From an optimization exercise on the open Yosys and OpenROAD flow, aimed at small area, a short achievable clock period and few clock cycles per item; shortcuts taken in it are not production practice.
RTL that was checked went through simulation tests only; none was proved equivalent to the original.
The series may have gaps, and a smaller design here may also do less where the tests do not look.
Function not checked in runs 1 to 5 and 8 to 11: the RTL went through the layout flow alone.

## flow/design.v in outline (module list and top-level ports)
// module rsa_fa: 4 lines
// module rsa_add: 1271 lines
// module Rsa256Core: 4766 lines
module Rsa256Core (
  input          i_clk,
  input          i_rst,
  input          i_start,
  input  [255:0] i_a,
  input  [255:0] i_d,
  input  [255:0] i_n,
  output [255:0] o_a_pow_d,
  output         o_finished
);
  // ...
==> flow/run.sh <==
#!/bin/bash
# synth_recipe.tcl (not shown) runs the flow's synth.tcl, then flattens the netlist and writes it again
# the make line also repeats each setting of config.mk as NAME=value (left out here)
make -C /OpenROAD-flow-scripts/flow DESIGN_CONFIG=/design/flow/config.mk WORK_HOME=/design/flow/orfs CLKGATE_MAP_FILE= SYNTH_SCRIPT=/design/flow/synth_recipe.tcl finish
==> flow/config.mk <==
export PLATFORM = sky130hd
export DESIGN_NAME = Rsa256Core
export DESIGN_NICKNAME = Rsa256Core
export VERILOG_FILES = /design/flow/design.v
export SDC_FILE = /design/flow/constraint.sdc
export NUM_CORES = 8
export LEC_CHECK = 0
export CAP_MARGIN = 20
export CORE_MARGIN = 2
export CORE_UTILIZATION = 40
export SETUP_SLACK_MARGIN = 0.5
export SLEW_MARGIN = 20
export SYNTH_HIERARCHICAL = 1
==> flow/constraint.sdc <==
create_clock -name core_clock -period 16.0 [get_ports {i_clk}]
set_input_delay 3.2000 -clock core_clock [delete_from_list [all_inputs] [get_ports {i_clk}]]
set_output_delay 3.2000 -clock core_clock [all_outputs]
set_load 0.01 [all_outputs]
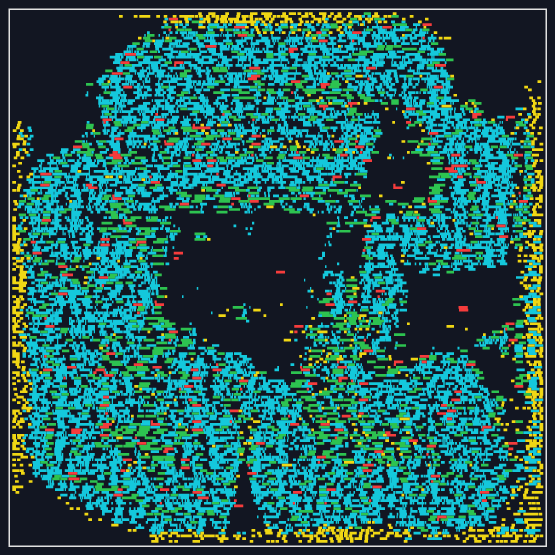
(run_1/class_map.png)
Scale: 1 px per µm.
Key: cyan = remaining logic cells [cells 8,426, share of their area 67%]; green = registers [cells 1,086, share of their area 20%]; yellow = remaining buffers and delay cells [cells 1,163, share of their area 9.3%]; red = clock drivers and dummy loads [cells 276, share of their area 4.1%]

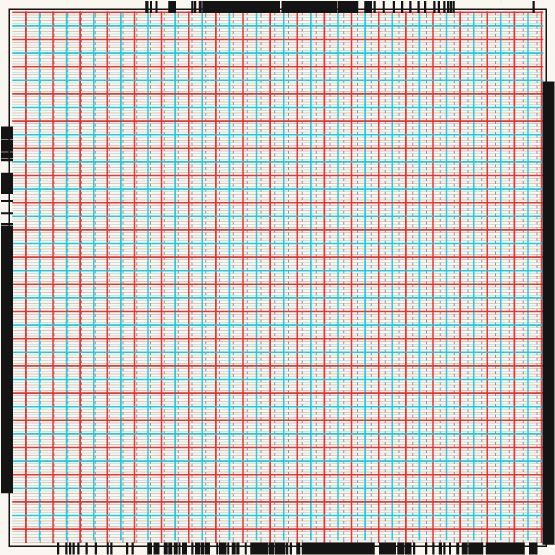
(run_1/floorplan.png)
Scale: 1 px per µm. Pins as bars on the die edge. Tap cells in gray.
Key: red = VSS; cyan = VDD
3,743 tap cells. 39 straps on met4.
Die W: 535 µm
Die Height: 535 µm
Core Footprint: 282,000 µm²

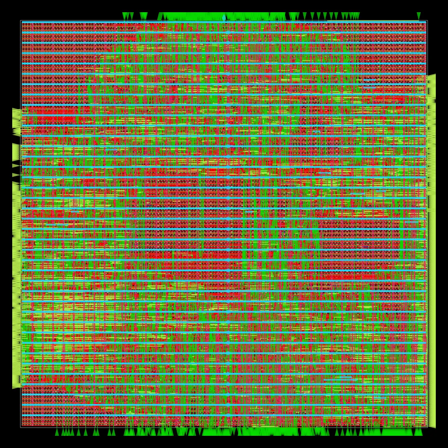
(run_1/top_view.png)
Core Rows: 195
Final Non-Filler Cells: 14,700
final instance area: 129,000 µm²
Ports: 1,028
die footprint: 287,000 µm²

==> metrics.md, run 1 <==
| Metric | Value |
|---|---|
| Status | timing/DRC/antenna clean |
| Final core occ | 45.8% |
| Port Buffers | 1,027 |
| Post-synth top cells | nand2_1, fa_1, dfxtp_1 |
| Yosys top cell by area | fa_1 |
| Largest net degree at the start of global routing | 194 |
| Commonest non-fill, non-tap cells in the layout | nand2_1, fa_1, clkdlybuf4s50_1 |
| CP max FO | 39 |
| Clk root buf | clkbuf_16 |
| Slew margin rel. | 11.3% |
| Max-cap violations | 0 |
| Initial core utilization | 40.1% |
| Peak Freq | 113 MHz |
| Sequential fraction of the synthesis area | 21.8% |
| Post-DRT Antenna Nets | 0 |
| Yosys top cell area share | 38.8% |
| Postcts setup bufs | 0 |
| Layout cells sized above 1 | 5.31% |
| Resized Gates After CTS | 0 |
| Hold Crit Class | reg -> reg |
| # setup viols final | 0 |
| Startpoint types | flip-flop |
| Vias in the first global route | 92,100 |
| CP top delay family | compound AO/OA/AOI/OAI gates |
| Critical Path Most Common Cell | buf_4 |
| Critical path's slowest cell | dfrtp_4 |
| Fill count | 25,800 |
| CP Capture Type | flip-flop |
| Min cycle time layout | 8840 ps |
| DRT iter0 DRCs | 7,519 |
| Crit path kind | reg -> reg |
| Final Skew | 39.8 ps |
| Clock tree from TritonCTS | done |
| First-pass GRT wire length | 620 mm |
| Number of synthesized flops with an enable pin | 280 |
| Arr. time, crit path | 9560 ps |
| Bufs and invs on worst path | 4 |
| Total CTS buffers | 148 |
| Avg Cell Area, Syn | 10.6 µm² |
| RSZ-0062 raised after global routing | false |
| Hold Path Depth | 1 |
| Detailed-route via count | 84,500 |
| Post-synth top flop | dfxtp_1 |
| Area delta synth->final | 14.2% |
| FFs w/ async S/R, synth | 0.645% |
| Slowest stage delay, CP | 770 ps |
| Drt wl/cell | 28.1 µm |
| CTS Hold Buffers Added | 0 |
| Reg2Reg Depth | 22 |
| DRC viols | 0 |
| Layout Nets | 14,100 |
| DP HPWL | 314 mm |
| Count leader, synth | nand2_1 |
-- run 1: routing by layer --
layer	part of all wire, %	global-route usage (%)	up-vias
met2	46	46.0	4145
met3	8.6	6.54	749
li1	-	-	35200
met1	40	37.8	44400
met4	5.1	14.1	30
met5	0.052	0	-
-- run 1: per-stage QoR --
step / worst slack [ps] / area [µm²] / instances / hold slack (ps)
floorplan: 8160 / 113000 / 10600 / 426
global placement: 6840 / 124000 / 14400 / 490
detailed placement: 6710 / 124000 / 14400 / 502
CTS: 6710 / 129000 / 14700 / 524
global route: 6580 / 129000 / 14700 / 532
finish: 7160 / 129000 / 14700 / 521
-- run 1: kinds of logic after synthesis --
| family | after synthesis | share of synthesized area (%) |
|---|---|---|
| buf+inv | 1268 | 5.37 |
| compound gates | 1335 | 7.88 |
| flops | 1086 | 21.8 |
| mux | 548 | 6.64 |
| simple gates | 3518 | 13.3 |
| other cells | 1 | 0.00332 |
| fa+ha+maj | 2461 | 41.8 |
| xor+xnor | 414 | 3.21 |
-- run 1: cell type report --
type                    instances  area (µm²)  share of cell area, %
diodes                         52         130                  0.101
clock buffers                 203        4230                   3.28
clock inverters                73         828                  0.642
inverters                     148         557                  0.432
multi-input cells            8278       82400                   63.9
flip-flops and latches       1086       24600                   19.1
well taps                    3743        4680                   3.63
repair buffers               1163       11500                   8.95
==> run_1/clock_wires.png <==
Scale: 1 px per µm.
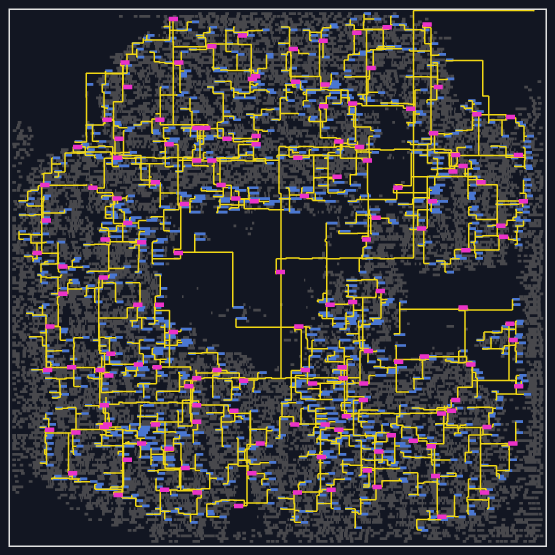

--- run 2 (diff from run 1) ---
==> flow/flow/run.sh (new file) <==
#!/bin/bash
# Own layout flow: the standard synthesis, then the standard ORFS layout steps with
# repair_timing aiming for extra setup slack (the clock and constraints are unchanged).
set -uo pipefail
MARGIN=$(cat flow/margin.txt 2>/dev/null || echo 10)
bash standard.sh synth > synth.log 2>&1 || { tail -50 synth.log; exit 1; }
bash standard.sh SETUP_SLACK_MARGIN=$MARGIN finish > layout.log 2>&1 || { tail -50 layout.log; exit 1; }
==> flow/flow/margin.txt (new file) <==
10
==> flow/standard.sh (new file) <==
#!/bin/bash
# synth_recipe.tcl (not shown) runs the flow's synth.tcl, then flattens the netlist and writes it again
# the make line also repeats each setting of config.mk as NAME=value (left out here)
make -C /OpenROAD-flow-scripts/flow DESIGN_CONFIG=/design/flow/config.mk WORK_HOME=/design/flow/orfs CLKGATE_MAP_FILE= SYNTH_SCRIPT=/design/flow/synth_recipe.tcl "${@:-finish}"
removed: flow/run.sh
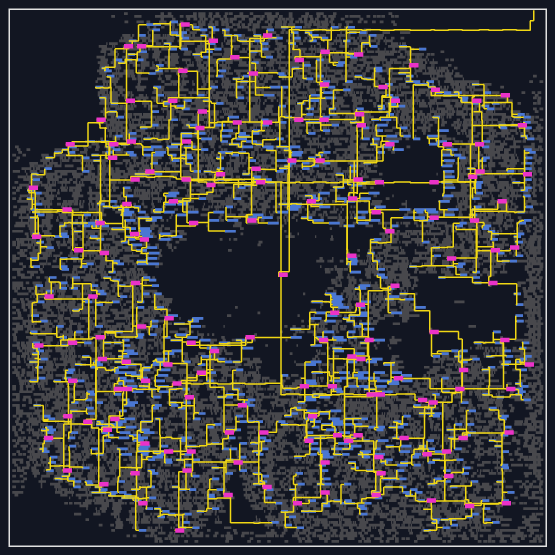
(run_2/clock_wires.png)
Scale: 1 px per µm.
Key: blue = flip-flops [count 1,086]; magenta = clock-net drivers [count 159]; yellow = clock wires [length 20.3 mm]
Position of the flops: spread over the die.

==> run 2 against run 1 <==
  * Now fails the layout checks on max-slew violations
  * Utilization up 0.83 points
  * Area after synthesis stayed put
  * Hold slack got worse by 8.5 ps
  * Sequential share of layout area is 0.34 points lower
  * Largest cell class unchanged
==> metrics.md, run 2 <==
| Metric | Value |
|---|---|
| Max Slew Vio Count | 44 |
| Initial core utilization | 40.1% (unchanged) |
| Max-cap violations | 0 (unchanged) |
| Sequential fraction of the synthesis area | 21.8% (unchanged) |
| FFs w/ async S/R, synth | 0.645% (unchanged) |
| Post-synth top cells | nand2_1, fa_1, dfxtp_1 |
| Number of synthesized flops with an enable pin | 280 (unchanged) |
| Yosys top cell area share | 38.8% (unchanged) |
| Hold Crit Class | reg -> reg |
| Failing Checks | max-slew violations |
| Post-synth top flop | dfxtp_1 |
| Min cycle time layout | 5890 ps (-2950 ps) |
| Arr. time, crit path | 6550 ps (-3010 ps) |
| CP Capture Type | flip-flop |
| Core Rows | 195 (unchanged) |
| Startpoint types | flip-flop |
| Flip-flop and latch area | 24,600 µm² (about the same) |
| RSZ-0062 raised after global routing | true |
| Slew margin rel. | -2.79% (-14 points) |
| Largest net degree at the start of global routing | 198 (+2.1%) |
| Post-DRT Antenna Nets | 0 (unchanged) |
| Count leader, synth | nand2_1 |
| Total CTS buffers | 159 (+7.4%) |
| Multi-input logic area | 82,900 µm² (+0.56%) |
| Drt wl/cell | 29.5 µm (+4.8%) |
| Detailed-route via count | 85,600 (+1.4%) |
| Clock tree from TritonCTS | done |
| Hold Path Depth | 1 (unchanged) |
| Ports | 1,028 (unchanged) |
| Core Footprint | 282,000 µm² (unchanged) |
| CTS Hold Buffers Added | 0 (unchanged) |
| Vias in the first global route | 92,800 (+0.71%) |
| Die footprint | 287,000 µm² (unchanged) |
| Reg2Reg Depth | 22 (unchanged) |
| Port Buffers | 1,027 (unchanged) |
| # setup viols final | 0 (unchanged) |
| Area delta synth->final | 16.3% |
| Clk root buf | clkbuf_16 |
| CP max FO | 7 (-82%) |
| Die Height | 535 µm (unchanged) |
| DP HPWL | 316 mm (+0.51%) |
| DRC viols | 0 (unchanged) |
| Status | finished with violations |
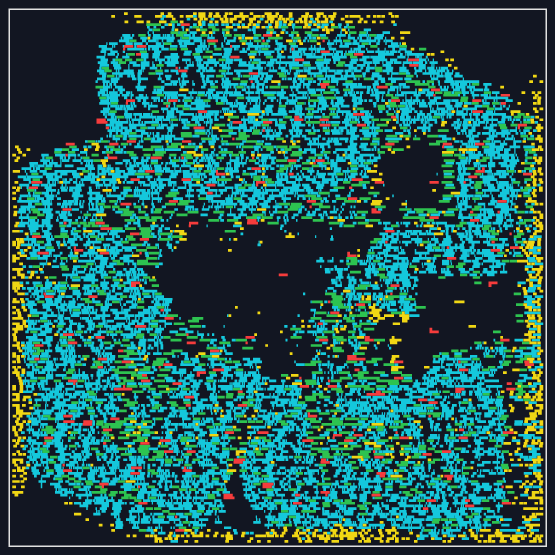
(run_2/class_map.png)
Scale: 1 px per µm.
Key: yellow = remaining buffers and delay cells [cells 1,240, share of their area 10%]; red = clock drivers and dummy loads [cells 285, share of their area 4.2%]; cyan = remaining logic cells [cells 8,426, share of their area 66%]; green = registers [cells 1,086, share of their area 19%]
final instance area: 131,000 µm²
final core occ: 46.6%
register share of the cell area: 18.7%

-- run 2: through the flow --
stage | area [µm²] | setup slack [ps] | std cells | hold WS [ps]
floorplan | 113000 | 10030 | 10600 | 426
global placement | 124000 | 7090 | 14400 | 497
detailed placement | 124000 | 7040 | 14400 | 506
CTS | 130000 | 9950 | 14700 | 518
global route | 131000 | 9980 | 14800 | 547
finish | 131000 | 10110 | 14800 | 513
-- run 2: kinds of logic (layout without fill, tap and decap cells) --
logic type | count (synthesis) | in the layout | synth area share [%]
other cells | 1 | 52 | 0.00332
flops | 1086 | 1086 | 21.8
buf+inv | 1268 | 1673 | 5.37
mux | 548 | 548 | 6.64
fa+ha+maj | 2461 | 2461 | 41.8
compound gates | 1335 | 1335 | 7.88
simple gates | 3518 | 3518 | 13.3
xor+xnor | 414 | 414 | 3.21
-- run 2: layout make-up --
class | count | area share (%)
clock buffer | 218 | 3.45
tap | 3743 | 3.57
inverter | 148 | 0.424
clock inverter | 67 | 0.623
sequential | 1086 | 18.7
antenna | 50 | 0.0953
timing repair buffer | 1240 | 10.0
multi-input combinational | 8278 | 63.1
-- run 2: worst max-delay path: stages, from the launching register on --
cell	delay [ps]
dfxtp_4	360
inv_2	40
fa_1	550
ha_2	200
inv_2	40
fa_1	520
nor2b_1	70
ha_1	330
ha_4	260
ha_4	170
xnor2_4	130
xnor2_2	160
xnor2_2	280
xnor2_4	200
buf_12	190
buf_16	240
buf_16	200
nand2_2	80
fa_2	420
fa_2	600
fa_1	410
nor2b_1	150
a21oi_1	80
-- run 2: metal layers --
| metal | vias to the layer above | global-route usage (%) | wire (µm) |
|---|---|---|---|
| li1 | 35400 | - | - |
| met1 | 45100 | 38.3 | 171000 |
| met2 | 4329 | 47.4 | 204000 |
| met3 | 825 | 6.59 | 38500 |
| met4 | 24 | 14.9 | 23600 |
| met5 | - | 0 | 167 |
-- run 2: what timing repair did --
item / CTS / global route
setup buffers: 25 / 28
setup endpoints to repair: 641 / 463
cloned: 10 / 24
gates resized for setup: 76 / 124
pin swaps: 8 / 28
--- run 3 (diff from run 2) ---
==> flow/flow/run.sh (replaced) <==
#!/bin/bash
# Own layout flow: the standard synthesis, then the standard ORFS layout steps with
# repair_timing aiming for extra setup slack (the clock and constraints are unchanged).
set -uo pipefail
KNOBS=$(cat flow/knobs.txt 2>/dev/null || echo "SETUP_SLACK_MARGIN=10")
bash standard.sh synth > synth.log 2>&1 || { tail -50 synth.log; exit 1; }
bash standard.sh $KNOBS finish > layout.log 2>&1 || { tail -50 layout.log; exit 1; }
==> flow/flow/knobs.txt (new file) <==
SETUP_SLACK_MARGIN=10 SKIP_BUFFER_REMOVAL=1
removed: flow/flow/margin.txt
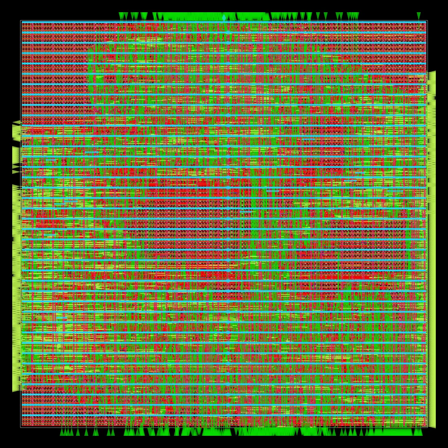
(run_3/top_view.png)
WL final: 437 mm
Final Non-Filler Cells: 14,800

==> run 3 against run 2 <==
  * The layout still fails its checks (max-slew violations)
  * Sequential cell count did not move
  * Clock skew is the same
  * Wire length unchanged
  * Non-clock buffer count did not move
  * Global-route usage is the same
  * Critical endpoint unchanged
  * Largest cell class unchanged
==> metrics.md, run 3 <==
| Metric | Value |
|---|---|
| Status | finished with violations |
| Failing Checks | max-slew violations |
| Count leader, synth | nand2_1 |
| DP HPWL | 316 mm (unchanged) |
| Place WS | 7040 ps (unchanged) |
| Yosys top cell area share | 38.8% (unchanged) |
| Reg2Reg Depth | 22 (unchanged) |
| Max Slew Vio Count | 44 (unchanged) |
| Slowest stage delay, CP | 600 ps (about the same) |
| Cell Chain, Critical Path | inv_2 > fa_1 > ha_2 > inv_2 > fa_1 > nor2b_1 > ha_1 > ha_4 > ha_4 > xnor2_4 > xnor2_2 > xnor2_2 > xnor2_4 > buf_12 > buf_16 > buf_16 > nand2_2 > fa_2 > fa_2 > fa_1 > nor2b_1 > a21oi_1 |
| Max-cap violations | 0 (unchanged) |
| Clock tree from TritonCTS | done |
| Vias in the first global route | 92,800 (unchanged) |
| Die Height | 535 µm (unchanged) |
| Ports | 1,028 (unchanged) |
| Detailed-route via count | 85,600 (unchanged) |
| Post-synth top flop | dfxtp_1 |
| Clk root buf | clkbuf_16 |
| CP Capture Type | flip-flop |
| Critical path's slowest cell | fa_2 |
| RSZ-0062 raised after global routing | true |
| Hold Path Depth | 1 (unchanged) |
| Arr. time, crit path | 6550 ps (about the same) |
| Post-DRT Antenna Nets | 0 (unchanged) |
| Final WS setup | 10,110 ps (unchanged) |
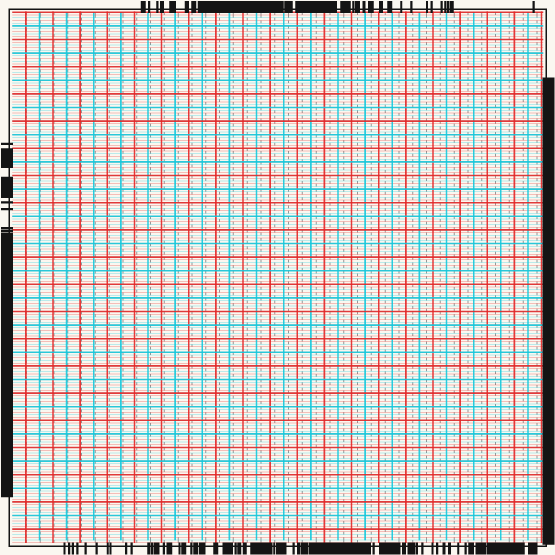
(run_3/floorplan.png)
Scale: 1 px per µm. Pins as bars on the die edge. Tap cells in gray.

## run 3: cell counts in the layout (fill, tap and decap cells not counted)
Identical to the previous run, type by type.
## run 3: per-stage QoR
| stage | cells | util [%] | instance area (µm²) |
|---|---|---|---|
| after detailed placement | 14400 | 43.9 | 124000 |
| after floorplan | 10600 | - | 113000 |
| after CTS | 14700 | 46.2 | 130000 |
| final | 14800 | 46.6 | 131000 |
| after global routing | 14800 | 46.6 | 131000 |
| after global placement | 14400 | 43.9 | 124000 |
## run 3: kinds of logic after synthesis
| kind of cell | count (synthesis) | synth area share [%] |
|---|---|---|
| adder cells (fa/ha/maj) | 2461 | 41.8 |
| multiplexers | 548 | 6.64 |
| flip-flops | 1086 | 21.8 |
| AO/OA/AOI/OAI | 1335 | 7.88 |
| XOR/XNOR | 414 | 3.21 |
| AND/OR/NAND/NOR | 3518 | 13.3 |
| buffers and inverters | 1268 | 5.37 |
| other | 1 | 0.00332 |
## run 3: layout make-up
type                            instances  area (µm²)
Antenna cell                           50         125
Clock buffer                          218        4530
Clock inverter                         67         818
Fill cell                           25900      150000
Inverter                              148         557
Multi-Input combinational cell       8278       82900
Sequential cell                      1086       24600
Tap cell                             3743        4680
Timing Repair Buffer                 1240       13100
## run 3: repair_timing
item,CTS,global route
cloned,10,24
setup buffers,25,28
pin swaps,8,28
resized for setup,76,124
endpoints found under the setup margin,641,463
## run 3: worst register-to-register path: cells and delay by family (launching register included)
kind	cells	cell delay [ps]
AO/OA/AOI/OAI	1	80
XOR/XNOR	4	780
adder cells (fa/ha/maj)	9	3460
buffers and inverters	5	750
flip-flops	1	360
AND/OR/NAND/NOR	3	320
## run 3: per-layer routing
metal	wire length [µm]	GRT usage (%)
met5	167	0
met4	23600	14.9
met3	38500	6.59
met2	204000	47.4
met1	171000	38.3
==> run_3/layers.png <==
Scale: 1 px per µm.
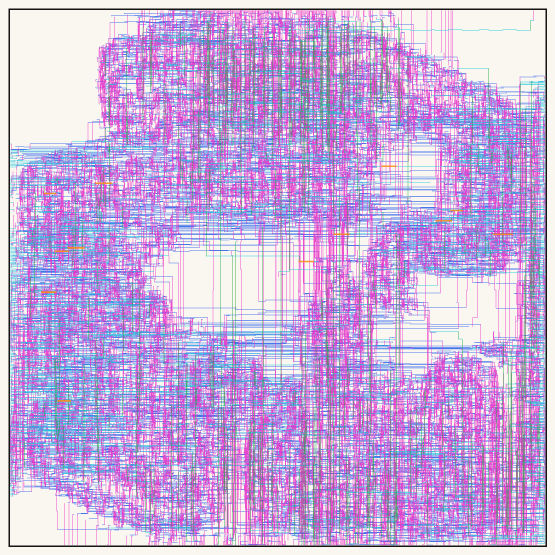

--- run 4: outline of the changes from run 3 ---
flow/design.v: 6041 -> 4276 lines; modules unchanged: 1
  rsa_han: new, 4 lines
  rsa_xor2: new, 1 lines
  rsa_xnor2: new, 1 lines
  rsa_nand2: new, 1 lines
  rsa_nor2: new, 1 lines
  rsa_inv: new, 1 lines
  rsa_aoi21: new, 1 lines
  rsa_oai21: new, 1 lines
  rsa_q: new, 24 lines
  rsa_add: edited, 1271 -> 1269 lines
  Rsa256Core: edited, 4766 -> 2968 lines
==> module rsa_oai21 as of run 4 <==
module rsa_oai21 (input a, input b, input c, output y); assign y = ~((a | b) & c); endmodule
==> module rsa_q as of run 4 <==
module rsa_q (input [3:0] sn, input [3:0] cn, input cinn, input [3:1] np, output [3:0] q);
  wire [3:0] p;
  rsa_xor2 xp0 (.a(sn[0]), .b(cn[0]), .y(p[0]));
  rsa_xor2 xp1 (.a(sn[1]), .b(cn[1]), .y(p[1]));
  rsa_xor2 xp2 (.a(sn[2]), .b(cn[2]), .y(p[2]));
  rsa_xor2 xp3 (.a(sn[3]), .b(cn[3]), .y(p[3]));
  wire [2:0] g = ~(sn[2:0] | cn[2:0]);
  wire c0 = ~cinn;
  wire c1 = g[0] | (p[0] & c0);
  wire c2 = g[1] | (p[1] & g[0]) | (p[1] & p[0] & c0);
  wire c3 = g[2] | (p[2] & g[1]) | (p[2] & p[1] & g[0]) | (p[2] & p[1] & p[0] & c0);
  wire [3:0] t;
  rsa_xor2 xt0 (.a(p[0]), .b(c0), .y(t[0]));
  rsa_xor2 xt1 (.a(p[1]), .b(c1), .y(t[1]));
  rsa_xor2 xt2 (.a(p[2]), .b(c2), .y(t[2]));
  rsa_xor2 xt3 (.a(p[3]), .b(c3), .y(t[3]));
  assign q[0] = t[0];
  assign q[1] = t[1] ^ (t[0] & np[1]);
  wire a = t[2], b = t[1] & np[1], c = t[0] & np[2], d = t[1] & t[0] & np[1];
  assign q[2] = a ^ b ^ c ^ d;
  wire k = ((a & b) ^ (c & d)) ^ ((a ^ b) & (c ^ d));
  wire f3 = (t[2] & np[1]) ^ (t[1] & np[2]) ^ (t[0] & np[3]) ^ k;
  rsa_xor2 xq3 (.a(t[3]), .b(f3), .y(q[3]));
endmodule
==> module rsa_nor2 as of run 4 <==
module rsa_nor2 (input a, input b, output y); assign y = ~(a | b); endmodule
==> module rsa_xnor2 as of run 4 <==
module rsa_xnor2 (input a, input b, output y); assign y = ~(a ^ b); endmodule
==> module rsa_han as of run 4 <==
module rsa_han (input a, input b, output s, output y);
  assign s = ~(a ^ b);
  assign y = a | b;
endmodule
==> module rsa_nand2 as of run 4 <==
module rsa_nand2 (input a, input b, output y); assign y = ~(a & b); endmodule
==> module rsa_xor2 as of run 4 <==
module rsa_xor2 (input a, input b, output y); assign y = a ^ b; endmodule
==> module rsa_aoi21 as of run 4 <==
module rsa_aoi21 (input a, input b, input c, output y); assign y = ~((a & b) | c); endmodule
==> module rsa_inv as of run 4 <==
module rsa_inv (input a, output y); assign y = ~a; endmodule
--- a/flow/flow/run.sh
+++ b/flow/flow/run.sh
@@ -4,4 +4,5 @@
 set -uo pipefail
 KNOBS=$(cat flow/knobs.txt 2>/dev/null || echo "SETUP_SLACK_MARGIN=10")
+[[ -f flow/env.sh ]] && source flow/env.sh
 bash standard.sh synth > synth.log 2>&1 || { tail -50 synth.log; exit 1; }
 bash standard.sh $KNOBS finish > layout.log 2>&1 || { tail -50 layout.log; exit 1; }
==> flow/flow/env.sh (new file) <==
export BUFFER_PORTS_ARGS="-buffer_cell sky130_fd_sc_hd__buf_4"
==> flow/flow/knobs.txt (replaced) <==
SETUP_SLACK_MARGIN=11 SLEW_MARGIN=30
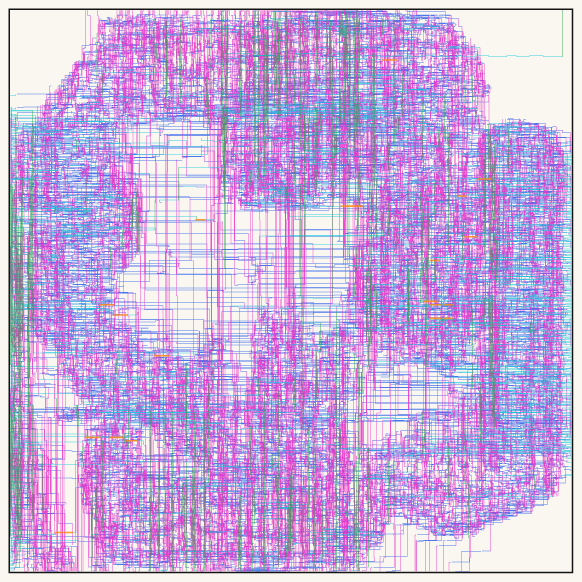
(run_4/layers.png)
Scale: 1 px per µm.
Key: blue = M1 [wire length 182 mm]; magenta = M2 [wire length 218 mm]; orange = M5 [wire length 225 µm]; green = M4 [wire length 27.1 mm]; cyan = M3 [wire length 37.6 mm]

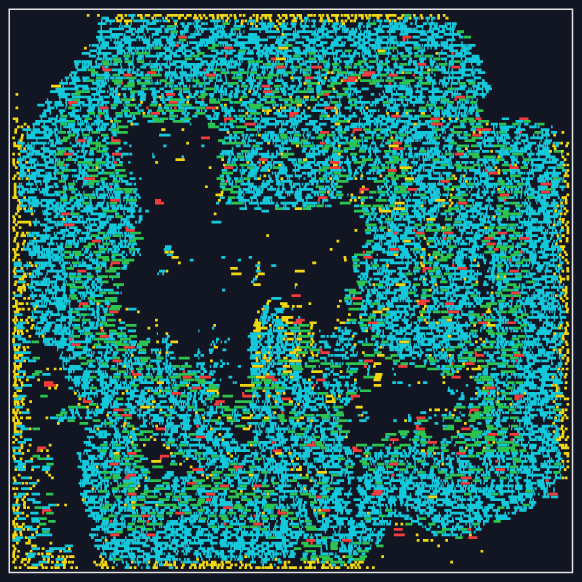
(run_4/class_map.png)
Scale: 1 px per µm.
Key: yellow = remaining buffers and delay cells [cells 1,293, share of their area 7.9%]; cyan = remaining logic cells [cells 10,553, share of their area 71%]; red = clock drivers and dummy loads [cells 275, share of their area 3.6%]; green = registers [cells 1,094, share of their area 18%]
final instance area: 144,000 µm²
register share of the cell area: 17.3%
final core occ: 46.6%
Core Rows: 204

==> run 4 against run 3 <==
  * The run now finishes clean
  * Critical path type unchanged
  * Design area increased by 9.6%
  * Critical endpoint is now dBln[7]
  * Global-route usage down 0.76 points
  * Die area grew 10%
  * Clock skew shrank 23 ps
==> metrics.md, run 4 <==
| Metric | Value |
|---|---|
| Hold Vio Cnt, Final | 0 |
| Port Buffers | 1,027 |
| DRC viols | 0 |
| Core Footprint | 309,000 µm² |
| Status | timing/DRC/antenna clean |
| Sequential fraction of the synthesis area | 19.9% |
| Detailed-route via count | 93,900 (+9.6%) |
| Arr. time, crit path | 5980 ps (-570 ps) |
| WL final | 465 mm (+6.4%) |
| CP Capture Type | flip-flop |
| Clock tree from TritonCTS | done |
| DP HPWL | 355 mm (+12%) |
| Post-synth top flop | dfxtp_1 |
| FF-to-FF setup slack | 10,610 ps |
| Hold Crit Class | reg -> reg |
| Slowest stage delay, CP | 540 ps (-60 ps) |
| Layout cells sized above 1 | 20.3% |
| Max Root-Sink Buffers | 4 |
| Cell Chain, Critical Path | buf_12 > or2_4 > buf_6 > buf_8 > o221ai_4 > nand4_1 > buf_4 > buf_4 > a21oi_4 > a2111oi_4 > buf_4 > nand2_1 > nand2b_1 > fa_1 > fa_1 > inv_1 > ha_1 > a21o_1 > a21oi_2 > o21bai_1 > a21oi_1 > xnor2_1 > a21oi_1 |
| Max-cap violations | 0 (unchanged) |
| Crit path kind | reg -> reg |
| Post-synth top cells | nand2_1, fa_1, inv_1 |
| Count leader, synth | nand2_1 |
| Die Height | 562 µm (+4.9%) |
| Hold Path Depth | 1 (unchanged) |
| Post-DRT Antenna Nets | 0 (unchanged) |
| Mapped cell area | 124,000 µm² |
| Ports | 1,028 (unchanged) |
| RSZ-0062 raised after global routing | true |
| Worst EP required | 16,580 ps |
| Critical path's slowest cell | fa_1 |
| Drt wl/cell | 26.8 µm |
| Tcrit/Tclk final | 33.7% |
| Via-to-Cell Ratio | 5.40 |
| Worst-skew pair later-pin latency | 880 ps |
| Drt pass-1 iters | 6 |
| Placer Congestion | 0.937 |
| Area delta synth->final | 15.8% |
| Max Slew Vio Count | 0 (-100%) |
| Die footprint | 315,000 µm² |
| Critical Path Most Common Cell | buf_4 |
| Cells after Synth | 12,500 |
| Die W | 562 µm |
| Vias in the first global route | 97,700 (+5.3%) |
| Most common library cell in the layout ignoring fill and taps | nand2_1 |
| Largest net degree at the start of global routing | 171 |
| Slew margin rel. | 26.6% |
| First-pass GRT wire length | 672 mm |
| CP max FO | 27 |
| Reg2Reg Depth | 23 (+4.5%) |
| Clk root buf | clkbuf_16 |
| Post-DP Area | 136,000 µm² (+9.7%) |
| Yosys top cell area share | 33.0% (-5.7 points) |
| Min cycle time layout | 5390 ps |
==> run 4: cell types whose count changed in the layout (fill, tap and decap cells not counted), sizes merged, moves of 227 or more <==
cell           before   now
a22oi             259     1
xnor2             306    43
mux2               15   774
ha                274   822
nor2              333   103
clkdlybuf4s50    1027     0
a211oi            259     9
buf               189  1278
o21ai             130   357
nand2            2439  2692
inv               152  1652
nand2b            274    28
==> run 4: cells by family (layout without fill, tap and decap cells) <==
group / after synthesis / count (layout) / share of synthesized area [%]
AO/OA/AOI/OAI: 1274 / 1274 / 6.24
adder cells (fa/ha/maj): 2873 / 2873 / 41.3
buffers and inverters: 2465 / 3217 / 8.32
XOR/XNOR: 349 / 350 / 2.46
flip-flops: 1094 / 1094 / 19.9
multiplexers: 1082 / 1082 / 10.7
other: 2 / 44 / 0.00604
AND/OR/NAND/NOR: 3319 / 3322 / 11.1
==> run 4: layout make-up <==
class	count	area (µm²)
inverters	1649	6210
repair buffers	1293	10900
multi-input cells	8904	91800
clock inverters	68	813
flip-flops and latches	1094	24900
well taps	4120	5150
fillers	29200	165000
clock buffers	207	4190
diodes	41	103
==> run 4: what timing repair did <==
item                        CTS  global route
gates resized for setup     161           121
setup endpoints to repair  1014           565
setup buffers                60            86
pin swaps                    40            79
cloned                       14             8
==> run 4: metrics by stage <==
step | util [%] | worst slack, ps | instances | hold slack [ps]
3_5_place_dp | 43.9 | 8660 | 16900 | 486
3_3_place_gp | 43.8 | 8660 | 16900 | 489
2_1_floorplan | - | 6960 | 12500 | 352
4_1_cts | 46.0 | 10510 | 17200 | 496
6_report | 46.6 | 10610 | 17400 | 503
5_1_grt | 46.6 | 10390 | 17400 | 511
==> run 4: layer usage <==
layer	share of wire, %	wire length, µm	GRT usage (%)	vias to the layer above
met4	5.8	27100	14.2	38
met3	8.1	37600	6.09	866
met5	0.048	225	0	-
met2	47	218000	47.5	3846
li1	-	-	-	40900
met1	39	182000	36.5	48300
==> run_4/floorplan.png <==
Pins as bars on the die edge. Tap cells in gray.
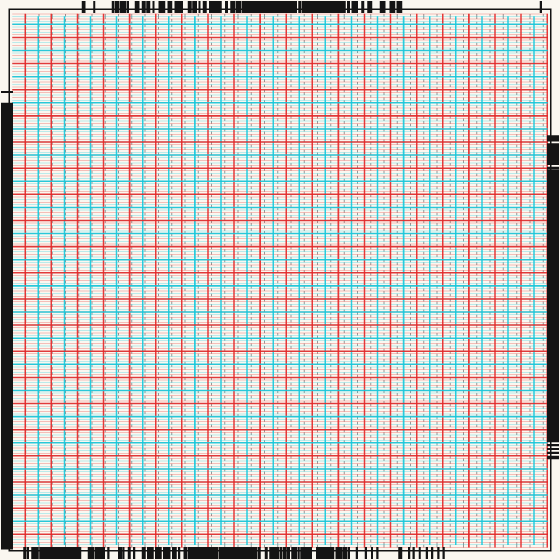

## Run 5: large edit since run 4, in outline
flow/design.v: 4276 -> 4330 lines; modules unchanged: 8
  rsa_han: edited, 4 -> 4 lines
  rsa_or2: new, 1 lines
  rsa_q: edited, 24 -> 32 lines
  rsa_add: edited, 1269 -> 1269 lines
  Rsa256Core: edited, 2968 -> 3013 lines
==> module rsa_or2 as of run 5 <==
module rsa_or2 (input a, input b, output y); assign y = a | b; endmodule
==> module rsa_q as of run 5 <==
module rsa_q (input [3:0] sn, input [3:0] cn, input cinn, input [3:0] dbn, input n1,
              input [3:0] f2, input [7:0] f3, output [3:0] q);
  wire [3:0] xn, yn;
  rsa_fa u_c0 (.a(sn[0]), .b(cn[0]), .c(dbn[0]), .s(xn[0]), .y(yn[1]));
  rsa_fa u_c1 (.a(sn[1]), .b(cn[1]), .c(dbn[1]), .s(xn[1]), .y(yn[2]));
  rsa_fa u_c2 (.a(sn[2]), .b(cn[2]), .c(dbn[2]), .s(xn[2]), .y(yn[3]));
  wire x3a;
  rsa_xor2 u_x3a (.a(sn[3]), .b(cn[3]), .y(x3a));
  rsa_xor2 u_x3b (.a(x3a), .b(dbn[3]), .y(xn[3]));
  assign yn[0] = cinn;
  wire [3:0] p;
  rsa_xor2 xp0 (.a(xn[0]), .b(yn[0]), .y(p[0]));
  rsa_xor2 xp1 (.a(xn[1]), .b(yn[1]), .y(p[1]));
  rsa_xor2 xp2 (.a(xn[2]), .b(yn[2]), .y(p[2]));
  rsa_xor2 xp3 (.a(xn[3]), .b(yn[3]), .y(p[3]));
  wire [2:0] g = ~(xn[2:0] | yn[2:0]);
  wire c1 = g[0];
  wire c2 = g[1] | (p[1] & g[0]);
  wire c3 = g[2] | (p[2] & g[1]) | (p[2] & p[1] & g[0]);
  wire [3:0] t;
  assign t[0] = p[0];
  rsa_xor2 xt1 (.a(p[1]), .b(c1), .y(t[1]));
  rsa_xor2 xt2 (.a(p[2]), .b(c2), .y(t[2]));
  rsa_xor2 xt3 (.a(p[3]), .b(c3), .y(t[3]));
  assign q[0] = t[0];
  wire m1 = t[0] & n1;
  wire m2 = f2[t[1:0]];
  wire m3 = f3[t[2:0]];
  rsa_xor2 xq1 (.a(t[1]), .b(m1), .y(q[1]));
  rsa_xor2 xq2 (.a(t[2]), .b(m2), .y(q[2]));
  rsa_xor2 xq3 (.a(t[3]), .b(m3), .y(q[3]));
endmodule
==> module rsa_han as of run 5 <==
module rsa_han (input a, input b, output s, output y);
  rsa_xnor2 u_s (.a(a), .b(b), .y(s));
  rsa_or2 u_y (.a(a), .b(b), .y(y));
endmodule
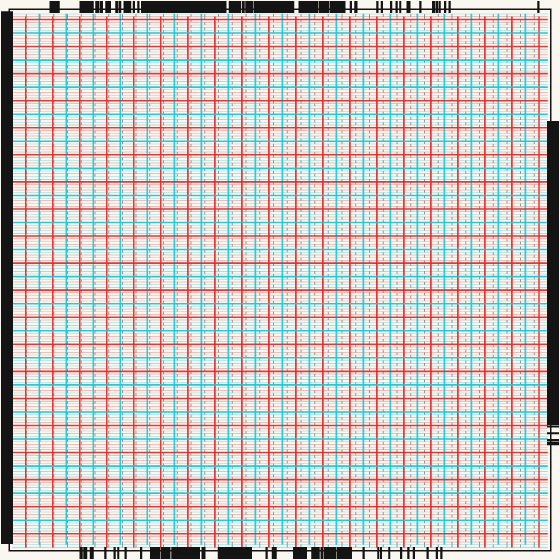
(run_5/floorplan.png)
Pins as bars on the die edge. Tap cells in gray.
Key: red = VSS; cyan = VDD
39 straps on met4. 39 straps on met5. 198 met1 rails follow the rows.
Core Footprint: 288,000 µm²
Die Height: 543 µm
Die W: 543 µm

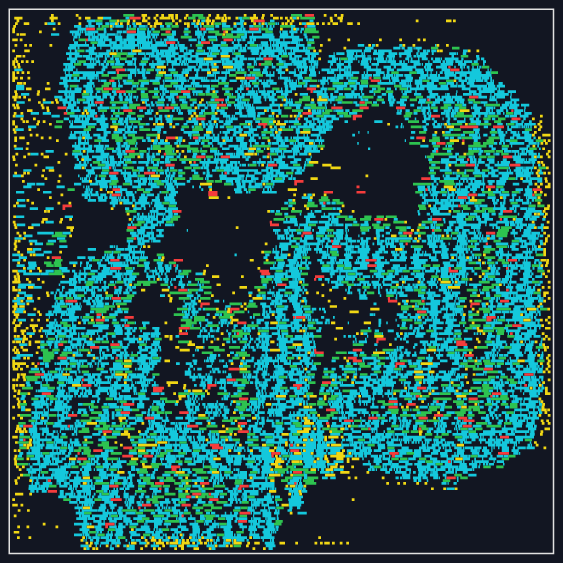
(run_5/class_map.png)
Scale: 1 px per µm.
Key: red = clock drivers and dummy loads [cells 281, share of their area 4.0%]; yellow = remaining buffers and delay cells [cells 1,280, share of their area 8.8%]; cyan = remaining logic cells [cells 8,788, share of their area 68%]; green = registers [cells 1,113, share of their area 19%]
register share of the cell area: 18.6%
final instance area: 136,000 µm²

==> run 5 against run 4 <==
  * Still clean
  * Area after synthesis shrank 6.7%
  * Fmax grew 3.2%
  * Sequential cell count up 19
  * First-iteration DRC count grew 35%
  * Cell count is 12% lower
  * Clock skew up 24 ps
  * Utilization is 0.56 points higher
  * Highest routed layer unchanged
==> metrics.md, run 5 <==
| Metric | Value |
|---|---|
| WL final | 492 mm (+5.7%) |
| Slew margin rel. | 28.1% (+1.5 points) |
| Main combinational cell family by area after synthesis | adder cells |
| Vias in the first global route | 95,400 (-2.4%) |
| Post-synthesis compound-gate area fraction | 6.78% (+0.54 points) |
| Mapped cell area | 116,000 µm² (-6.7%) |
| Ports | 1,028 (unchanged) |
| Hold Vio Cnt, Final | 0 (unchanged) |
| Clk root buf | clkbuf_16 |
| Status | timing/DRC/antenna clean |
| Fill count | 26,400 (-9.6%) |
| Sequential fraction of the synthesis area | 21.8% (+1.9 points) |
| Drt wl/cell | 32.1 µm (+20%) |
| Core Rows | 197 (-3.4%) |
| Yosys top cell area share | 35.6% (+2.6 points) |
| Placer Congestion | 1.01 (+7.3%) |
| Max Slew Vio Count | 0 (unchanged) |
| Reg2Reg Depth | 17 (-26%) |
| CP max FO | 4 (-85%) |
| Port Buffers | 1,027 (unchanged) |
| Via-to-Cell Ratio | 5.91 (+9.3%) |
| Post-Synth Simple-Gate Area | 12.4% (+1.3 points) |
| Area delta synth->final | 17.1% |
| Min cycle time layout | 5230 ps (-168 ps) |
| Inst Count DP | 14,800 (-12%) |
| Hold Path Depth | 1 (unchanged) |
| Worst-skew pair later-pin latency | 880 ps (about the same) |
| CP Capture Type | flip-flop |
| DRC viols | 0 (unchanged) |
| Largest net degree at the start of global routing | 168 (-1.8%) |
| DP HPWL | 358 mm (+0.98%) |
| Die footprint | 294,000 µm² (-6.6%) |
| Layout cells sized above 1 | 27.0% (+6.7 points) |
| Drt pass-1 iters | 6 (unchanged) |
| Synth top area cells | fa_1, dfxtp_1, nand2_1, edfxtp_1, mux2_2 |
| Hold WS | 446 ps (-57.7 ps) |
| Cells after Synth | 10,700 (-14%) |
| Detailed-route via count | 90,600 (-3.5%) |
| Arr. time, crit path | 5810 ps (-170 ps) |
| Post-synthesis xor/xnor area fraction | 4.60% (+2.1 points) |
| Adder-Cell Fraction of Synth Area | 38.7% (-2.5 points) |
| First-pass GRT wire length | 682 mm (+1.6%) |
| Max-cap violations | 0 (unchanged) |
| Post-DRT Antenna Nets | 0 (unchanged) |
| Crit path kind | in -> reg |
| # setup viols final | 0 |
| Hold Crit Class | reg -> reg |
| FF-to-FF setup slack | 10,780 ps (+170 ps) |
| Max Root-Sink Buffers | 4 (unchanged) |
| Worst EP required | 16,580 ps (about the same) |
| Clock tree from TritonCTS | done |
| Most common library cell in the layout ignoring fill and taps | nand2_1 |
| RSZ-0062 raised after global routing | true |
| Final core occ | 47.1% (+0.56 points) |
| Final Non-Filler Cells | 15,300 (-12%) |
| Tcrit/Tclk final | 32.7% (-1.1 points) |
| Post-synth top flop | dfxtp_1 |
| Count leader, synth | nand2_1 |
==> run 5: cell count changes in the layout (fill, tap and decap cells not counted), moves of 66 or more <==
cell     change
a21oi_1     +91
fa_1       -362
fa_2       +374
ha_1       -533
inv_1     -1555
mux2_2     +175
mux2_4     -228
mux2i_1    -132
mux4_2      +95
nand2_1     -93
nor2b_1     +66
o22ai_1     -72
xnor2_1    +263
==> run 5: cells by family (layout without fill, tap and decap cells) <==
logic type | count (synthesis) | after routing
simple gates | 3421 | 3421
xor+xnor | 609 | 611
buf+inv | 945 | 1646
compound gates | 1309 | 1309
fa+ha+maj | 2356 | 2356
mux | 995 | 995
flops | 1113 | 1113
other cells | 1 | 104
==> run 5: area by class of cell <==
cell class              count  area, µm²  share of cell area, %
multi-input cells        8703      88600                   65.2
flip-flops and latches   1113      25300                   18.6
repair buffers           1280      11500                   8.48
well taps                3781       4730                   3.48
clock buffers             201       4300                   3.16
clock inverters            80        920                  0.676
inverters                  85        322                  0.237
diodes                     93        233                  0.171
==> run 5: per-layer routing <==
metal  global-route usage (%)  wire [µm]
met1                     38.3     175000
met2                     50.0     223000
met3                     8.51      50500
met4                     22.7      43400
met5                        0        311
==> run 5: per-stage QoR <==
| stage | cell area [µm²] | worst slack, ps |
|---|---|---|
| after floorplan | 116000 | 10280 |
| after global placement | 126000 | 9470 |
| after detailed placement | 126000 | 9450 |
| after CTS | 132000 | 10830 |
| after global routing | 136000 | 10740 |
| final | 136000 | 10770 |
==> run 5: critical path, stage by stage <==
cell	delay, ps
buf_12	110
nand2_8	80
inv_4	30
ha_4	210
nor2_4	110
ha_4	210
ha_4	210
and2_4	140
fa_1	530
inv_2	70
ha_4	170
xor2_2	180
xnor2_2	160
xnor2_2	290
xnor2_1	110
==> run 5: timing repair <==
action | 4_1_cts | 5_1_grt
buffers inserted | 35 | 64
endpoints found under the setup margin | 857 | 528
pin swaps | 22 | 307
cloned | 14 | 32
hold endpoints to repair | 0 | 0
hold buffers | 0 | 0
resized for setup | 126 | 626
==> run_5/clock_wires.png <==
Scale: 1 px per µm.
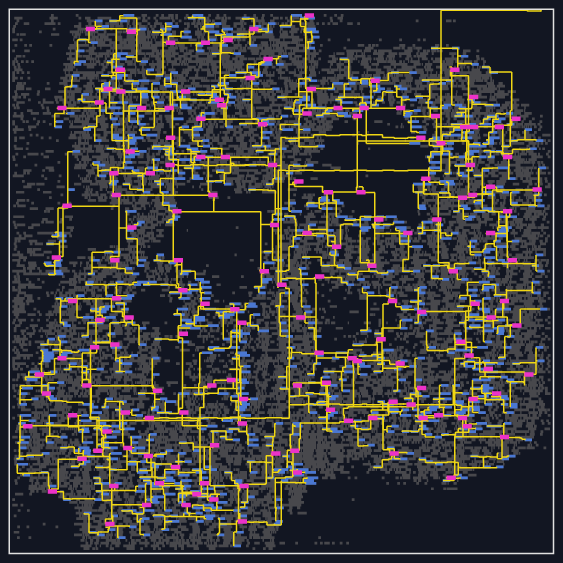

==> run 6: too many edits to list; what changed since run 5 <==
flow/design.v: 4330 -> 4542 lines; modules unchanged: 11
  rsa_q: edited, 32 -> 24 lines
  Rsa256Core: edited, 3013 -> 3233 lines
==> module rsa_q as of run 6 <==
module rsa_q (input [3:0] sn, input [3:0] cn, input cinn, input [3:1] np, output [3:0] q);
  wire [3:0] p;
  rsa_xor2 xp0 (.a(sn[0]), .b(cn[0]), .y(p[0]));
  rsa_xor2 xp1 (.a(sn[1]), .b(cn[1]), .y(p[1]));
  rsa_xor2 xp2 (.a(sn[2]), .b(cn[2]), .y(p[2]));
  rsa_xor2 xp3 (.a(sn[3]), .b(cn[3]), .y(p[3]));
  wire [2:0] g = ~(sn[2:0] | cn[2:0]);
  wire c0 = ~cinn;
  wire c1 = g[0] | (p[0] & c0);
  wire c2 = g[1] | (p[1] & g[0]) | (p[1] & p[0] & c0);
  wire c3 = g[2] | (p[2] & g[1]) | (p[2] & p[1] & g[0]) | (p[2] & p[1] & p[0] & c0);
  wire [3:0] t;
  rsa_xor2 xt0 (.a(p[0]), .b(c0), .y(t[0]));
  rsa_xor2 xt1 (.a(p[1]), .b(c1), .y(t[1]));
  rsa_xor2 xt2 (.a(p[2]), .b(c2), .y(t[2]));
  rsa_xor2 xt3 (.a(p[3]), .b(c3), .y(t[3]));
  assign q[0] = t[0];
  assign q[1] = t[1] ^ (t[0] & np[1]);
  wire a = t[2], b = t[1] & np[1], c = t[0] & np[2], d = t[1] & t[0] & np[1];
  assign q[2] = a ^ b ^ c ^ d;
  wire k = ((a & b) ^ (c & d)) ^ ((a ^ b) & (c ^ d));
  wire f3 = (t[2] & np[1]) ^ (t[1] & np[2]) ^ (t[0] & np[3]) ^ k;
  rsa_xor2 xq3 (.a(t[3]), .b(f3), .y(q[3]));
endmodule
==> flow/flow/knobs.txt (replaced) <==
SETUP_SLACK_MARGIN=11.5 SLEW_MARGIN=30
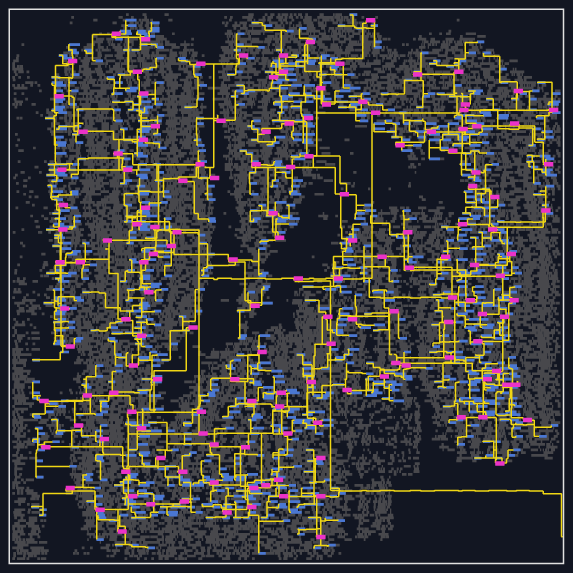
(run_6/clock_wires.png)
Scale: 1 px per µm.
Final Skew: 74.4 ps
worst-skew pair later-pin latency: 860 ps

==> run 6 against run 5 <==
  * Now fails the layout checks on max-slew violations
  * Die area grew 3.8%
  * Fmax grew 6.7%
  * Design area grew 12%
  * Critical path depth grew 5
  * Clock skew shrank 3.7 ps
  * Largest cell class unchanged
==> metrics.md, run 6 <==
| Metric | Value |
|---|---|
| DRC viols | 0 (unchanged) |
| Via-to-Cell Ratio | 5.90 (-0.11%) |
| Tcrit/Tclk final | 30.6% (-2.0 points) |
| Reg2Reg Depth | 20 (+3) |
| Max Root-Sink Buffers | 4 (unchanged) |
| FF-to-FF setup slack | 11,100 ps (+320 ps) |
| Mapped cell area | 120,000 µm² (+3.8%) |
| Clk root buf | clkbuf_16 |
| RSZ-0062 raised after global routing | true |
| Core Rows | 201 (+2.0%) |
| Placer Congestion | 0.952 (-5.3%) |
| Min cycle time layout | 4900 ps (-327 ps) |
| Drt pass-1 iters | 8 (+2) |
| Cell Chain, Critical Path | buf_6 > buf_12 > xor2_4 > buf_12 > xor2_4 > buf_12 > and3_4 > ha_4 > xor2_2 > xnor2_1 > xnor2_1 > xnor2_2 > xor2_4 > buf_12 > buf_16 > nand2_1 > fa_2 > fa_1 > fa_2 > a2bb2oi_1 |
| Max-cap violations | 0 (unchanged) |
| Drt wl/cell | 31.1 µm (-3.1%) |
| Status | finished with violations |
| Startpoint types | flip-flop |
| Port Buffers | 1,027 (unchanged) |
| Count leader, synth | nand2_1 |
| Die Height | 553 µm (+1.9%) |
| Failing Checks | max-slew violations |
| # setup viols final | 0 (unchanged) |
| Slew margin rel. | -4.83% (-33 points) |
| Core Footprint | 300,000 µm² (+3.9%) |
| Slowest stage delay, CP | 540 ps (about the same) |
| Arr. time, crit path | 5630 ps (-180 ps) |
| Critical Path Most Common Cell | buf_12 |
| Critical path's slowest cell | fa_2 |
| Detailed-route via count | 97,000 (+7.0%) |
| Area delta synth->final | 26.1% |
| DP HPWL | 352 mm (-1.7%) |
| Cells after Synth | 11,200 (+4.1%) |
| Max Slew Vio Count | 80 (+80) |
| Die footprint | 306,000 µm² (+3.8%) |
| Synth top area cells | fa_1, dfxtp_1, nand2_1, edfxtp_1, ha_1 |
| Largest net degree at the start of global routing | 183 (+8.9%) |
| Post-synth top flop | dfxtp_1 |
| Hold Crit Class | reg -> reg |
| Vias in the first global route | 104,000 (+9.2%) |
| CTS Hold Buffers Added | 0 (unchanged) |
| CP max FO | 8 (+4) |
| CP Capture Type | flip-flop |
| Hold Path Depth | 1 (unchanged) |
| Ports | 1,028 (unchanged) |
| Yosys top cell area share | 33.9% (-1.7 points) |
| Most common library cell in the layout ignoring fill and taps | nand2_1 |
| WL final | 511 mm (+3.8%) |
| Clock tree from TritonCTS | done |
| Crit path kind | reg -> reg |
| Post-DRT Antenna Nets | 0 (unchanged) |
| Die W | 553 µm (+1.9%) |
| First-pass GRT wire length | 724 mm (+6.2%) |
Testbench counts for the RTL of run 6, summed over its fixed seeds: cycles 621,500, ops 24.
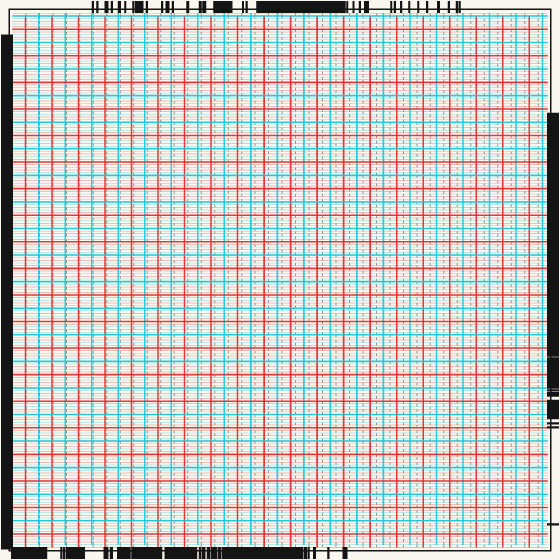
(run_6/floorplan.png)
Pins as bars on the die edge. Tap cells in gray.
Key: cyan = VDD; red = VSS
3,958 tap cells. 40 straps on met5. 202 met1 rails follow the rows. 1,028 signal pins sit on the boundary. 40 straps on met4.

## run 6: area by class of cell
type	instances	area, µm²
tap	3958	4950
inverter	99	388
clock buffer	196	4150
fill	26300	148000
antenna	109	273
timing repair buffer	1786	17600
sequential	1106	26200
clock inverter	79	951
multi-input combinational	9098	97400
## run 6: logic make-up (layout without fill, tap and decap cells)
| group | after synthesis | in the layout | share of synthesized area (%) |
|---|---|---|---|
| other | 2 | 112 | 0.00623 |
| XOR/XNOR | 608 | 608 | 4.42 |
| multiplexers | 794 | 794 | 9.37 |
| AO/OA/AOI/OAI | 1681 | 1681 | 9.64 |
| AND/OR/NAND/NOR | 3407 | 3407 | 11.9 |
| adder cells (fa/ha/maj) | 2605 | 2605 | 39.8 |
| flip-flops | 1106 | 1106 | 20.9 |
| buffers and inverters | 985 | 2160 | 4.03 |
## run 6: layer usage
layer	track usage, %	vias up	routed length [µm]
met2	52.8	5045	240000
met3	9.21	1328	49600
met4	22.0	92	41400
met1	37.2	50200	179000
met5	0	-	569
li1	-	40300	-
## run 6: repair_timing
action / 4_1_cts / 5_1_grt
pin swaps: 444 / 551
buffers inserted: 466 / 110
gates resized for setup: 1653 / 880
endpoints found under the setup margin: 1156 / 825
cloned: 69 / 12
## run 6: stage by stage
stage          setup WS, ps  utilization (%)  instance area [µm²]  cells
2_1_floorplan          7760                -               121000  11200
3_3_place_gp           9420             43.6               131000  15400
3_5_place_dp           9640             43.7               131000  15400
4_1_cts               11230             49.0               147000  16200
5_1_grt               11040             50.6               152000  16400
6_report              11100             50.7               152000  16400
## run 6: worst max-delay path: cells and delay by family, from the launching register on
family / cells / cell delay, ps
flops: 1 / 400
compound gates: 1 / 180
simple gates: 2 / 280
xor+xnor: 7 / 1390
buf+inv: 6 / 930
fa+ha+maj: 4 / 1560
==> run_6/layers.png <==
Scale: 1 px per µm.
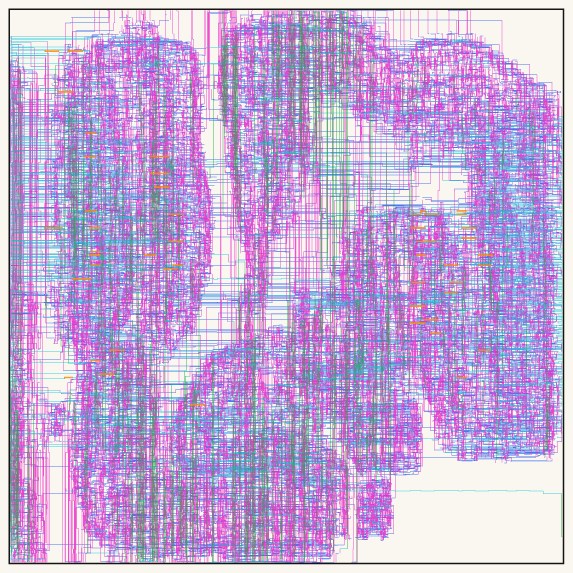

--- run 7 (diff from run 6) ---
==> flow/flow/knobs.txt (replaced) <==
SETUP_SLACK_MARGIN=11 SLEW_MARGIN=30
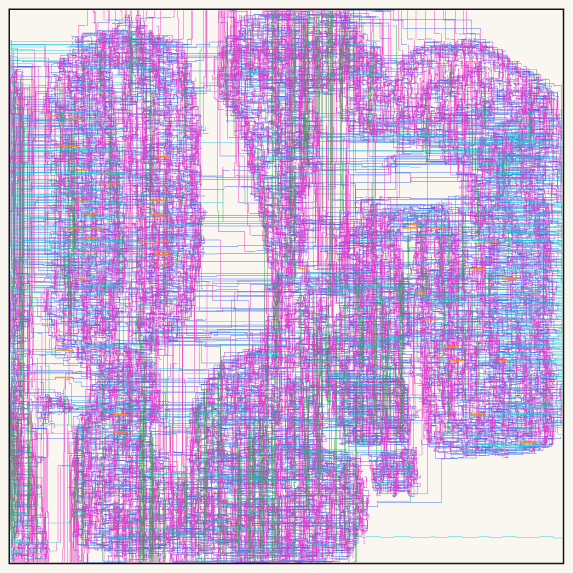
(run_7/layers.png)
Scale: 1 px per µm.
Key: orange = M5 [wire length 487 µm]; cyan = M3 [wire length 43.3 mm]; blue = M1 [wire length 173 mm]; magenta = M2 [wire length 221 mm]; green = M4 [wire length 31.4 mm]
gr usage total: 30.1%
WL final: 469 mm
detailed-route via count: 93,100
drt wl/cell: 29.6 µm

==> run 7 against run 6 <==
  * The run now finishes clean
  * Clock skew down 30 ps
  * Setup slack worse by 49 ps
  * Design area down 9.6%
  * Hold slack better by 10 ps
  * Critical path depth down 19
  * Sequential cell count unchanged
  * Register-to-register slack worse by 40 ps
  * Via count down 4.0%
==> metrics.md, run 7 <==
| Metric | Value |
|---|---|
| WP depth | 1 (-95%) |
| Crit path kind | reg -> out |
| Count leader, synth | nand2_1 |
| Arr. time, crit path | 1750 ps (-3880 ps) |
| FF-to-FF setup slack | 11,060 ps (-40 ps) |
| Reg2Reg Depth | 14 (-30%) |
| Worst-skew pair later-pin latency | 870 ps (about the same) |
| Slowest stage delay, CP | 680 ps (+140 ps) |
| CP max FO | 7 (-1) |
| Clock tree from TritonCTS | done |
| RSZ-0062 raised after global routing | true |
| Max Root-Sink Buffers | 4 (unchanged) |
| Synth top area cells | fa_1, dfxtp_1, nand2_1, edfxtp_1, ha_1 |
| Vias in the first global route | 99,800 (-4.2%) |
| Area delta synth->final | 13.9% |
| Hold Path Depth | 1 (unchanged) |
| CTS Hold Buffers Added | 0 (unchanged) |
| Post-synth top flop | dfxtp_1 |
| Via-to-Cell Ratio | 5.88 (-0.37%) |
| Place WS | 9720 ps (+79.5 ps) |
| CP Capture Type | primary output |
| Port Buffers | 1,027 (unchanged) |
| Final WS setup | 11,050 ps (-49.1 ps) |
| Core Footprint | 300,000 µm² (unchanged) |
| DP HPWL | 351 mm (-0.21%) |
| Hold Crit Class | reg -> reg |
| Status | timing/DRC/antenna clean |
| Final instance area | 137,000 µm² (-9.6%) |
| Core Rows | 201 (unchanged) |
| Max-cap violations | 0 (unchanged) |
| Critical path's slowest cell | dfxtp_1 |
| Min cycle time layout | 4950 ps (+49.1 ps) |
| Post-DP Area | 130,000 µm² (-0.51%) |
| Slew margin rel. | 24.1% (+29 points) |
| Yosys top cell area share | 33.9% (unchanged) |
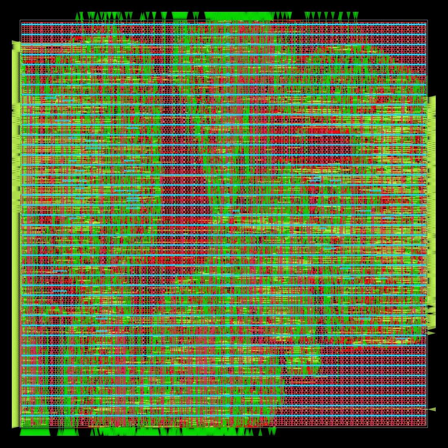
(run_7/top_view.png)
final core occ: 45.8%
die footprint: 306,000 µm²
Die W: 553 µm
Final Non-Filler Cells: 15,800

-- run 7: cell types whose count changed in the layout (fill, tap and decap cells not counted), moves of 251 or more --
cell     before   now
dfxtp_4     262     4
nand2_1    2211  2467
fa_1       1230  2041
fa_2        812     1
dfxtp_1     507   786
buf_6       263    12
-- run 7: repair_timing --
item,CTS,global route
gates cloned,9,7
buffers inserted,20,26
resized for setup,95,49
setup endpoints to repair,729,528
pin swaps,14,15
-- run 7: final cells by class --
class / count / share of cell area [%]
inverter: 99 / 0.276
clock buffer: 208 / 3.07
timing repair buffer: 1201 / 7.26
sequential: 1106 / 18.4
clock inverter: 72 / 0.618
multi-input combinational: 9098 / 66.6
antenna: 97 / 0.177
tap: 3958 / 3.61
-- run 7: cell families after synthesis --
group	count (synthesis)	synth area share, %
AO/OA/AOI/OAI	1681	9.64
XOR/XNOR	608	4.42
adder cells (fa/ha/maj)	2605	39.8
buffers and inverters	985	4.03
flip-flops	1106	20.9
multiplexers	794	9.37
other	2	0.00623
AND/OR/NAND/NOR	3407	11.9
-- run 7: per-layer routing --
metal  part of all wire (%)  track usage [%]
met1                     37             36.2
met2                     47             48.7
met3                    9.2             7.44
met4                    6.7             18.1
met5                   0.10                0
-- run 7: through the flow --
stage,std cells,utilization [%]
after global routing,15800,45.8
final,15800,45.8
after global placement,15400,43.4
after CTS,15700,45.5
after detailed placement,15400,43.4
after floorplan,11200,-
==> run_7/floorplan.png <==
Pins as bars on the die edge. Tap cells in gray.
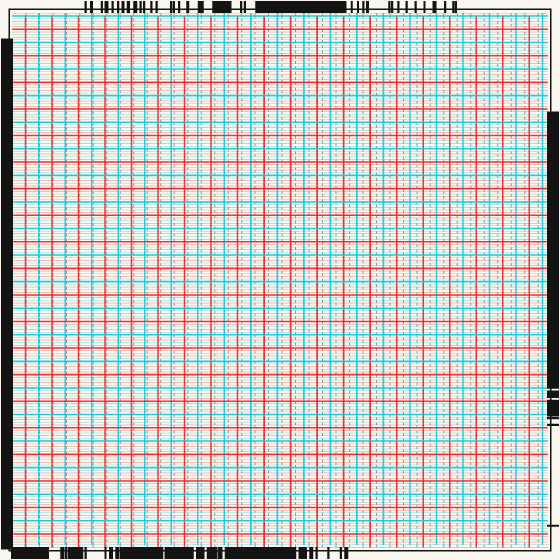

--- run 8: outline of the changes from run 7 ---
flow/design.v: 4542 -> 7324 lines; modules unchanged: 10
  rsa_qn: new, 93 lines
  rsa_add: edited, 1269 -> 1339 lines
  rsa_addlo: new, 466 lines
  rsa_mulw: new, 204 lines
  rsa_muln: new, 76 lines
  Rsa256Core: edited, 3233 -> 5130 lines
  removed: rsa_q
==> module rsa_muln as of run 8 <==
module rsa_muln (input [7:0] a, input [7:0] b, output [7:0] sn, output [7:0] cn);
  wire [35:0] ppn;
  assign ppn[0] = ~(a[0] & b[0]);
  assign ppn[1] = ~(a[0] & b[1]);
  assign ppn[2] = ~(a[0] & b[2]);
  assign ppn[3] = ~(a[0] & b[3]);
  assign ppn[4] = ~(a[0] & b[4]);
  assign ppn[5] = ~(a[0] & b[5]);
  assign ppn[6] = ~(a[0] & b[6]);
  assign ppn[7] = ~(a[0] & b[7]);
  assign ppn[8] = ~(a[1] & b[0]);
  assign ppn[9] = ~(a[1] & b[1]);
  assign ppn[10] = ~(a[1] & b[2]);
  assign ppn[11] = ~(a[1] & b[3]);
  assign ppn[12] = ~(a[1] & b[4]);
  assign ppn[13] = ~(a[1] & b[5]);
  assign ppn[14] = ~(a[1] & b[6]);
  assign ppn[15] = ~(a[2] & b[0]);
  assign ppn[16] = ~(a[2] & b[1]);
  assign ppn[17] = ~(a[2] & b[2]);
  assign ppn[18] = ~(a[2] & b[3]);
  assign ppn[19] = ~(a[2] & b[4]);
  assign ppn[20] = ~(a[2] & b[5]);
  assign ppn[21] = ~(a[3] & b[0]);
  assign ppn[22] = ~(a[3] & b[1]);
  assign ppn[23] = ~(a[3] & b[2]);
  assign ppn[24] = ~(a[3] & b[3]);
  assign ppn[25] = ~(a[3] & b[4]);
  assign ppn[26] = ~(a[4] & b[0]);
  assign ppn[27] = ~(a[4] & b[1]);
  assign ppn[28] = ~(a[4] & b[2]);
  assign ppn[29] = ~(a[4] & b[3]);
  assign ppn[30] = ~(a[5] & b[0]);
  assign ppn[31] = ~(a[5] & b[1]);
  assign ppn[32] = ~(a[5] & b[2]);
  assign ppn[33] = ~(a[6] & b[0]);
  assign ppn[34] = ~(a[6] & b[1]);
  assign ppn[35] = ~(a[7] & b[0]);
  wire rsa_mulns4380, rsa_mulnc4380; rsa_fa u_rsa_mulnf4380 (.a(ppn[6]), .b(ppn[13]), .c(ppn[19]), .s(rsa_mulns4380), .y(rsa_mulnc4380));
  wire rsa_mulns4381, rsa_mulnc4381; rsa_fa u_rsa_mulnf4381 (.a(ppn[7]), .b(ppn[14]), .c(ppn[20]), .s(rsa_mulns4381), .y(rsa_mulnc4381));
  wire rsa_mulns4382, rsa_mulnc4382; rsa_fa u_rsa_mulnf4382 (.a(ppn[25]), .b(ppn[29]), .c(ppn[32]), .s(rsa_mulns4382), .y(rsa_mulnc4382));
  wire rsa_mulns4383, rsa_mulnc4383; rsa_fa u_rsa_mulnf4383 (.a(ppn[4]), .b(ppn[11]), .c(ppn[17]), .s(rsa_mulns4383), .y(rsa_mulnc4383));
  wire rsa_mulns4384, rsa_mulnc4384; rsa_fa u_rsa_mulnf4384 (.a(ppn[5]), .b(ppn[12]), .c(ppn[18]), .s(rsa_mulns4384), .y(rsa_mulnc4384));
  wire rsa_mulns4385, rsa_mulnc4385; rsa_fa u_rsa_mulnf4385 (.a(ppn[23]), .b(ppn[27]), .c(ppn[30]), .s(rsa_mulns4385), .y(rsa_mulnc4385));
  wire rsa_mulns4386, rsa_mulnc4386; rsa_fa u_rsa_mulnf4386 (.a(ppn[24]), .b(ppn[28]), .c(ppn[31]), .s(rsa_mulns4386), .y(rsa_mulnc4386));
  wire rsa_mulnhs19, rsa_mulnhc19; rsa_han u_rsa_mulnh19 (.a(ppn[33]), .b(rsa_mulns4380), .s(rsa_mulnhs19), .y(rsa_mulnhc19));
  wire rsa_mulns4387, rsa_mulnc4387; rsa_fa u_rsa_mulnf4387 (.a(ppn[34]), .b(ppn[35]), .c(rsa_mulnc4380), .s(rsa_mulns4387), .y(rsa_mulnc4387));
  wire rsa_mulnhs20, rsa_mulnhc20; rsa_han u_rsa_mulnh20 (.a(rsa_mulns4381), .b(rsa_mulns4382), .s(rsa_mulnhs20), .y(rsa_mulnhc20));
  wire rsa_mulns4388, rsa_mulnc4388; rsa_fa u_rsa_mulnf4388 (.a(ppn[3]), .b(ppn[10]), .c(ppn[16]), .s(rsa_mulns4388), .y(rsa_mulnc4388));
  wire rsa_mulns4389, rsa_mulnc4389; rsa_fa u_rsa_mulnf4389 (.a(ppn[22]), .b(ppn[26]), .c(rsa_mulns4383), .s(rsa_mulns4389), .y(rsa_mulnc4389));
  wire rsa_mulns4390, rsa_mulnc4390; rsa_fa u_rsa_mulnf4390 (.a(rsa_mulnc4383), .b(rsa_mulns4384), .c(rsa_mulns4385), .s(rsa_mulns4390), .y(rsa_mulnc4390));
  wire rsa_mulns4391, rsa_mulnc4391; rsa_fa u_rsa_mulnf4391 (.a(rsa_mulnc4384), .b(rsa_mulnc4385), .c(rsa_mulns4386), .s(rsa_mulns4391), .y(rsa_mulnc4391));
  wire rsa_mulns4392, rsa_mulnc4392; rsa_fa u_rsa_mulnf4392 (.a(rsa_mulnc4386), .b(rsa_mulnhc19), .c(rsa_mulnhs20), .s(rsa_mulns4392), .y(rsa_mulnc4392));
  wire rsa_mulns4393, rsa_mulnc4393; rsa_fa u_rsa_mulnf4393 (.a(ppn[2]), .b(ppn[9]), .c(ppn[15]), .s(rsa_mulns4393), .y(rsa_mulnc4393));
  wire rsa_mulnhs21, rsa_mulnhc21; rsa_han u_rsa_mulnh21 (.a(ppn[21]), .b(rsa_mulns4388), .s(rsa_mulnhs21), .y(rsa_mulnhc21));
  wire rsa_mulnhs22, rsa_mulnhc22; rsa_han u_rsa_mulnh22 (.a(rsa_mulnc4388), .b(rsa_mulns4389), .s(rsa_mulnhs22), .y(rsa_mulnhc22));
  wire rsa_mulnhs23, rsa_mulnhc23; rsa_han u_rsa_mulnh23 (.a(rsa_mulnc4389), .b(rsa_mulns4390), .s(rsa_mulnhs23), .y(rsa_mulnhc23));
  wire rsa_mulns4394, rsa_mulnc4394; rsa_fa u_rsa_mulnf4394 (.a(rsa_mulnhs19), .b(rsa_mulnc4390), .c(rsa_mulns4391), .s(rsa_mulns4394), .y(rsa_mulnc4394));
  wire rsa_mulns4395, rsa_mulnc4395; rsa_fa u_rsa_mulnf4395 (.a(rsa_mulns4387), .b(rsa_mulnc4391), .c(rsa_mulns4392), .s(rsa_mulns4395), .y(rsa_mulnc4395));
  assign sn[0] = ppn[0];
  assign cn[0] = 1'b1;
  assign sn[1] = ppn[1];
  assign cn[1] = ppn[8];
  assign sn[2] = rsa_mulns4393;
  assign cn[2] = 1'b1;
  assign sn[3] = rsa_mulnc4393;
  assign cn[3] = rsa_mulnhs21;
  assign sn[4] = rsa_mulnhc21;
  assign cn[4] = rsa_mulnhs22;
  assign sn[5] = rsa_mulnhc22;
  assign cn[5] = rsa_mulnhs23;
  assign sn[6] = rsa_mulnhc23;
  assign cn[6] = rsa_mulns4394;
  assign sn[7] = rsa_mulnc4394;
  assign cn[7] = rsa_mulns4395;
endmodule
==> flow/flow/knobs.txt (replaced) <==
SETUP_SLACK_MARGIN=11.25 SLEW_MARGIN=40
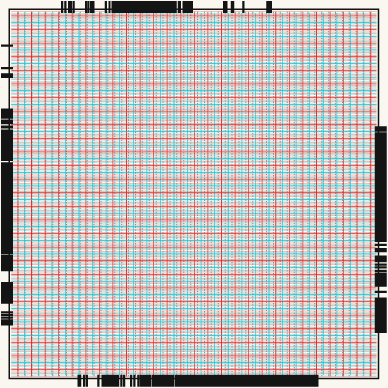
(run_8/floorplan.png)
Scale: 0.5 px per µm. Pins as bars on the die edge. Tap cells in gray.
Key: red = VSS; cyan = VDD
1,028 signal pins sit on the boundary. 53 straps on met4. The core has 268 rows. 7,020 tap cells. 53 straps on met5.

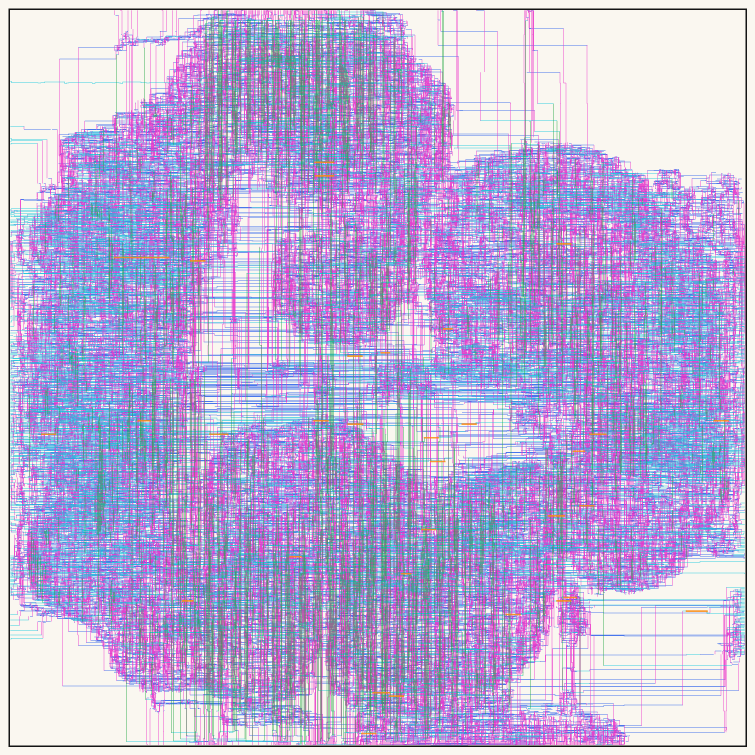
(run_8/layers.png)
Scale: 1 px per µm.
detailed-route via count: 172,000
WL final: 976 mm

==> run 8 against run 7 <==
  * Critical endpoint is now o_a_pow_d[13]
  * Clock skew is 93 ps higher
  * Utilization is 0.25 points lower
  * Still clean on timing, DRC and antenna
  * Hold slack worse by 44 ps
  * Global-route usage is 5.3 points higher
  * Area after synthesis is 78% higher
  * First-iteration DRC count grew to 2.6 times the previous value
  * Cell count is 73% higher
  * Design area is 77% higher
==> metrics.md, run 8 <==
| Metric | Value |
|---|---|
| Via-to-Cell Ratio | 6.26 (+6.5%) |
| Arr. time, crit path | 1680 ps (-70 ps) |
| Slew margin rel. | 25.0% (+0.85 points) |
| Multi-input logic area | 163,000 µm² |
| Gr usage total | 35.3% (+5.3 points) |
| Max-cap violations | 0 (unchanged) |
| Layout Nets | 26,000 |
| Largest net degree at the start of global routing | 185 |
| Vias in the first global route | 177,000 (+77%) |
| Die Height | 735 µm |
| RSZ-0062 raised after global routing | true |
| Reg2Reg Depth | 15 (+1) |
| Clock tree from TritonCTS | done |
| Worst Tran Pin Value | 1130 ps |
| CTS Hold Buffers Added | 0 (unchanged) |
| First-pass GRT wire length | 1360 mm |
| Hold Vio Cnt, Final | 0 |
| Congestion Overflow GR | 0 |
| CP Capture Type | primary output |
| DRT iter0 DRCs | 21,800 |
| Worst EP required | 12,800 ps |
| Die W | 735 µm (+33%) |
| Hold Crit Class | reg -> reg |
| Place WS | 9590 ps (-129 ps) |
| Drt wl/cell | 35.6 µm (+20%) |
| # setup viols final | 0 |
| Hold Path Depth | 1 (unchanged) |
| Total CTS buffers | 225 |
| Core Footprint | 533,000 µm² (+78%) |
| Area delta synth->final | 13.4% |
| Avg Cell Area, Syn | 10.6 µm² |
| DRC viols | 0 |
| Clk root buf | clkbuf_16 |
| Layout cells sized above 1 | 17.0% |
| CP max FO | 2 (-5) |
| Cells after Synth | 20,200 |
| Core Rows | 268 (+33%) |
| Crit path kind | reg -> out |
| Mapped cell area | 214,000 µm² |
| Min cycle time layout | 4880 ps (-64.2 ps) |
| Most common library cell in the layout ignoring fill and taps | nand2_1 |
| Initial core utilization | 40.2% |
| Flip-flop and latch area | 44,400 µm² |
| Peak Freq | 205 MHz |
| Setup TNS | 0 ps |
| Initial antenna violation count | 97 |
| DP HPWL | 673 mm (+92%) |
| Max Slew Vio Count | 0 |
| Final WS setup | 11,120 ps (+64.2 ps) |
| FF-to-FF setup slack | 11,180 ps (+120 ps) |
| Max Root-Sink Buffers | 4 (unchanged) |
| Status | timing/DRC/antenna clean |
| Worst-skew pair later-pin latency | 1050 ps (+180 ps) |
| CTS clk-pin slew, worst paths | 60 ps |
| TritonCTS Sinks | 1,837 |
| Port Buffers | 1,027 (unchanged) |
| Die footprint | 541,000 µm² (+77%) |
## run 8: changes by cell type in the layout (fill, tap and decap cells not counted), moves of 221 or more
cell / before / now
or2_1: 255 / 34
o22a_1: 5 / 274
nor2b_1: 18 / 307
dfxtp_4: 4 / 267
a21oi_1: 174 / 978
o21ai_0: 369 / 635
edfxtp_1: 298 / 654
mux2i_1: 56 / 360
fa_1: 2041 / 4525
nand2_1: 2467 / 5387
nor2_1: 316 / 686
xnor2_1: 534 / 191
## run 8: layout make-up
class	count	share of cell area, %
sequential	1837	18.3
inverter	117	0.187
antenna	53	0.0547
timing repair buffer	1780	7.49
clock buffer	303	2.61
tap	7020	3.62
clock inverter	119	0.589
multi-input combinational	16200	67.1
## run 8: per-layer routing
layer / wire length, µm / part of all wire [%] / global-route usage [%] / vias up
li1: - / - / - / 66200
met2: 407000 / 42 / 50.5 / 13100
met3: 138000 / 14 / 14.0 / 2839
met1: 351000 / 36 / 44.3 / 89500
met4: 79600 / 8.2 / 23.0 / 64
met5: 479 / 0.049 / 0 / -
## run 8: per-stage QoR
step	hold slack [ps]	cells	util, %	instance area (µm²)
floorplan	366	20200	-	214000
global placement	407	26400	41.9	223000
detailed placement	409	26400	42.2	225000
CTS	407	27300	45.2	241000
global route	421	27400	45.5	242000
finish	405	27400	45.5	243000
## run 8: worst max-delay path, cell delays in order (launching register included)
cell     delay, ps
dfxtp_4        360
buf_12         140
buf_8          120
## run 8: timing repair
| item | in CTS | in global routing |
|---|---|---|
| buffers inserted | 342 | 56 |
| pin swaps | 17 | 13 |
| gates cloned | 73 | 14 |
| gates resized for setup | 1103 | 87 |
| setup endpoints to repair | 1605 | 620 |
==> run_8/class_map.png <==
Scale: 1 px per µm.
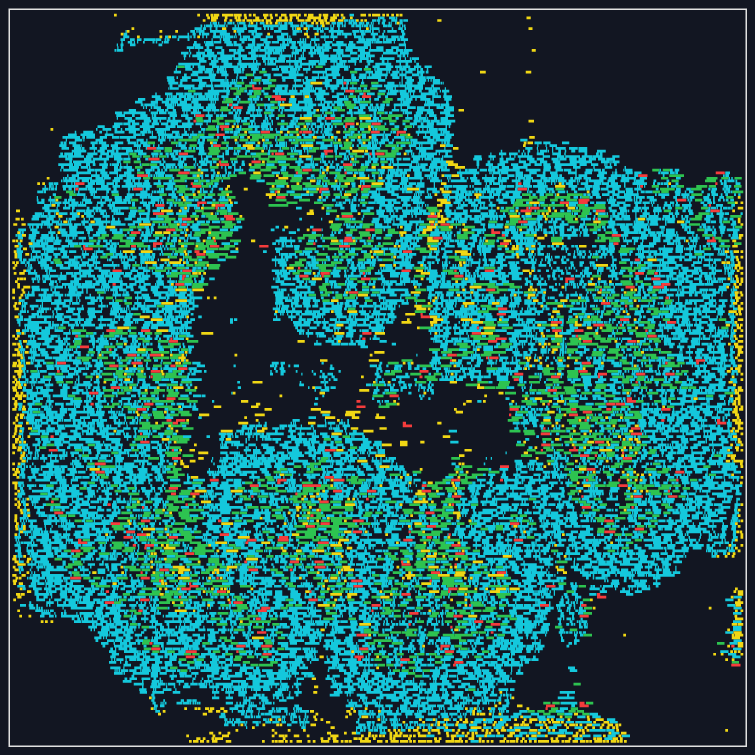

==> run 9: too many edits to list; what changed since run 8 <==
flow/design.v: 7324 -> 6601 lines; modules unchanged: 10
  rsa_qn: edited, 93 -> 83 lines
  rsa_add: edited, 1339 -> 1325 lines
  rsa_mulcs: new, 76 lines
  Rsa256Core: edited, 5130 -> 5101 lines
  removed: rsa_addlo, rsa_mulw, rsa_muln
==> module rsa_qn as of run 9 <==
module rsa_qn (input [15:0] sn, input [15:0] cn, input cinn, input [7:0] dbsn, input [7:0] dbcn,
              input [3:0] qc, input [3:0] hc, output [7:0] q);
  wire [9:0] cpn;
  assign cpn[0] = ~(qc[0] & hc[0]);
  assign cpn[1] = ~(qc[0] & hc[1]);
  assign cpn[2] = ~(qc[0] & hc[2]);
  assign cpn[3] = ~(qc[0] & hc[3]);
  assign cpn[4] = ~(qc[1] & hc[0]);
  assign cpn[5] = ~(qc[1] & hc[1]);
  assign cpn[6] = ~(qc[1] & hc[2]);
  assign cpn[7] = ~(qc[2] & hc[0]);
  assign cpn[8] = ~(qc[2] & hc[1]);
  assign cpn[9] = ~(qc[3] & hc[0]);
  wire qs4301, qc4301; rsa_fa u_qf4301 (.a(sn[14]), .b(cn[14]), .c(dbsn[6]), .s(qs4301), .y(qc4301));
  wire qs4302, qc4302; rsa_fa u_qf4302 (.a(sn[15]), .b(cn[15]), .c(dbsn[7]), .s(qs4302), .y(qc4302));
  wire qs4303, qc4303; rsa_fa u_qf4303 (.a(dbcn[7]), .b(cpn[3]), .c(cpn[6]), .s(qs4303), .y(qc4303));
  wire qs4304, qc4304; rsa_fa u_qf4304 (.a(sn[12]), .b(cn[12]), .c(dbsn[4]), .s(qs4304), .y(qc4304));
  wire qs4305, qc4305; rsa_fa u_qf4305 (.a(sn[13]), .b(cn[13]), .c(dbsn[5]), .s(qs4305), .y(qc4305));
  wire qs4306, qc4306; rsa_fa u_qf4306 (.a(dbcn[5]), .b(cpn[1]), .c(cpn[4]), .s(qs4306), .y(qc4306));
  wire qs4307, qc4307; rsa_fa u_qf4307 (.a(dbcn[6]), .b(cpn[2]), .c(cpn[5]), .s(qs4307), .y(qc4307));
  wire qhs26, qhc26; rsa_han u_qh26 (.a(cpn[7]), .b(qs4301), .s(qhs26), .y(qhc26));
  wire qs4308, qc4308; rsa_fa u_qf4308 (.a(cpn[8]), .b(cpn[9]), .c(qc4301), .s(qs4308), .y(qc4308));
  wire qhs27, qhc27; rsa_han u_qh27 (.a(qs4302), .b(qs4303), .s(qhs27), .y(qhc27));
  wire qs4309, qc4309; rsa_fa u_qf4309 (.a(sn[8]), .b(cn[8]), .c(dbsn[0]), .s(qs4309), .y(qc4309));
  wire qs4310, qc4310; rsa_fa u_qf4310 (.a(sn[9]), .b(cn[9]), .c(dbsn[1]), .s(qs4310), .y(qc4310));
  wire qs4311, qc4311; rsa_fa u_qf4311 (.a(sn[10]), .b(cn[10]), .c(dbsn[2]), .s(qs4311), .y(qc4311));
  wire qs4312, qc4312; rsa_fa u_qf4312 (.a(sn[11]), .b(cn[11]), .c(dbsn[3]), .s(qs4312), .y(qc4312));
  wire qs4313, qc4313; rsa_fa u_qf4313 (.a(dbcn[4]), .b(cpn[0]), .c(qs4304), .s(qs4313), .y(qc4313));
  wire qs4314, qc4314; rsa_fa u_qf4314 (.a(qc4304), .b(qs4305), .c(qs4306), .s(qs4314), .y(qc4314));
  wire qs4315, qc4315; rsa_fa u_qf4315 (.a(qc4305), .b(qc4306), .c(qhs26), .s(qs4315), .y(qc4315));
  wire qs4316, qc4316; rsa_fa u_qf4316 (.a(qc4307), .b(qhc26), .c(qs4308), .s(qs4316), .y(qc4316));
  wire qs4317, qc4317; rsa_fa u_qf4317 (.a(cinn), .b(sn[0]), .c(cn[0]), .s(qs4317), .y(qc4317));
  wire qhs28, qhc28; rsa_han u_qh28 (.a(sn[1]), .b(cn[1]), .s(qhs28), .y(qhc28));
  wire qhs29, qhc29; rsa_han u_qh29 (.a(sn[2]), .b(cn[2]), .s(qhs29), .y(qhc29));
  wire qhs30, qhc30; rsa_han u_qh30 (.a(sn[3]), .b(cn[3]), .s(qhs30), .y(qhc30));
  wire qhs31, qhc31; rsa_han u_qh31 (.a(sn[4]), .b(cn[4]), .s(qhs31), .y(qhc31));
  wire qhs32, qhc32; rsa_han u_qh32 (.a(sn[5]), .b(cn[5]), .s(qhs32), .y(qhc32));
  wire qhs33, qhc33; rsa_han u_qh33 (.a(sn[6]), .b(cn[6]), .s(qhs33), .y(qhc33));
  wire qhs34, qhc34; rsa_han u_qh34 (.a(sn[7]), .b(cn[7]), .s(qhs34), .y(qhc34));
  wire qhs35, qhc35; rsa_han u_qh35 (.a(dbcn[0]), .b(qs4309), .s(qhs35), .y(qhc35));
  wire qs4318, qc4318; rsa_fa u_qf4318 (.a(dbcn[1]), .b(qc4309), .c(qs4310), .s(qs4318), .y(qc4318));
  wire qs4319, qc4319; rsa_fa u_qf4319 (.a(dbcn[2]), .b(qc4310), .c(qs4311), .s(qs4319), .y(qc4319));
  wire qs4320, qc4320; rsa_fa u_qf4320 (.a(dbcn[3]), .b(qc4311), .c(qs4312), .s(qs4320), .y(qc4320));
  wire qhs36, qhc36; rsa_han u_qh36 (.a(qc4312), .b(qs4313), .s(qhs36), .y(qhc36));
  wire qhs37, qhc37; rsa_han u_qh37 (.a(qc4313), .b(qs4314), .s(qhs37), .y(qhc37));
  wire qs4321, qc4321; rsa_fa u_qf4321 (.a(qs4307), .b(qc4314), .c(qs4315), .s(qs4321), .y(qc4321));
  wire qs4322, qc4322; rsa_fa u_qf4322 (.a(qhs27), .b(qc4315), .c(qs4316), .s(qs4322), .y(qc4322));
  wire [15:0] vsn, vcn;
  assign vsn[0] = qs4317;
  assign vcn[0] = 1'b1;
  assign vsn[1] = qc4317;
  assign vcn[1] = qhs28;
  assign vsn[2] = qhc28;
  assign vcn[2] = qhs29;
  assign vsn[3] = qhc29;
  assign vcn[3] = qhs30;
  assign vsn[4] = qhc30;
  assign vcn[4] = qhs31;
  assign vsn[5] = qhc31;
  assign vcn[5] = qhs32;
  assign vsn[6] = qhc32;
  assign vcn[6] = qhs33;
  assign vsn[7] = qhc33;
  assign vcn[7] = qhs34;
  assign vsn[8] = qhc34;
  assign vcn[8] = qhs35;
  assign vsn[9] = qhc35;
  assign vcn[9] = qs4318;
  assign vsn[10] = qc4318;
  assign vcn[10] = qs4319;
  assign vsn[11] = qc4319;
  assign vcn[11] = qs4320;
  assign vsn[12] = qc4320;
  assign vcn[12] = qhs36;
  assign vsn[13] = qhc36;
  assign vcn[13] = qhs37;
  assign vsn[14] = qhc37;
  assign vcn[14] = qs4321;
  assign vsn[15] = qc4321;
  assign vcn[15] = qs4322;
  wire [15:0] un = vsn + vcn + 16'd1;
  assign q = ~un[15:8];
endmodule
--- a/flow/config.mk
+++ b/flow/config.mk
@@ -8,5 +8,5 @@
 export CAP_MARGIN = 20
 export CORE_MARGIN = 2
-export CORE_UTILIZATION = 40
+export CORE_UTILIZATION = 48
 export SETUP_SLACK_MARGIN = 0.5
 export SLEW_MARGIN = 20
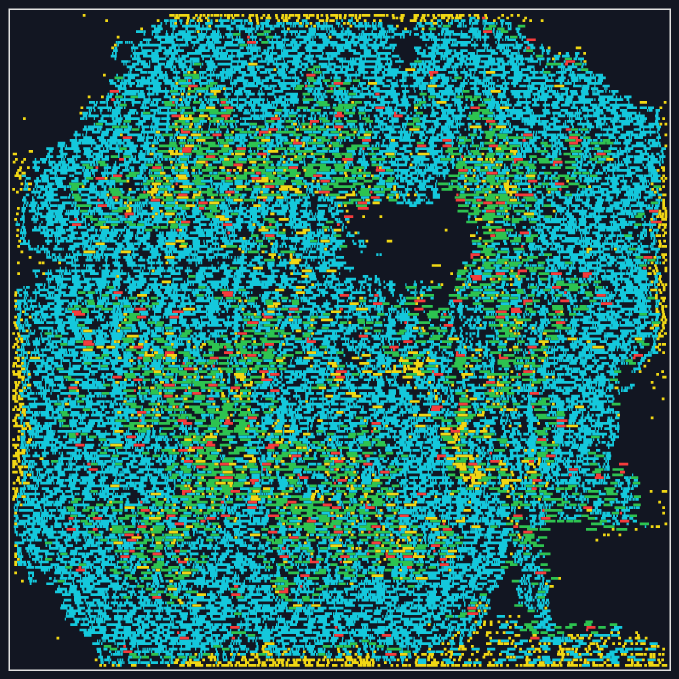
(run_9/class_map.png)
Scale: 1 px per µm.
Key: cyan = remaining logic cells [cells 15,878, share of their area 69%]; red = clock drivers and dummy loads [cells 416, share of their area 3.4%]; yellow = remaining buffers and delay cells [cells 1,911, share of their area 8.6%]; green = registers [cells 1,795, share of their area 19%]
register share of the cell area: 18.3%
Core Footprint: 428,000 µm²

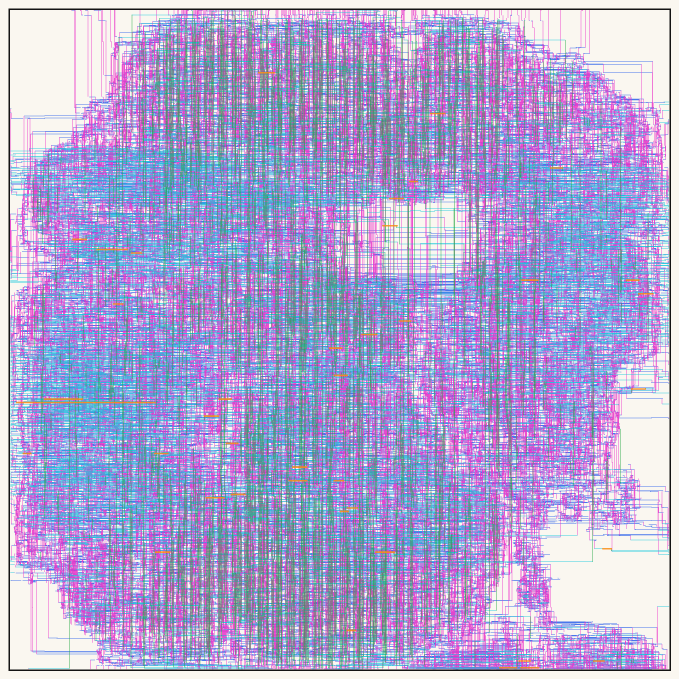
(run_9/layers.png)
Scale: 1 px per µm.
Key: magenta = M2 [wire length 386 mm]; green = M4 [wire length 86.5 mm]; blue = M1 [wire length 326 mm]; orange = M5 [wire length 670 µm]; cyan = M3 [wire length 147 mm]

==> run 9 against run 8 <==
  * First-iteration DRC count increased by 3.4%
  * Fmax is 1.1% lower
  * Critical path depth increased by 16
  * Clock skew is 6.3 ps lower
  * Design area fell by 2.5%
  * Via count shrank 1.6%
  * Hold slack gained 74 ps
  * Count of clock-buffer cells in the layout up 6
  * Critical path type is now reg -> reg
  * Critical endpoint is now A[110]
==> metrics.md, run 9 <==
| Metric | Value |
|---|---|
| Status | timing/DRC/antenna clean |
| FF-to-FF setup slack | 11,060 ps (-120 ps) |
| Arr. time, crit path | 5800 ps (+4120 ps) |
| CP Capture Type | flip-flop |
| Area delta synth->final | 14.7% |
| RSZ-0062 raised after global routing | true |
| Core Rows | 240 (-10%) |
| Mapped cell area | 206,000 µm² (-3.6%) |
| Peak Freq | 203 MHz (-1.1%) |
| Setup TNS | 0 ps (unchanged) |
| Drt wl/cell | 36.7 µm (+3.2%) |
| DRC viols | 0 (unchanged) |
| Congestion Overflow GR | 0 (unchanged) |
| TritonCTS Sinks | 1,795 (-2.3%) |
| Most common library cell in the layout ignoring fill and taps | nand2_1 |
| # setup viols final | 0 (unchanged) |
| Inst Count DP | 24,600 (-6.8%) |
| Layout Nets | 25,500 (-2.0%) |
| Die Height | 659 µm (-10%) |
| Gr usage total | 41.5% (+6.2 points) |
| Hold Path Depth | 2 (+1) |
| Port Buffers | 1,027 (unchanged) |
| Avg Cell Area, Syn | 10.5 µm² (-0.83%) |
| Layout cells sized above 1 | 18.1% (+1.1 points) |
## run 9: what timing repair did
action | CTS | global route
pin swaps | 67 | 155
resized for setup | 1089 | 354
setup buffers | 359 | 139
cloned | 53 | 68
setup endpoints to repair | 1528 | 845
## run 9: critical path, cell delays in order (launching register included)
cell	delay (ps)
dfxtp_1	330
ha_1	350
a21oi_1	280
o21ai_0	170
a221oi_2	470
o221ai_2	170
a21oi_4	160
buf_12	160
o31ai_4	130
a21boi_1	190
buf_4	230
o21ai_4	130
a21boi_0	330
o21bai_1	140
a21o_1	220
a21o_1	190
xnor2_1	880
a21oi_1	120
o21ai_0	200
## run 9: routing by layer
metal,GRT usage [%],routed length (µm),up-vias
li1,-,-,64500
met1,52.3,326000,87400
met2,58.4,386000,13900
met3,16.5,147000,3073
met4,28.9,86500,80
met5,0.233,669,-
## run 9: layout make-up
type	count	area [µm²]
Multi-Input combinational cell	15700	158000
Inverter	154	608
Clock inverter	107	1350
Antenna cell	65	163
Tap cell	5687	7120
Fill cell	37300	191000
Sequential cell	1795	43300
Clock buffer	309	6330
Timing Repair Buffer	1911	19600
## run 9: stage by stage
stage | setup WS (ps) | hold slack, ps | cell area, µm² | utilization (%)
final | 11060 | 479 | 236000 | 55.3
after global routing | 11030 | 517 | 236000 | 55.3
after CTS | 11150 | 481 | 232000 | 54.2
after detailed placement | 9600 | 469 | 216000 | 50.4
after global placement | 8820 | 462 | 215000 | 50.2
after floorplan | 11300 | 367 | 206000 | -
==> run_9/top_view.png <==
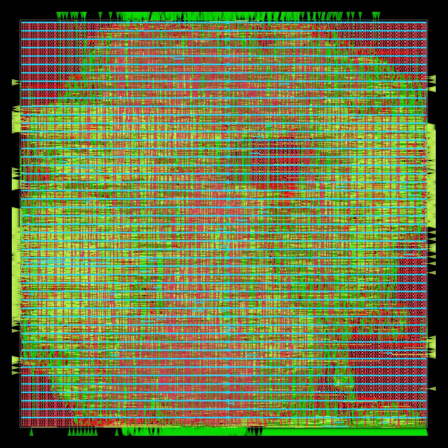

--- run 10: outline of the changes from run 9 ---
flow/design.v: 6601 -> 6500 lines; modules unchanged: 10
  rsa_qn: edited, 83 -> 4 lines
  rsa_add: edited, 1325 -> 1347 lines
  Rsa256Core: edited, 5101 -> 5133 lines
  removed: rsa_mulcs
==> module rsa_qn as of run 10 <==
module rsa_qn (input [15:0] sn, input [15:0] cn, input cinn, input [7:0] db, output [7:0] q);
  wire [15:0] u = ~sn + ~cn + {15'd0, ~cinn} + {db, 8'd0};
  assign q = u[15:8];
endmodule
==> flow/flow/knobs.txt (replaced) <==
SETUP_SLACK_MARGIN=11 SLEW_MARGIN=30
--- a/flow/config.mk
+++ b/flow/config.mk
@@ -8,5 +8,5 @@
 export CAP_MARGIN = 20
 export CORE_MARGIN = 2
-export CORE_UTILIZATION = 48
+export CORE_UTILIZATION = 40
 export SETUP_SLACK_MARGIN = 0.5
 export SLEW_MARGIN = 20
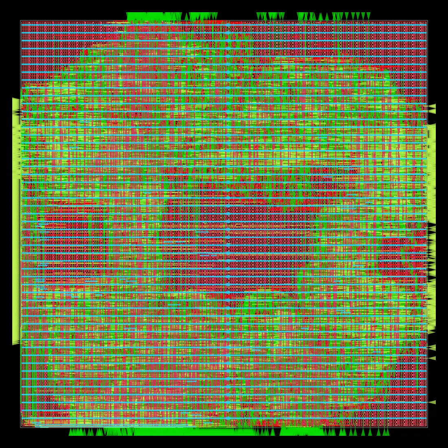
(run_10/top_view.png)
Die W: 704 µm
Final Non-Filler Cells: 25,400
final instance area: 225,000 µm²
Die Height: 704 µm
final core occ: 45.9%

==> run 10 against run 9 <==
  * Sequential share of layout area is 2.8 points lower
  * Cell count is 1.4% lower
  * Still clean
  * Highest routed layer unchanged
  * Global-route usage is 5.9 points lower
  * Register-to-register slack worse by 1300 ps
  * Fmax is 21% lower
  * Utilization is 9.4 points lower
==> metrics.md, run 10 <==
| Metric | Value |
|---|---|
| Status | timing/DRC/antenna clean |
| Ports | 1,028 |
| Flip-flop and latch area | 34,800 µm² (-20%) |
| # setup viols final | 0 (unchanged) |
| Avg Cell Area, Syn | 10.4 µm² (-0.69%) |
| WL met3 | 118 mm (-19%) |
| Startpoint types | flip-flop |
| Hold Crit Class | reg -> reg |
| FF-to-FF setup slack | 9760 ps (-1300 ps) |
| DRC viols | 0 (unchanged) |
| FFs w/ async S/R, synth | 0.650% |
| Post-synth top cells | nand2_1, fa_1, clkbuf_1 |
| DRT iter0 DRCs | 17,800 |
| CP Capture Type | flip-flop |
| Mapped cell area | 196,000 µm² (-4.9%) |
| Layout cells sized above 1 | 17.9% (-0.18 points) |
| Gr usage total | 35.6% (-5.9 points) |
| RSZ-0062 raised after global routing | true |
| Max Used Layer | met5 |
| Arr. time, crit path | 6940 ps (+1140 ps) |
| Initial core utilization | 40.1% |
| TritonCTS Sinks | 1,539 (-14%) |
| Clk root buf | clkbuf_16 |
| Cells after Synth | 18,800 |
| Multi-input logic area | 159,000 µm² (+0.86%) |
| Routed length on met2 | 389 mm (+0.60%) |
| Commonest non-fill, non-tap cells in the layout | nand2_1, fa_1, buf_4 |
| Port Buffers | 1,027 (unchanged) |
| Max-cap violations | 0 |
| M1 wire length | 320 mm (-1.8%) |
| Area delta synth->final | 14.6% (about the same) |
| Detailed-route via count | 159,000 |
| Slew margin rel. | 15.2% |
| Layout Nets | 24,400 (-4.3%) |
| Reg2Reg Depth | 25 |
| Drt wl/cell | 35.8 µm (-2.6%) |
| CTS H-Tree Depth | 4 |
| Critical path's slowest cell | fa_1 |
| Drt pass-1 iters | 8 |
| Post-synth top flop | dfxtp_1 |
| Post-DP Area | 206,000 µm² (-4.5%) |
| Number of synthesized flops with an enable pin | 329 |
| Yosys top cell area share | 44.7% |
| Total CTS buffers | 205 |
| Fill count | 45,100 (+21%) |
| Congestion Overflow GR | 0 (unchanged) |
| Peak Freq | 160 MHz (-21%) |
| Count leader, synth | nand2_1 |
| WL final | 909 mm |
| Most common library cell in the layout ignoring fill and taps | nand2_1 |
| Setup TNS | 0 ps (unchanged) |
| Slowest stage delay, CP | 550 ps (-330 ps) |
| Hold WS | 465 ps (-13.8 ps) |
| Hold Path Depth | 2 (unchanged) |
| Inst Count DP | 24,600 (-0.11%) |
| Max Root-Sink Buffers | 4 |
| Number of synthesized register bits | 1,539 |
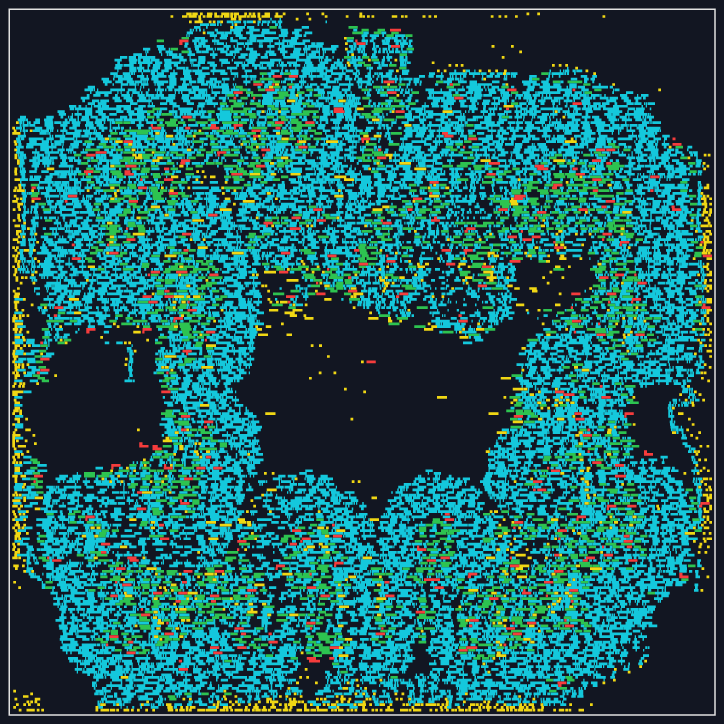
(run_10/class_map.png)
Scale: 1 px per µm.
Key: red = clock drivers and dummy loads [cells 381, share of their area 3.2%]; yellow = remaining buffers and delay cells [cells 1,531, share of their area 6.6%]; cyan = remaining logic cells [cells 15,360, share of their area 74%]; green = registers [cells 1,539, share of their area 16%]
Core Footprint: 489,000 µm²
Core Rows: 257
register share of the cell area: 15.5%

[run 10: kinds of logic (layout without fill, tap and decap cells)]
| group | after synthesis | count (layout) | synth area share (%) |
|---|---|---|---|
| compound gates | 2740 | 2740 | 9.16 |
| xor+xnor | 365 | 365 | 1.64 |
| mux | 838 | 838 | 6.11 |
| buf+inv | 2087 | 2121 | 4.51 |
| flops | 1539 | 1539 | 17.4 |
| simple gates | 6201 | 6201 | 12.4 |
| other cells | 1 | 101 | 0.00191 |
| fa+ha+maj | 5005 | 5005 | 48.7 |
[run 10: final cells by class]
class	count	area share (%)
multi-input cells	15200	70.9
flip-flops and latches	1539	15.5
repair buffers	1531	6.39
well taps	6475	3.61
clock buffers	287	2.64
clock inverters	94	0.463
inverters	209	0.370
diodes	99	0.110
[run 10: through the flow]
| step | utilization, % | setup WS, ps |
|---|---|---|
| 4_1_cts | 44.9 | 9740 |
| 6_report | 45.9 | 9760 |
| 2_1_floorplan | - | 10020 |
| 3_3_place_gp | 42.1 | 9140 |
| 3_5_place_dp | 42.1 | 9200 |
| 5_1_grt | 45.9 | 9510 |
[run 10: per-layer routing]
| metal | GRT usage [%] | up-vias |
|---|---|---|
| met5 | 0.452 | - |
| met4 | 25.6 | 94 |
| met3 | 12.7 | 2778 |
| met2 | 52.2 | 11700 |
| met1 | 43.6 | 83100 |
| li1 | - | 61200 |
[run 10: worst max-delay path, delay by kind of cell (launching register included)]
kind | cells | cell delay [ps]
simple gates | 3 | 560
buf+inv | 4 | 340
xor+xnor | 5 | 840
mux | 1 | 80
flops | 1 | 320
fa+ha+maj | 7 | 2880
compound gates | 5 | 930
[run 10: timing repair]
item	in CTS	in global routing
pin swaps	184	344
endpoints found under the setup margin	1405	1022
buffers inserted	103	138
hold buffers	0	0
gates resized for setup	1049	819
gates cloned	31	15
==> run_10/floorplan.png <==
Scale: 0.5 px per µm. Pins as bars on the die edge. Tap cells in gray.
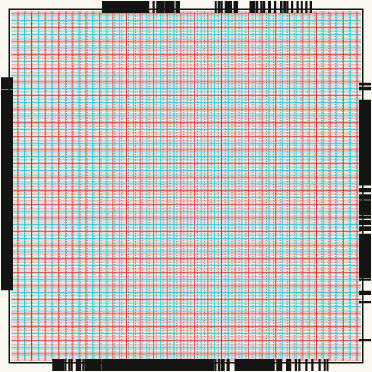

--- run 11 (diff from run 10) ---
--- a/flow/design.v
+++ b/flow/design.v
@@ -15,6 +15,7 @@
 module rsa_aoi21 (input a, input b, input c, output y); assign y = ~((a & b) | c); endmodule
 module rsa_oai21 (input a, input b, input c, output y); assign y = ~((a | b) & c); endmodule
-module rsa_qn (input [15:0] sn, input [15:0] cn, input cinn, input [7:0] db, output [7:0] q);
-  wire [15:0] u = ~sn + ~cn + {15'd0, ~cinn} + {db, 8'd0};
+module rsa_qn (input [15:0] sn, input [15:0] cn, input cinn, input [7:0] dbsn, input [7:0] dbcn,
+              output [7:0] q);
+  wire [15:0] u = ~sn + ~cn + {15'd0, ~cinn} + {~dbsn, 8'd0} + {~dbcn, 8'd0};
   assign q = u[15:8];
 endmodule
@@ -1366,4 +1367,80 @@
   rsa_xnor2 ux272 (.a(p0[272]), .b(g15_272), .y(s[272]));
 endmodule
+module rsa_mulcs (input [7:0] a, input [7:0] b, output [7:0] sn, output [7:0] cn);
+  wire [63:0] ppn;
+  assign ppn[0] = ~(a[0] & b[0]);
+  assign ppn[1] = ~(a[0] & b[1]);
+  assign ppn[2] = ~(a[0] & b[2]);
+  assign ppn[3] = ~(a[0] & b[3]);
+  assign ppn[4] = ~(a[0] & b[4]);
+  assign ppn[5] = ~(a[0] & b[5]);
+  assign ppn[6] = ~(a[0] & b[6]);
+  assign ppn[7] = ~(a[0] & b[7]);
+  assign ppn[8] = ~(a[1] & b[0]);
+  assign ppn[9] = ~(a[1] & b[1]);
+  assign ppn[10] = ~(a[1] & b[2]);
+  assign ppn[11] = ~(a[1] & b[3]);
+  assign ppn[12] = ~(a[1] & b[4]);
+  assign ppn[13] = ~(a[1] & b[5]);
+  assign ppn[14] = ~(a[1] & b[6]);
+  assign ppn[16] = ~(a[2] & b[0]);
+  assign ppn[17] = ~(a[2] & b[1]);
+  assign ppn[18] = ~(a[2] & b[2]);
+  assign ppn[19] = ~(a[2] & b[3]);
+  assign ppn[20] = ~(a[2] & b[4]);
+  assign ppn[21] = ~(a[2] & b[5]);
+  assign ppn[24] = ~(a[3] & b[0]);
+  assign ppn[25] = ~(a[3] & b[1]);
+  assign ppn[26] = ~(a[3] & b[2]);
+  assign ppn[27] = ~(a[3] & b[3]);
+  assign ppn[28] = ~(a[3] & b[4]);
+  assign ppn[32] = ~(a[4] & b[0]);
+  assign ppn[33] = ~(a[4] & b[1]);
+  assign ppn[34] = ~(a[4] & b[2]);
+  assign ppn[35] = ~(a[4] & b[3]);
+  assign ppn[40] = ~(a[5] & b[0]);
+  assign ppn[41] = ~(a[5] & b[1]);
+  assign ppn[42] = ~(a[5] & b[2]);
+  assign ppn[48] = ~(a[6] & b[0]);
+  assign ppn[49] = ~(a[6] & b[1]);
+  assign ppn[56] = ~(a[7] & b[0]);
+  wire ms4349, mc4349; rsa_fa u_mf4349 (.a(ppn[6]), .b(ppn[13]), .c(ppn[20]), .s(ms4349), .y(mc4349));
+  wire ms4350, mc4350; rsa_fa u_mf4350 (.a(ppn[7]), .b(ppn[14]), .c(ppn[21]), .s(ms4350), .y(mc4350));
+  wire ms4351, mc4351; rsa_fa u_mf4351 (.a(ppn[28]), .b(ppn[35]), .c(ppn[42]), .s(ms4351), .y(mc4351));
+  wire ms4352, mc4352; rsa_fa u_mf4352 (.a(ppn[4]), .b(ppn[11]), .c(ppn[18]), .s(ms4352), .y(mc4352));
+  wire ms4353, mc4353; rsa_fa u_mf4353 (.a(ppn[5]), .b(ppn[12]), .c(ppn[19]), .s(ms4353), .y(mc4353));
+  wire ms4354, mc4354; rsa_fa u_mf4354 (.a(ppn[26]), .b(ppn[33]), .c(ppn[40]), .s(ms4354), .y(mc4354));
+  wire ms4355, mc4355; rsa_fa u_mf4355 (.a(ppn[27]), .b(ppn[34]), .c(ppn[41]), .s(ms4355), .y(mc4355));
+  wire mhs21, mhc21; rsa_han u_mh21 (.a(ppn[48]), .b(ms4349), .s(mhs21), .y(mhc21));
+  wire ms4356, mc4356; rsa_fa u_mf4356 (.a(ppn[49]), .b(ppn[56]), .c(mc4349), .s(ms4356), .y(mc4356));
+  wire mhs22, mhc22; rsa_han u_mh22 (.a(ms4350), .b(ms4351), .s(mhs22), .y(mhc22));
+  wire ms4357, mc4357; rsa_fa u_mf4357 (.a(ppn[3]), .b(ppn[10]), .c(ppn[17]), .s(ms4357), .y(mc4357));
+  wire ms4358, mc4358; rsa_fa u_mf4358 (.a(ppn[25]), .b(ppn[32]), .c(ms4352), .s(ms4358), .y(mc4358));
+  wire ms4359, mc4359; rsa_fa u_mf4359 (.a(mc4352), .b(ms4353), .c(ms4354), .s(ms4359), .y(mc4359));
+  wire ms4360, mc4360; rsa_fa u_mf4360 (.a(mc4353), .b(mc4354), .c(ms4355), .s(ms4360), .y(mc4360));
+  wire ms4361, mc4361; rsa_fa u_mf4361 (.a(mc4355), .b(mhc21), .c(ms4356), .s(ms4361), .y(mc4361));
+  wire ms4362, mc4362; rsa_fa u_mf4362 (.a(ppn[2]), .b(ppn[9]), .c(ppn[16]), .s(ms4362), .y(mc4362));
+  wire mhs23, mhc23; rsa_han u_mh23 (.a(ppn[24]), .b(ms4357), .s(mhs23), .y(mhc23));
+  wire mhs24, mhc24; rsa_han u_mh24 (.a(mc4357), .b(ms4358), .s(mhs24), .y(mhc24));
+  wire mhs25, mhc25; rsa_han u_mh25 (.a(mc4358), .b(ms4359), .s(mhs25), .y(mhc25));
+  wire ms4363, mc4363; rsa_fa u_mf4363 (.a(mhs21), .b(mc4359), .c(ms4360), .s(ms4363), .y(mc4363));
+  wire ms4364, mc4364; rsa_fa u_mf4364 (.a(mhs22), .b(mc4360), .c(ms4361), .s(ms4364), .y(mc4364));
+  assign sn[0] = ppn[0];
+  assign cn[0] = 1'b1;
+  assign sn[1] = ppn[1];
+  assign cn[1] = ppn[8];
+  assign sn[2] = ms4362;
+  assign cn[2] = 1'b1;
+  assign sn[3] = mc4362;
+  assign cn[3] = mhs23;
+  assign sn[4] = mhc23;
+  assign cn[4] = mhs24;
+  assign sn[5] = mhc24;
+  assign cn[5] = mhs25;
+  assign sn[6] = mhc25;
+  assign cn[6] = ms4363;
+  assign sn[7] = mc4363;
+  assign cn[7] = ms4364;
+endmodule
 module Rsa256Core (
   input          i_clk,
@@ -1388,5 +1465,5 @@
   reg  [15:0] d_l1;
   reg  [281:0] Sn, Cn;     
-  reg  [15:0] lown;      
+  reg         cinn;           
   reg  [272:0] B;          
   reg  [272:0] A;          
@@ -1395,13 +1472,13 @@
   reg  [7:0]  dig, dign, dnx;   
   reg  [6:0]  didx;           
-  reg  [7:0]  dB;         
+  reg  [7:0]  dBsn, dBcn;   
   reg         sgn;            
   reg  [15:0] F;         
   reg  [15:0] nu;             
+  reg  [15:0] nlo;            
   reg  [15:0] npr;            
   assign o_a_pow_d = B[256:1];
   assign o_finished = fin_r;
   wire dbit = d_l1[idx[3:0]];
-  wire cinn = &lown;
   function automatic [7:0] mulk(input [7:0] x, input [7:0] y);
     mulk = x * y;
@@ -1411,5 +1488,7 @@
   rsa_add u_add (.x(Sn[272:0]), .y(Cn[272:0]), .ci(~cci), .s(P));
   wire [7:0] qnext;
-  rsa_qn u_qn (.sn(Sn[15:0]), .cn(Cn[15:0]), .cinn(cinn), .db(dB), .q(qnext));
+  rsa_qn u_qn (.sn(Sn[15:0]), .cn(Cn[15:0]), .cinn(cinn), .dbsn(dBsn), .dbcn(dBcn), .q(qnext));
+  wire [7:0] mmsn, mmcn, m0sn, m0cn;
+  rsa_mulcs u_mm (.a(dign), .b(B[7:0]), .sn(mmsn), .cn(mmcn));
   wire [271:0] qqn0 = ~(NT & {272{q[0]}});
   wire [272:0] ppn0 = ~(B & {273{dig[0]}});
@@ -6379,9 +6458,13 @@
   assign Vsn[289] = 1'b1;
   assign Vcn[289] = 1'b1;
-  wire [311:0] xsrc = (op == OP_SQ) ? {39'd0, B} : (op == OP_MUL) ? {39'd0, A} : {311'd0, 1'b1};
-  wire [7:0] dfetch = xsrc[didx * 8 +: 8];
+  wire [311:0] xsb = {39'd0, B};
+  wire [311:0] xsa = {39'd0, A};
+  wire [7:0] dfb = xsb[didx * 8 +: 8];
+  wire [7:0] dfa = xsa[didx * 8 +: 8];
+  wire [7:0] dfetch = (op == OP_SQ) ? dfb : (op == OP_MUL) ? dfa : 8'd0;
   wire [23:0] lowP = ~Sn[23:0] + ~Cn[23:0] + {23'd0, ~cinn};
   wire [23:0] bnew = first ? B[23:0] : lowP;
   wire [23:0] dfirst = (op == OP_SQ) ? bnew : (op == OP_MUL) ? A[23:0] : 24'd1;
+  rsa_mulcs u_m0 (.a(dfirst[7:0]), .b(bnew[7:0]), .sn(m0sn), .cn(m0cn));
   wire mont_last = st_mont && (cnt == 35);
   wire scan_done = st_scan && scan_ph && (dbit || idx == 8'd0);
@@ -6425,4 +6508,5 @@
       F <= 0;
       nu <= i_n[16:1];
+      nlo <= i_n[15:0];
       npr <= 16'h8000;
     end
@@ -6437,5 +6521,5 @@
       if (ph_in && cnt < 15) begin
         npr <= {~nu[0], npr[15:1]};
-        nu <= ({1'b0, nu} + (nu[0] ? 17'd0 : {1'b0, i_n[15:0]})) >> 1;
+        nu <= ({1'b0, nu} + (nu[0] ? 17'd0 : {1'b0, nlo})) >> 1;
       end
       if (ph_nt) npr <= npr << 1;
@@ -6458,5 +6542,6 @@
       dnx <= dfirst[23:16];
       didx <= 7'd3;
-      dB <= mulk(dfirst[7:0], bnew[7:0]);
+      dBsn <= m0sn;
+      dBcn <= m0cn;
       q <= 0;
       if (op == OP_DONE) begin
@@ -6473,5 +6558,6 @@
       dnx <= dfetch;
       didx <= didx + 7'd1;
-      dB <= mulk(dign, B[7:0]);
+      dBsn <= mmsn;
+      dBcn <= mmcn;
       q <= qnext;
       if (cnt == 35) begin
@@ -6491,9 +6577,9 @@
       Sn <= Vsn[289:8];
       Cn <= Vcn[289:8];
-      lown <= {Vsn[7:0], Vcn[7:0]};
+      cinn <= &{Vsn[7:0], Vcn[7:0]};
     end else begin
       Sn <= st_cl ? ~sconv : {282{1'b1}};
       Cn <= st_cl ? ~cconv : {282{1'b1}};
-      lown <= {{15{1'b1}}, ~d_zero};
+      cinn <= ~d_zero;
     end
   end
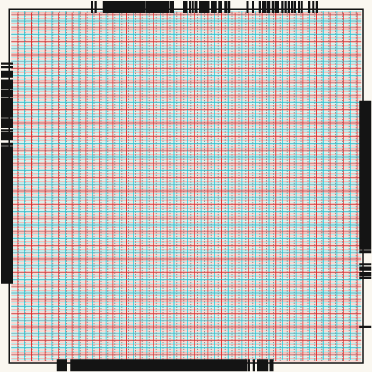
(run_11/floorplan.png)
Scale: 0.5 px per µm. Pins as bars on the die edge. Tap cells in gray.
Key: cyan = VDD; red = VSS
258 met1 rails follow the rows. 51 straps on met4. The core has 257 rows. 6,475 tap cells. 51 straps on met5.
Die W: 705 µm
Die Height: 705 µm
Core Footprint: 489,000 µm²

==> run 11 against run 10 <==
  * Still clean on timing, DRC and antenna
  * Largest cell class unchanged
  * Critical endpoint is now sgn
  * Count of clock-buffer cells in the layout shrank 18
  * Register-to-register slack gained 1200 ps
  * Fmax increased by 23%
==> metrics.md, run 11 <==
| Metric | Value |
|---|---|
| TritonCTS Sinks | 1,548 (+0.58%) |
| Drt pass-1 iters | 7 (-1) |
| CTS H-Tree Depth | 4 (unchanged) |
| Max-cap violations | 0 (unchanged) |
| Avg Cell Area, Syn | 10.5 µm² (about the same) |
| Status | timing/DRC/antenna clean |
| Final WS setup | 10,940 ps (+1180 ps) |
| Setup TNS | 0 ps (unchanged) |
| Place WS | 9520 ps (+317 ps) |
| Reg2Reg Depth | 18 (-28%) |
| Hold WS | 471 ps (+5.96 ps) |
| # setup viols final | 0 (unchanged) |
| RSZ-0062 raised after global routing | true |
| CP Capture Type | flip-flop |
| Port Buffers | 1,027 (unchanged) |
| CTS Hold Buffers Added | 0 (unchanged) |
| Ports | 1,028 (unchanged) |
| Inst Count DP | 24,600 (-0.12%) |
| Hold Path Depth | 2 (unchanged) |
| Mapped cell area | 196,000 µm² (+0.15%) |
| Clk root buf | clkbuf_16 |
| Peak Freq | 198 MHz (+23%) |
| Cells after Synth | 18,800 (+0.096%) |
| Final Non-Filler Cells | 25,100 (-1.3%) |
| FF-to-FF setup slack | 10,940 ps (+1180 ps) |
| Most common library cell in the layout ignoring fill and taps | nand2_1 |
| Fill count | 46,200 (+2.6%) |
| Total CTS buffers | 198 (-3.4%) |
| Commonest non-fill, non-tap cells in the layout | nand2_1, fa_1, buf_4 |
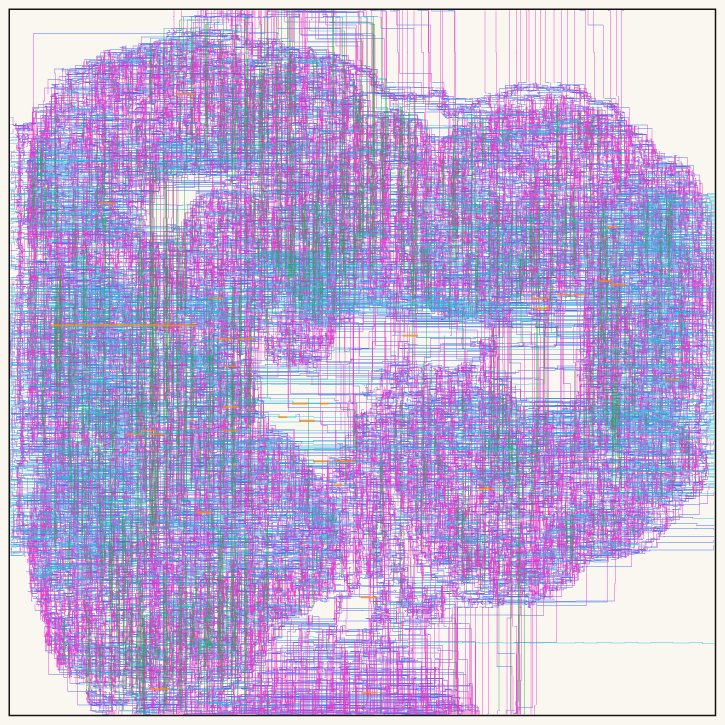
(run_11/layers.png)
Scale: 1 px per µm.
Key: magenta = M2 [wire length 381 mm]; green = M4 [wire length 58.0 mm]; orange = M5 [wire length 569 µm]; blue = M1 [wire length 325 mm]; cyan = M3 [wire length 120 mm]
gr usage total: 34.8%
detailed-route via count: 156,000

==> run 11: metal layers <==
metal	track usage, %	part of all wire [%]
met1	44.0	37
met2	51.5	43
met3	13.8	14
met4	18.2	6.6
met5	0	0.064
==> run 11: worst max-delay path, stage by stage (launching register included) <==
cell and delay [ps]:
dfxtp_1 390, ha_1 410, nand4_1 220, nor2_2 250, nand3_1 220, a31oi_4 380
o2111ai_4 190, buf_12 180, a21oi_4 550, buf_12 190, o2111ai_4 170, nand3_4 190
buf_12 160, a21oi_4 130, o41ai_4 460, a31o_1 310, xnor2_4 190, a22oi_1 230
nor2_1 50
==> run 11: cell type report <==
type / count / area (µm²) / area share (%)
Antenna cell: 45 / 113 / 0.0522
Clock buffer: 269 / 5700 / 2.64
Clock inverter: 101 / 987 / 0.458
Inverter: 174 / 676 / 0.313
Multi-Input combinational cell: 15200 / 154000 / 71.3
Sequential cell: 1548 / 35200 / 16.3
Tap cell: 6475 / 8100 / 3.75
Timing Repair Buffer: 1298 / 11200 / 5.21
==> run 11: timing repair <==
item | in CTS | in global routing
setup endpoints to repair | 1269 | 684
cloned | 10 | 9
buffers inserted | 22 | 15
hold endpoints to repair | 0 | 0
resized for setup | 512 | 84
pin swaps | 4 | 9
==> run 11: per-stage QoR <==
step	instance area [µm²]
floorplan	196000
global placement	206000
detailed placement	206000
CTS	215000
global route	216000
finish	216000

==> notes/layouts.md <==
Pictures saved along the way, in no particular order.

Wiring by layer.
Scale: 1 px per µm.
Plate I
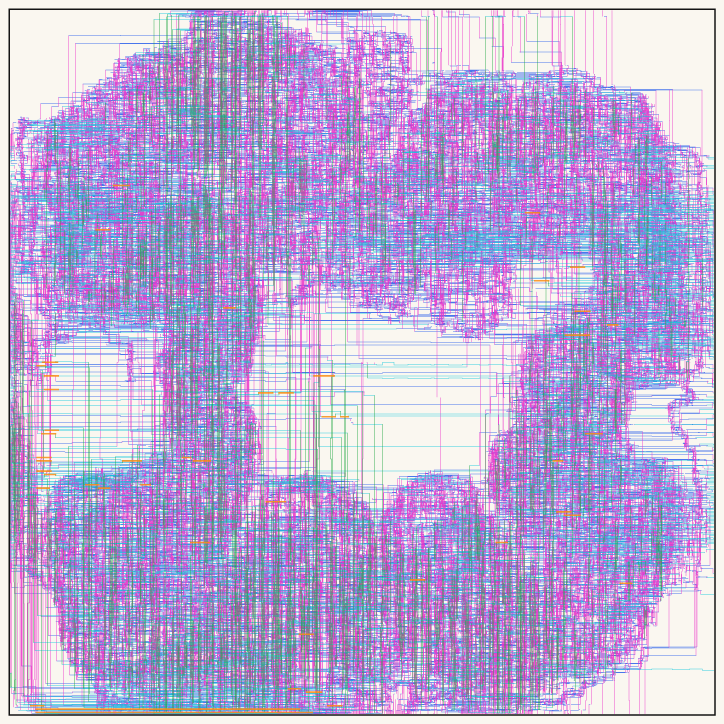
Plate II
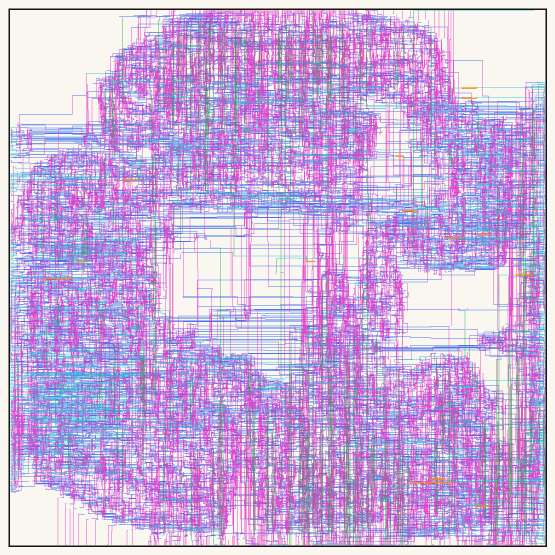
Plate III
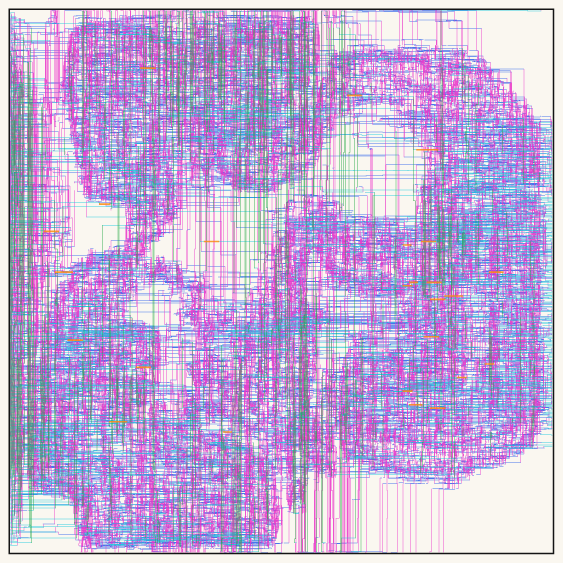
The one with the least wire is Plate II.
The one with the most wire is Plate I.
run 10 -> Plate I
run 1 -> Plate II
run 5 -> Plate III


==> gallery <==
Clock distribution.
Scale: 1 px per µm.
image #1
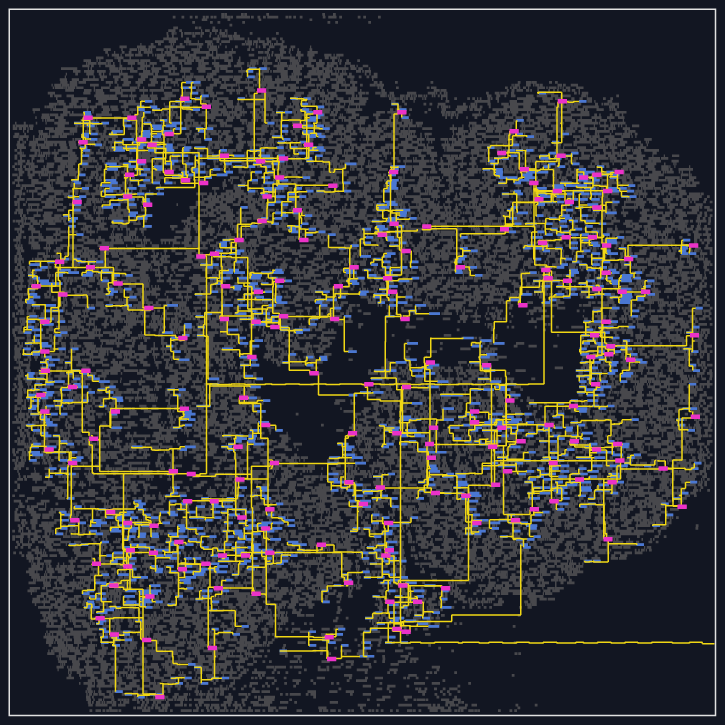
image #2
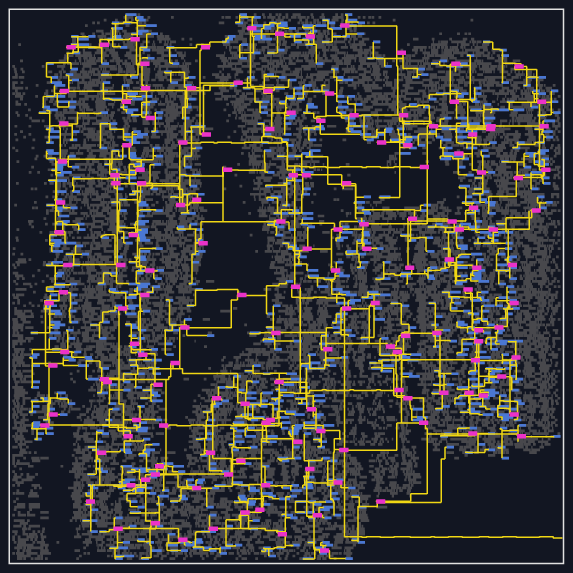
image #3
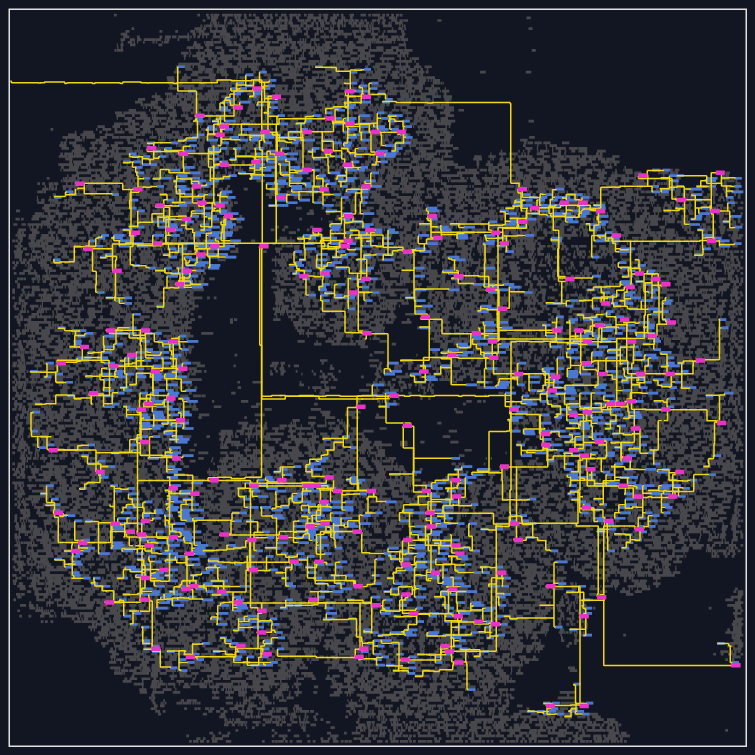
image #4
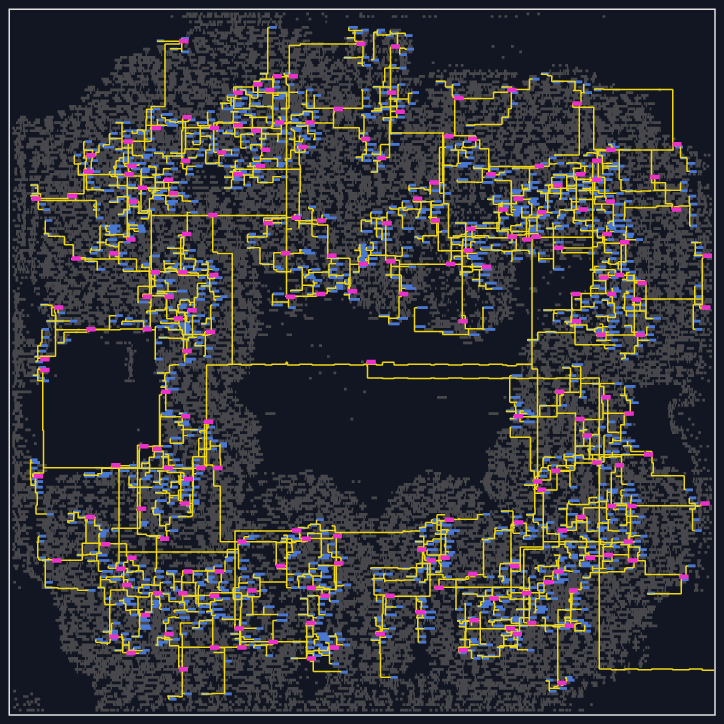
image #5
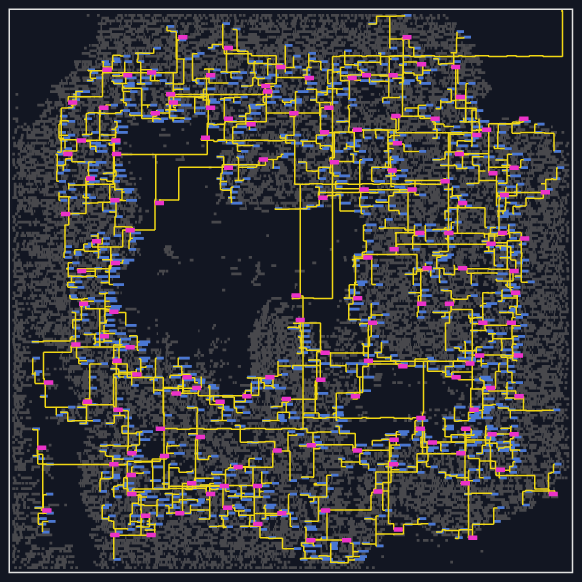
image #6
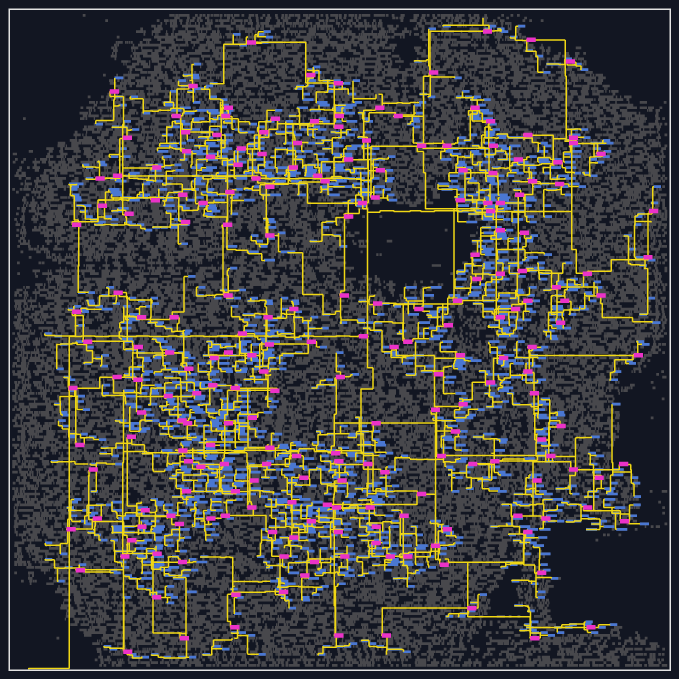
Image #1 is run 11.
Image #3 is run 8.
Image #4 is run 10.
Image #6 is run 9.
Image #5 is run 4.
Image #2 is run 7.

## separate check: timing with driven ports
Ports are ideal in the flow. The routed layouts listed here were re-timed in OpenROAD. Step 1 assumes that a clkbuf_16 drives the clock port and a buf_2 every other input. Step 2 also shifts input and output timing later by t, the mid clock arrival at the registers, as if the neighbouring blocks saw the same clock. Three values: ideal, step 1, step 2; two values: the first two.
| run | t (ns) | setup WS [ns] | worst slew at a driven data input, ns |
|---|---|---|---|
| run 1 | 0.910 | 7.157 / 7.157 / 7.157 | 0.26 |
| run 2 | 0.931 | 10.105 / 10.105 / 9.569 | 0.24 |
| run 3 | 0.931 | 10.105 / 10.105 / 9.569 | 0.24 |
| run 4 | 0.963 | 10.605 / 10.605 / 10.430 | 0.32 |
| run 5 | 0.951 | 10.773 / 10.784 / 9.867 | 0.28 |
| run 6 | 0.929 | 11.100 / 11.100 / 10.443 | 0.35 |
| run 7 | 0.954 | 11.051 / 10.946 / 10.523 | 0.33 |
| run 8 | 1.096 | 11.115 / 11.001 / 11.012 | 0.32 |
| run 9 | 1.119 | 11.062 / 11.041 / 11.062 | 0.48 |
| run 10 | 1.089 | 9.759 / 9.759 / 9.759 | 0.51 |
| run 11 | 1.040 | 10.941 / 10.855 / 10.941 | 0.39 |
The setup slack of run 5, which loses most, moves by +0.011 ns with the drivers and by -0.906 ns with both steps.
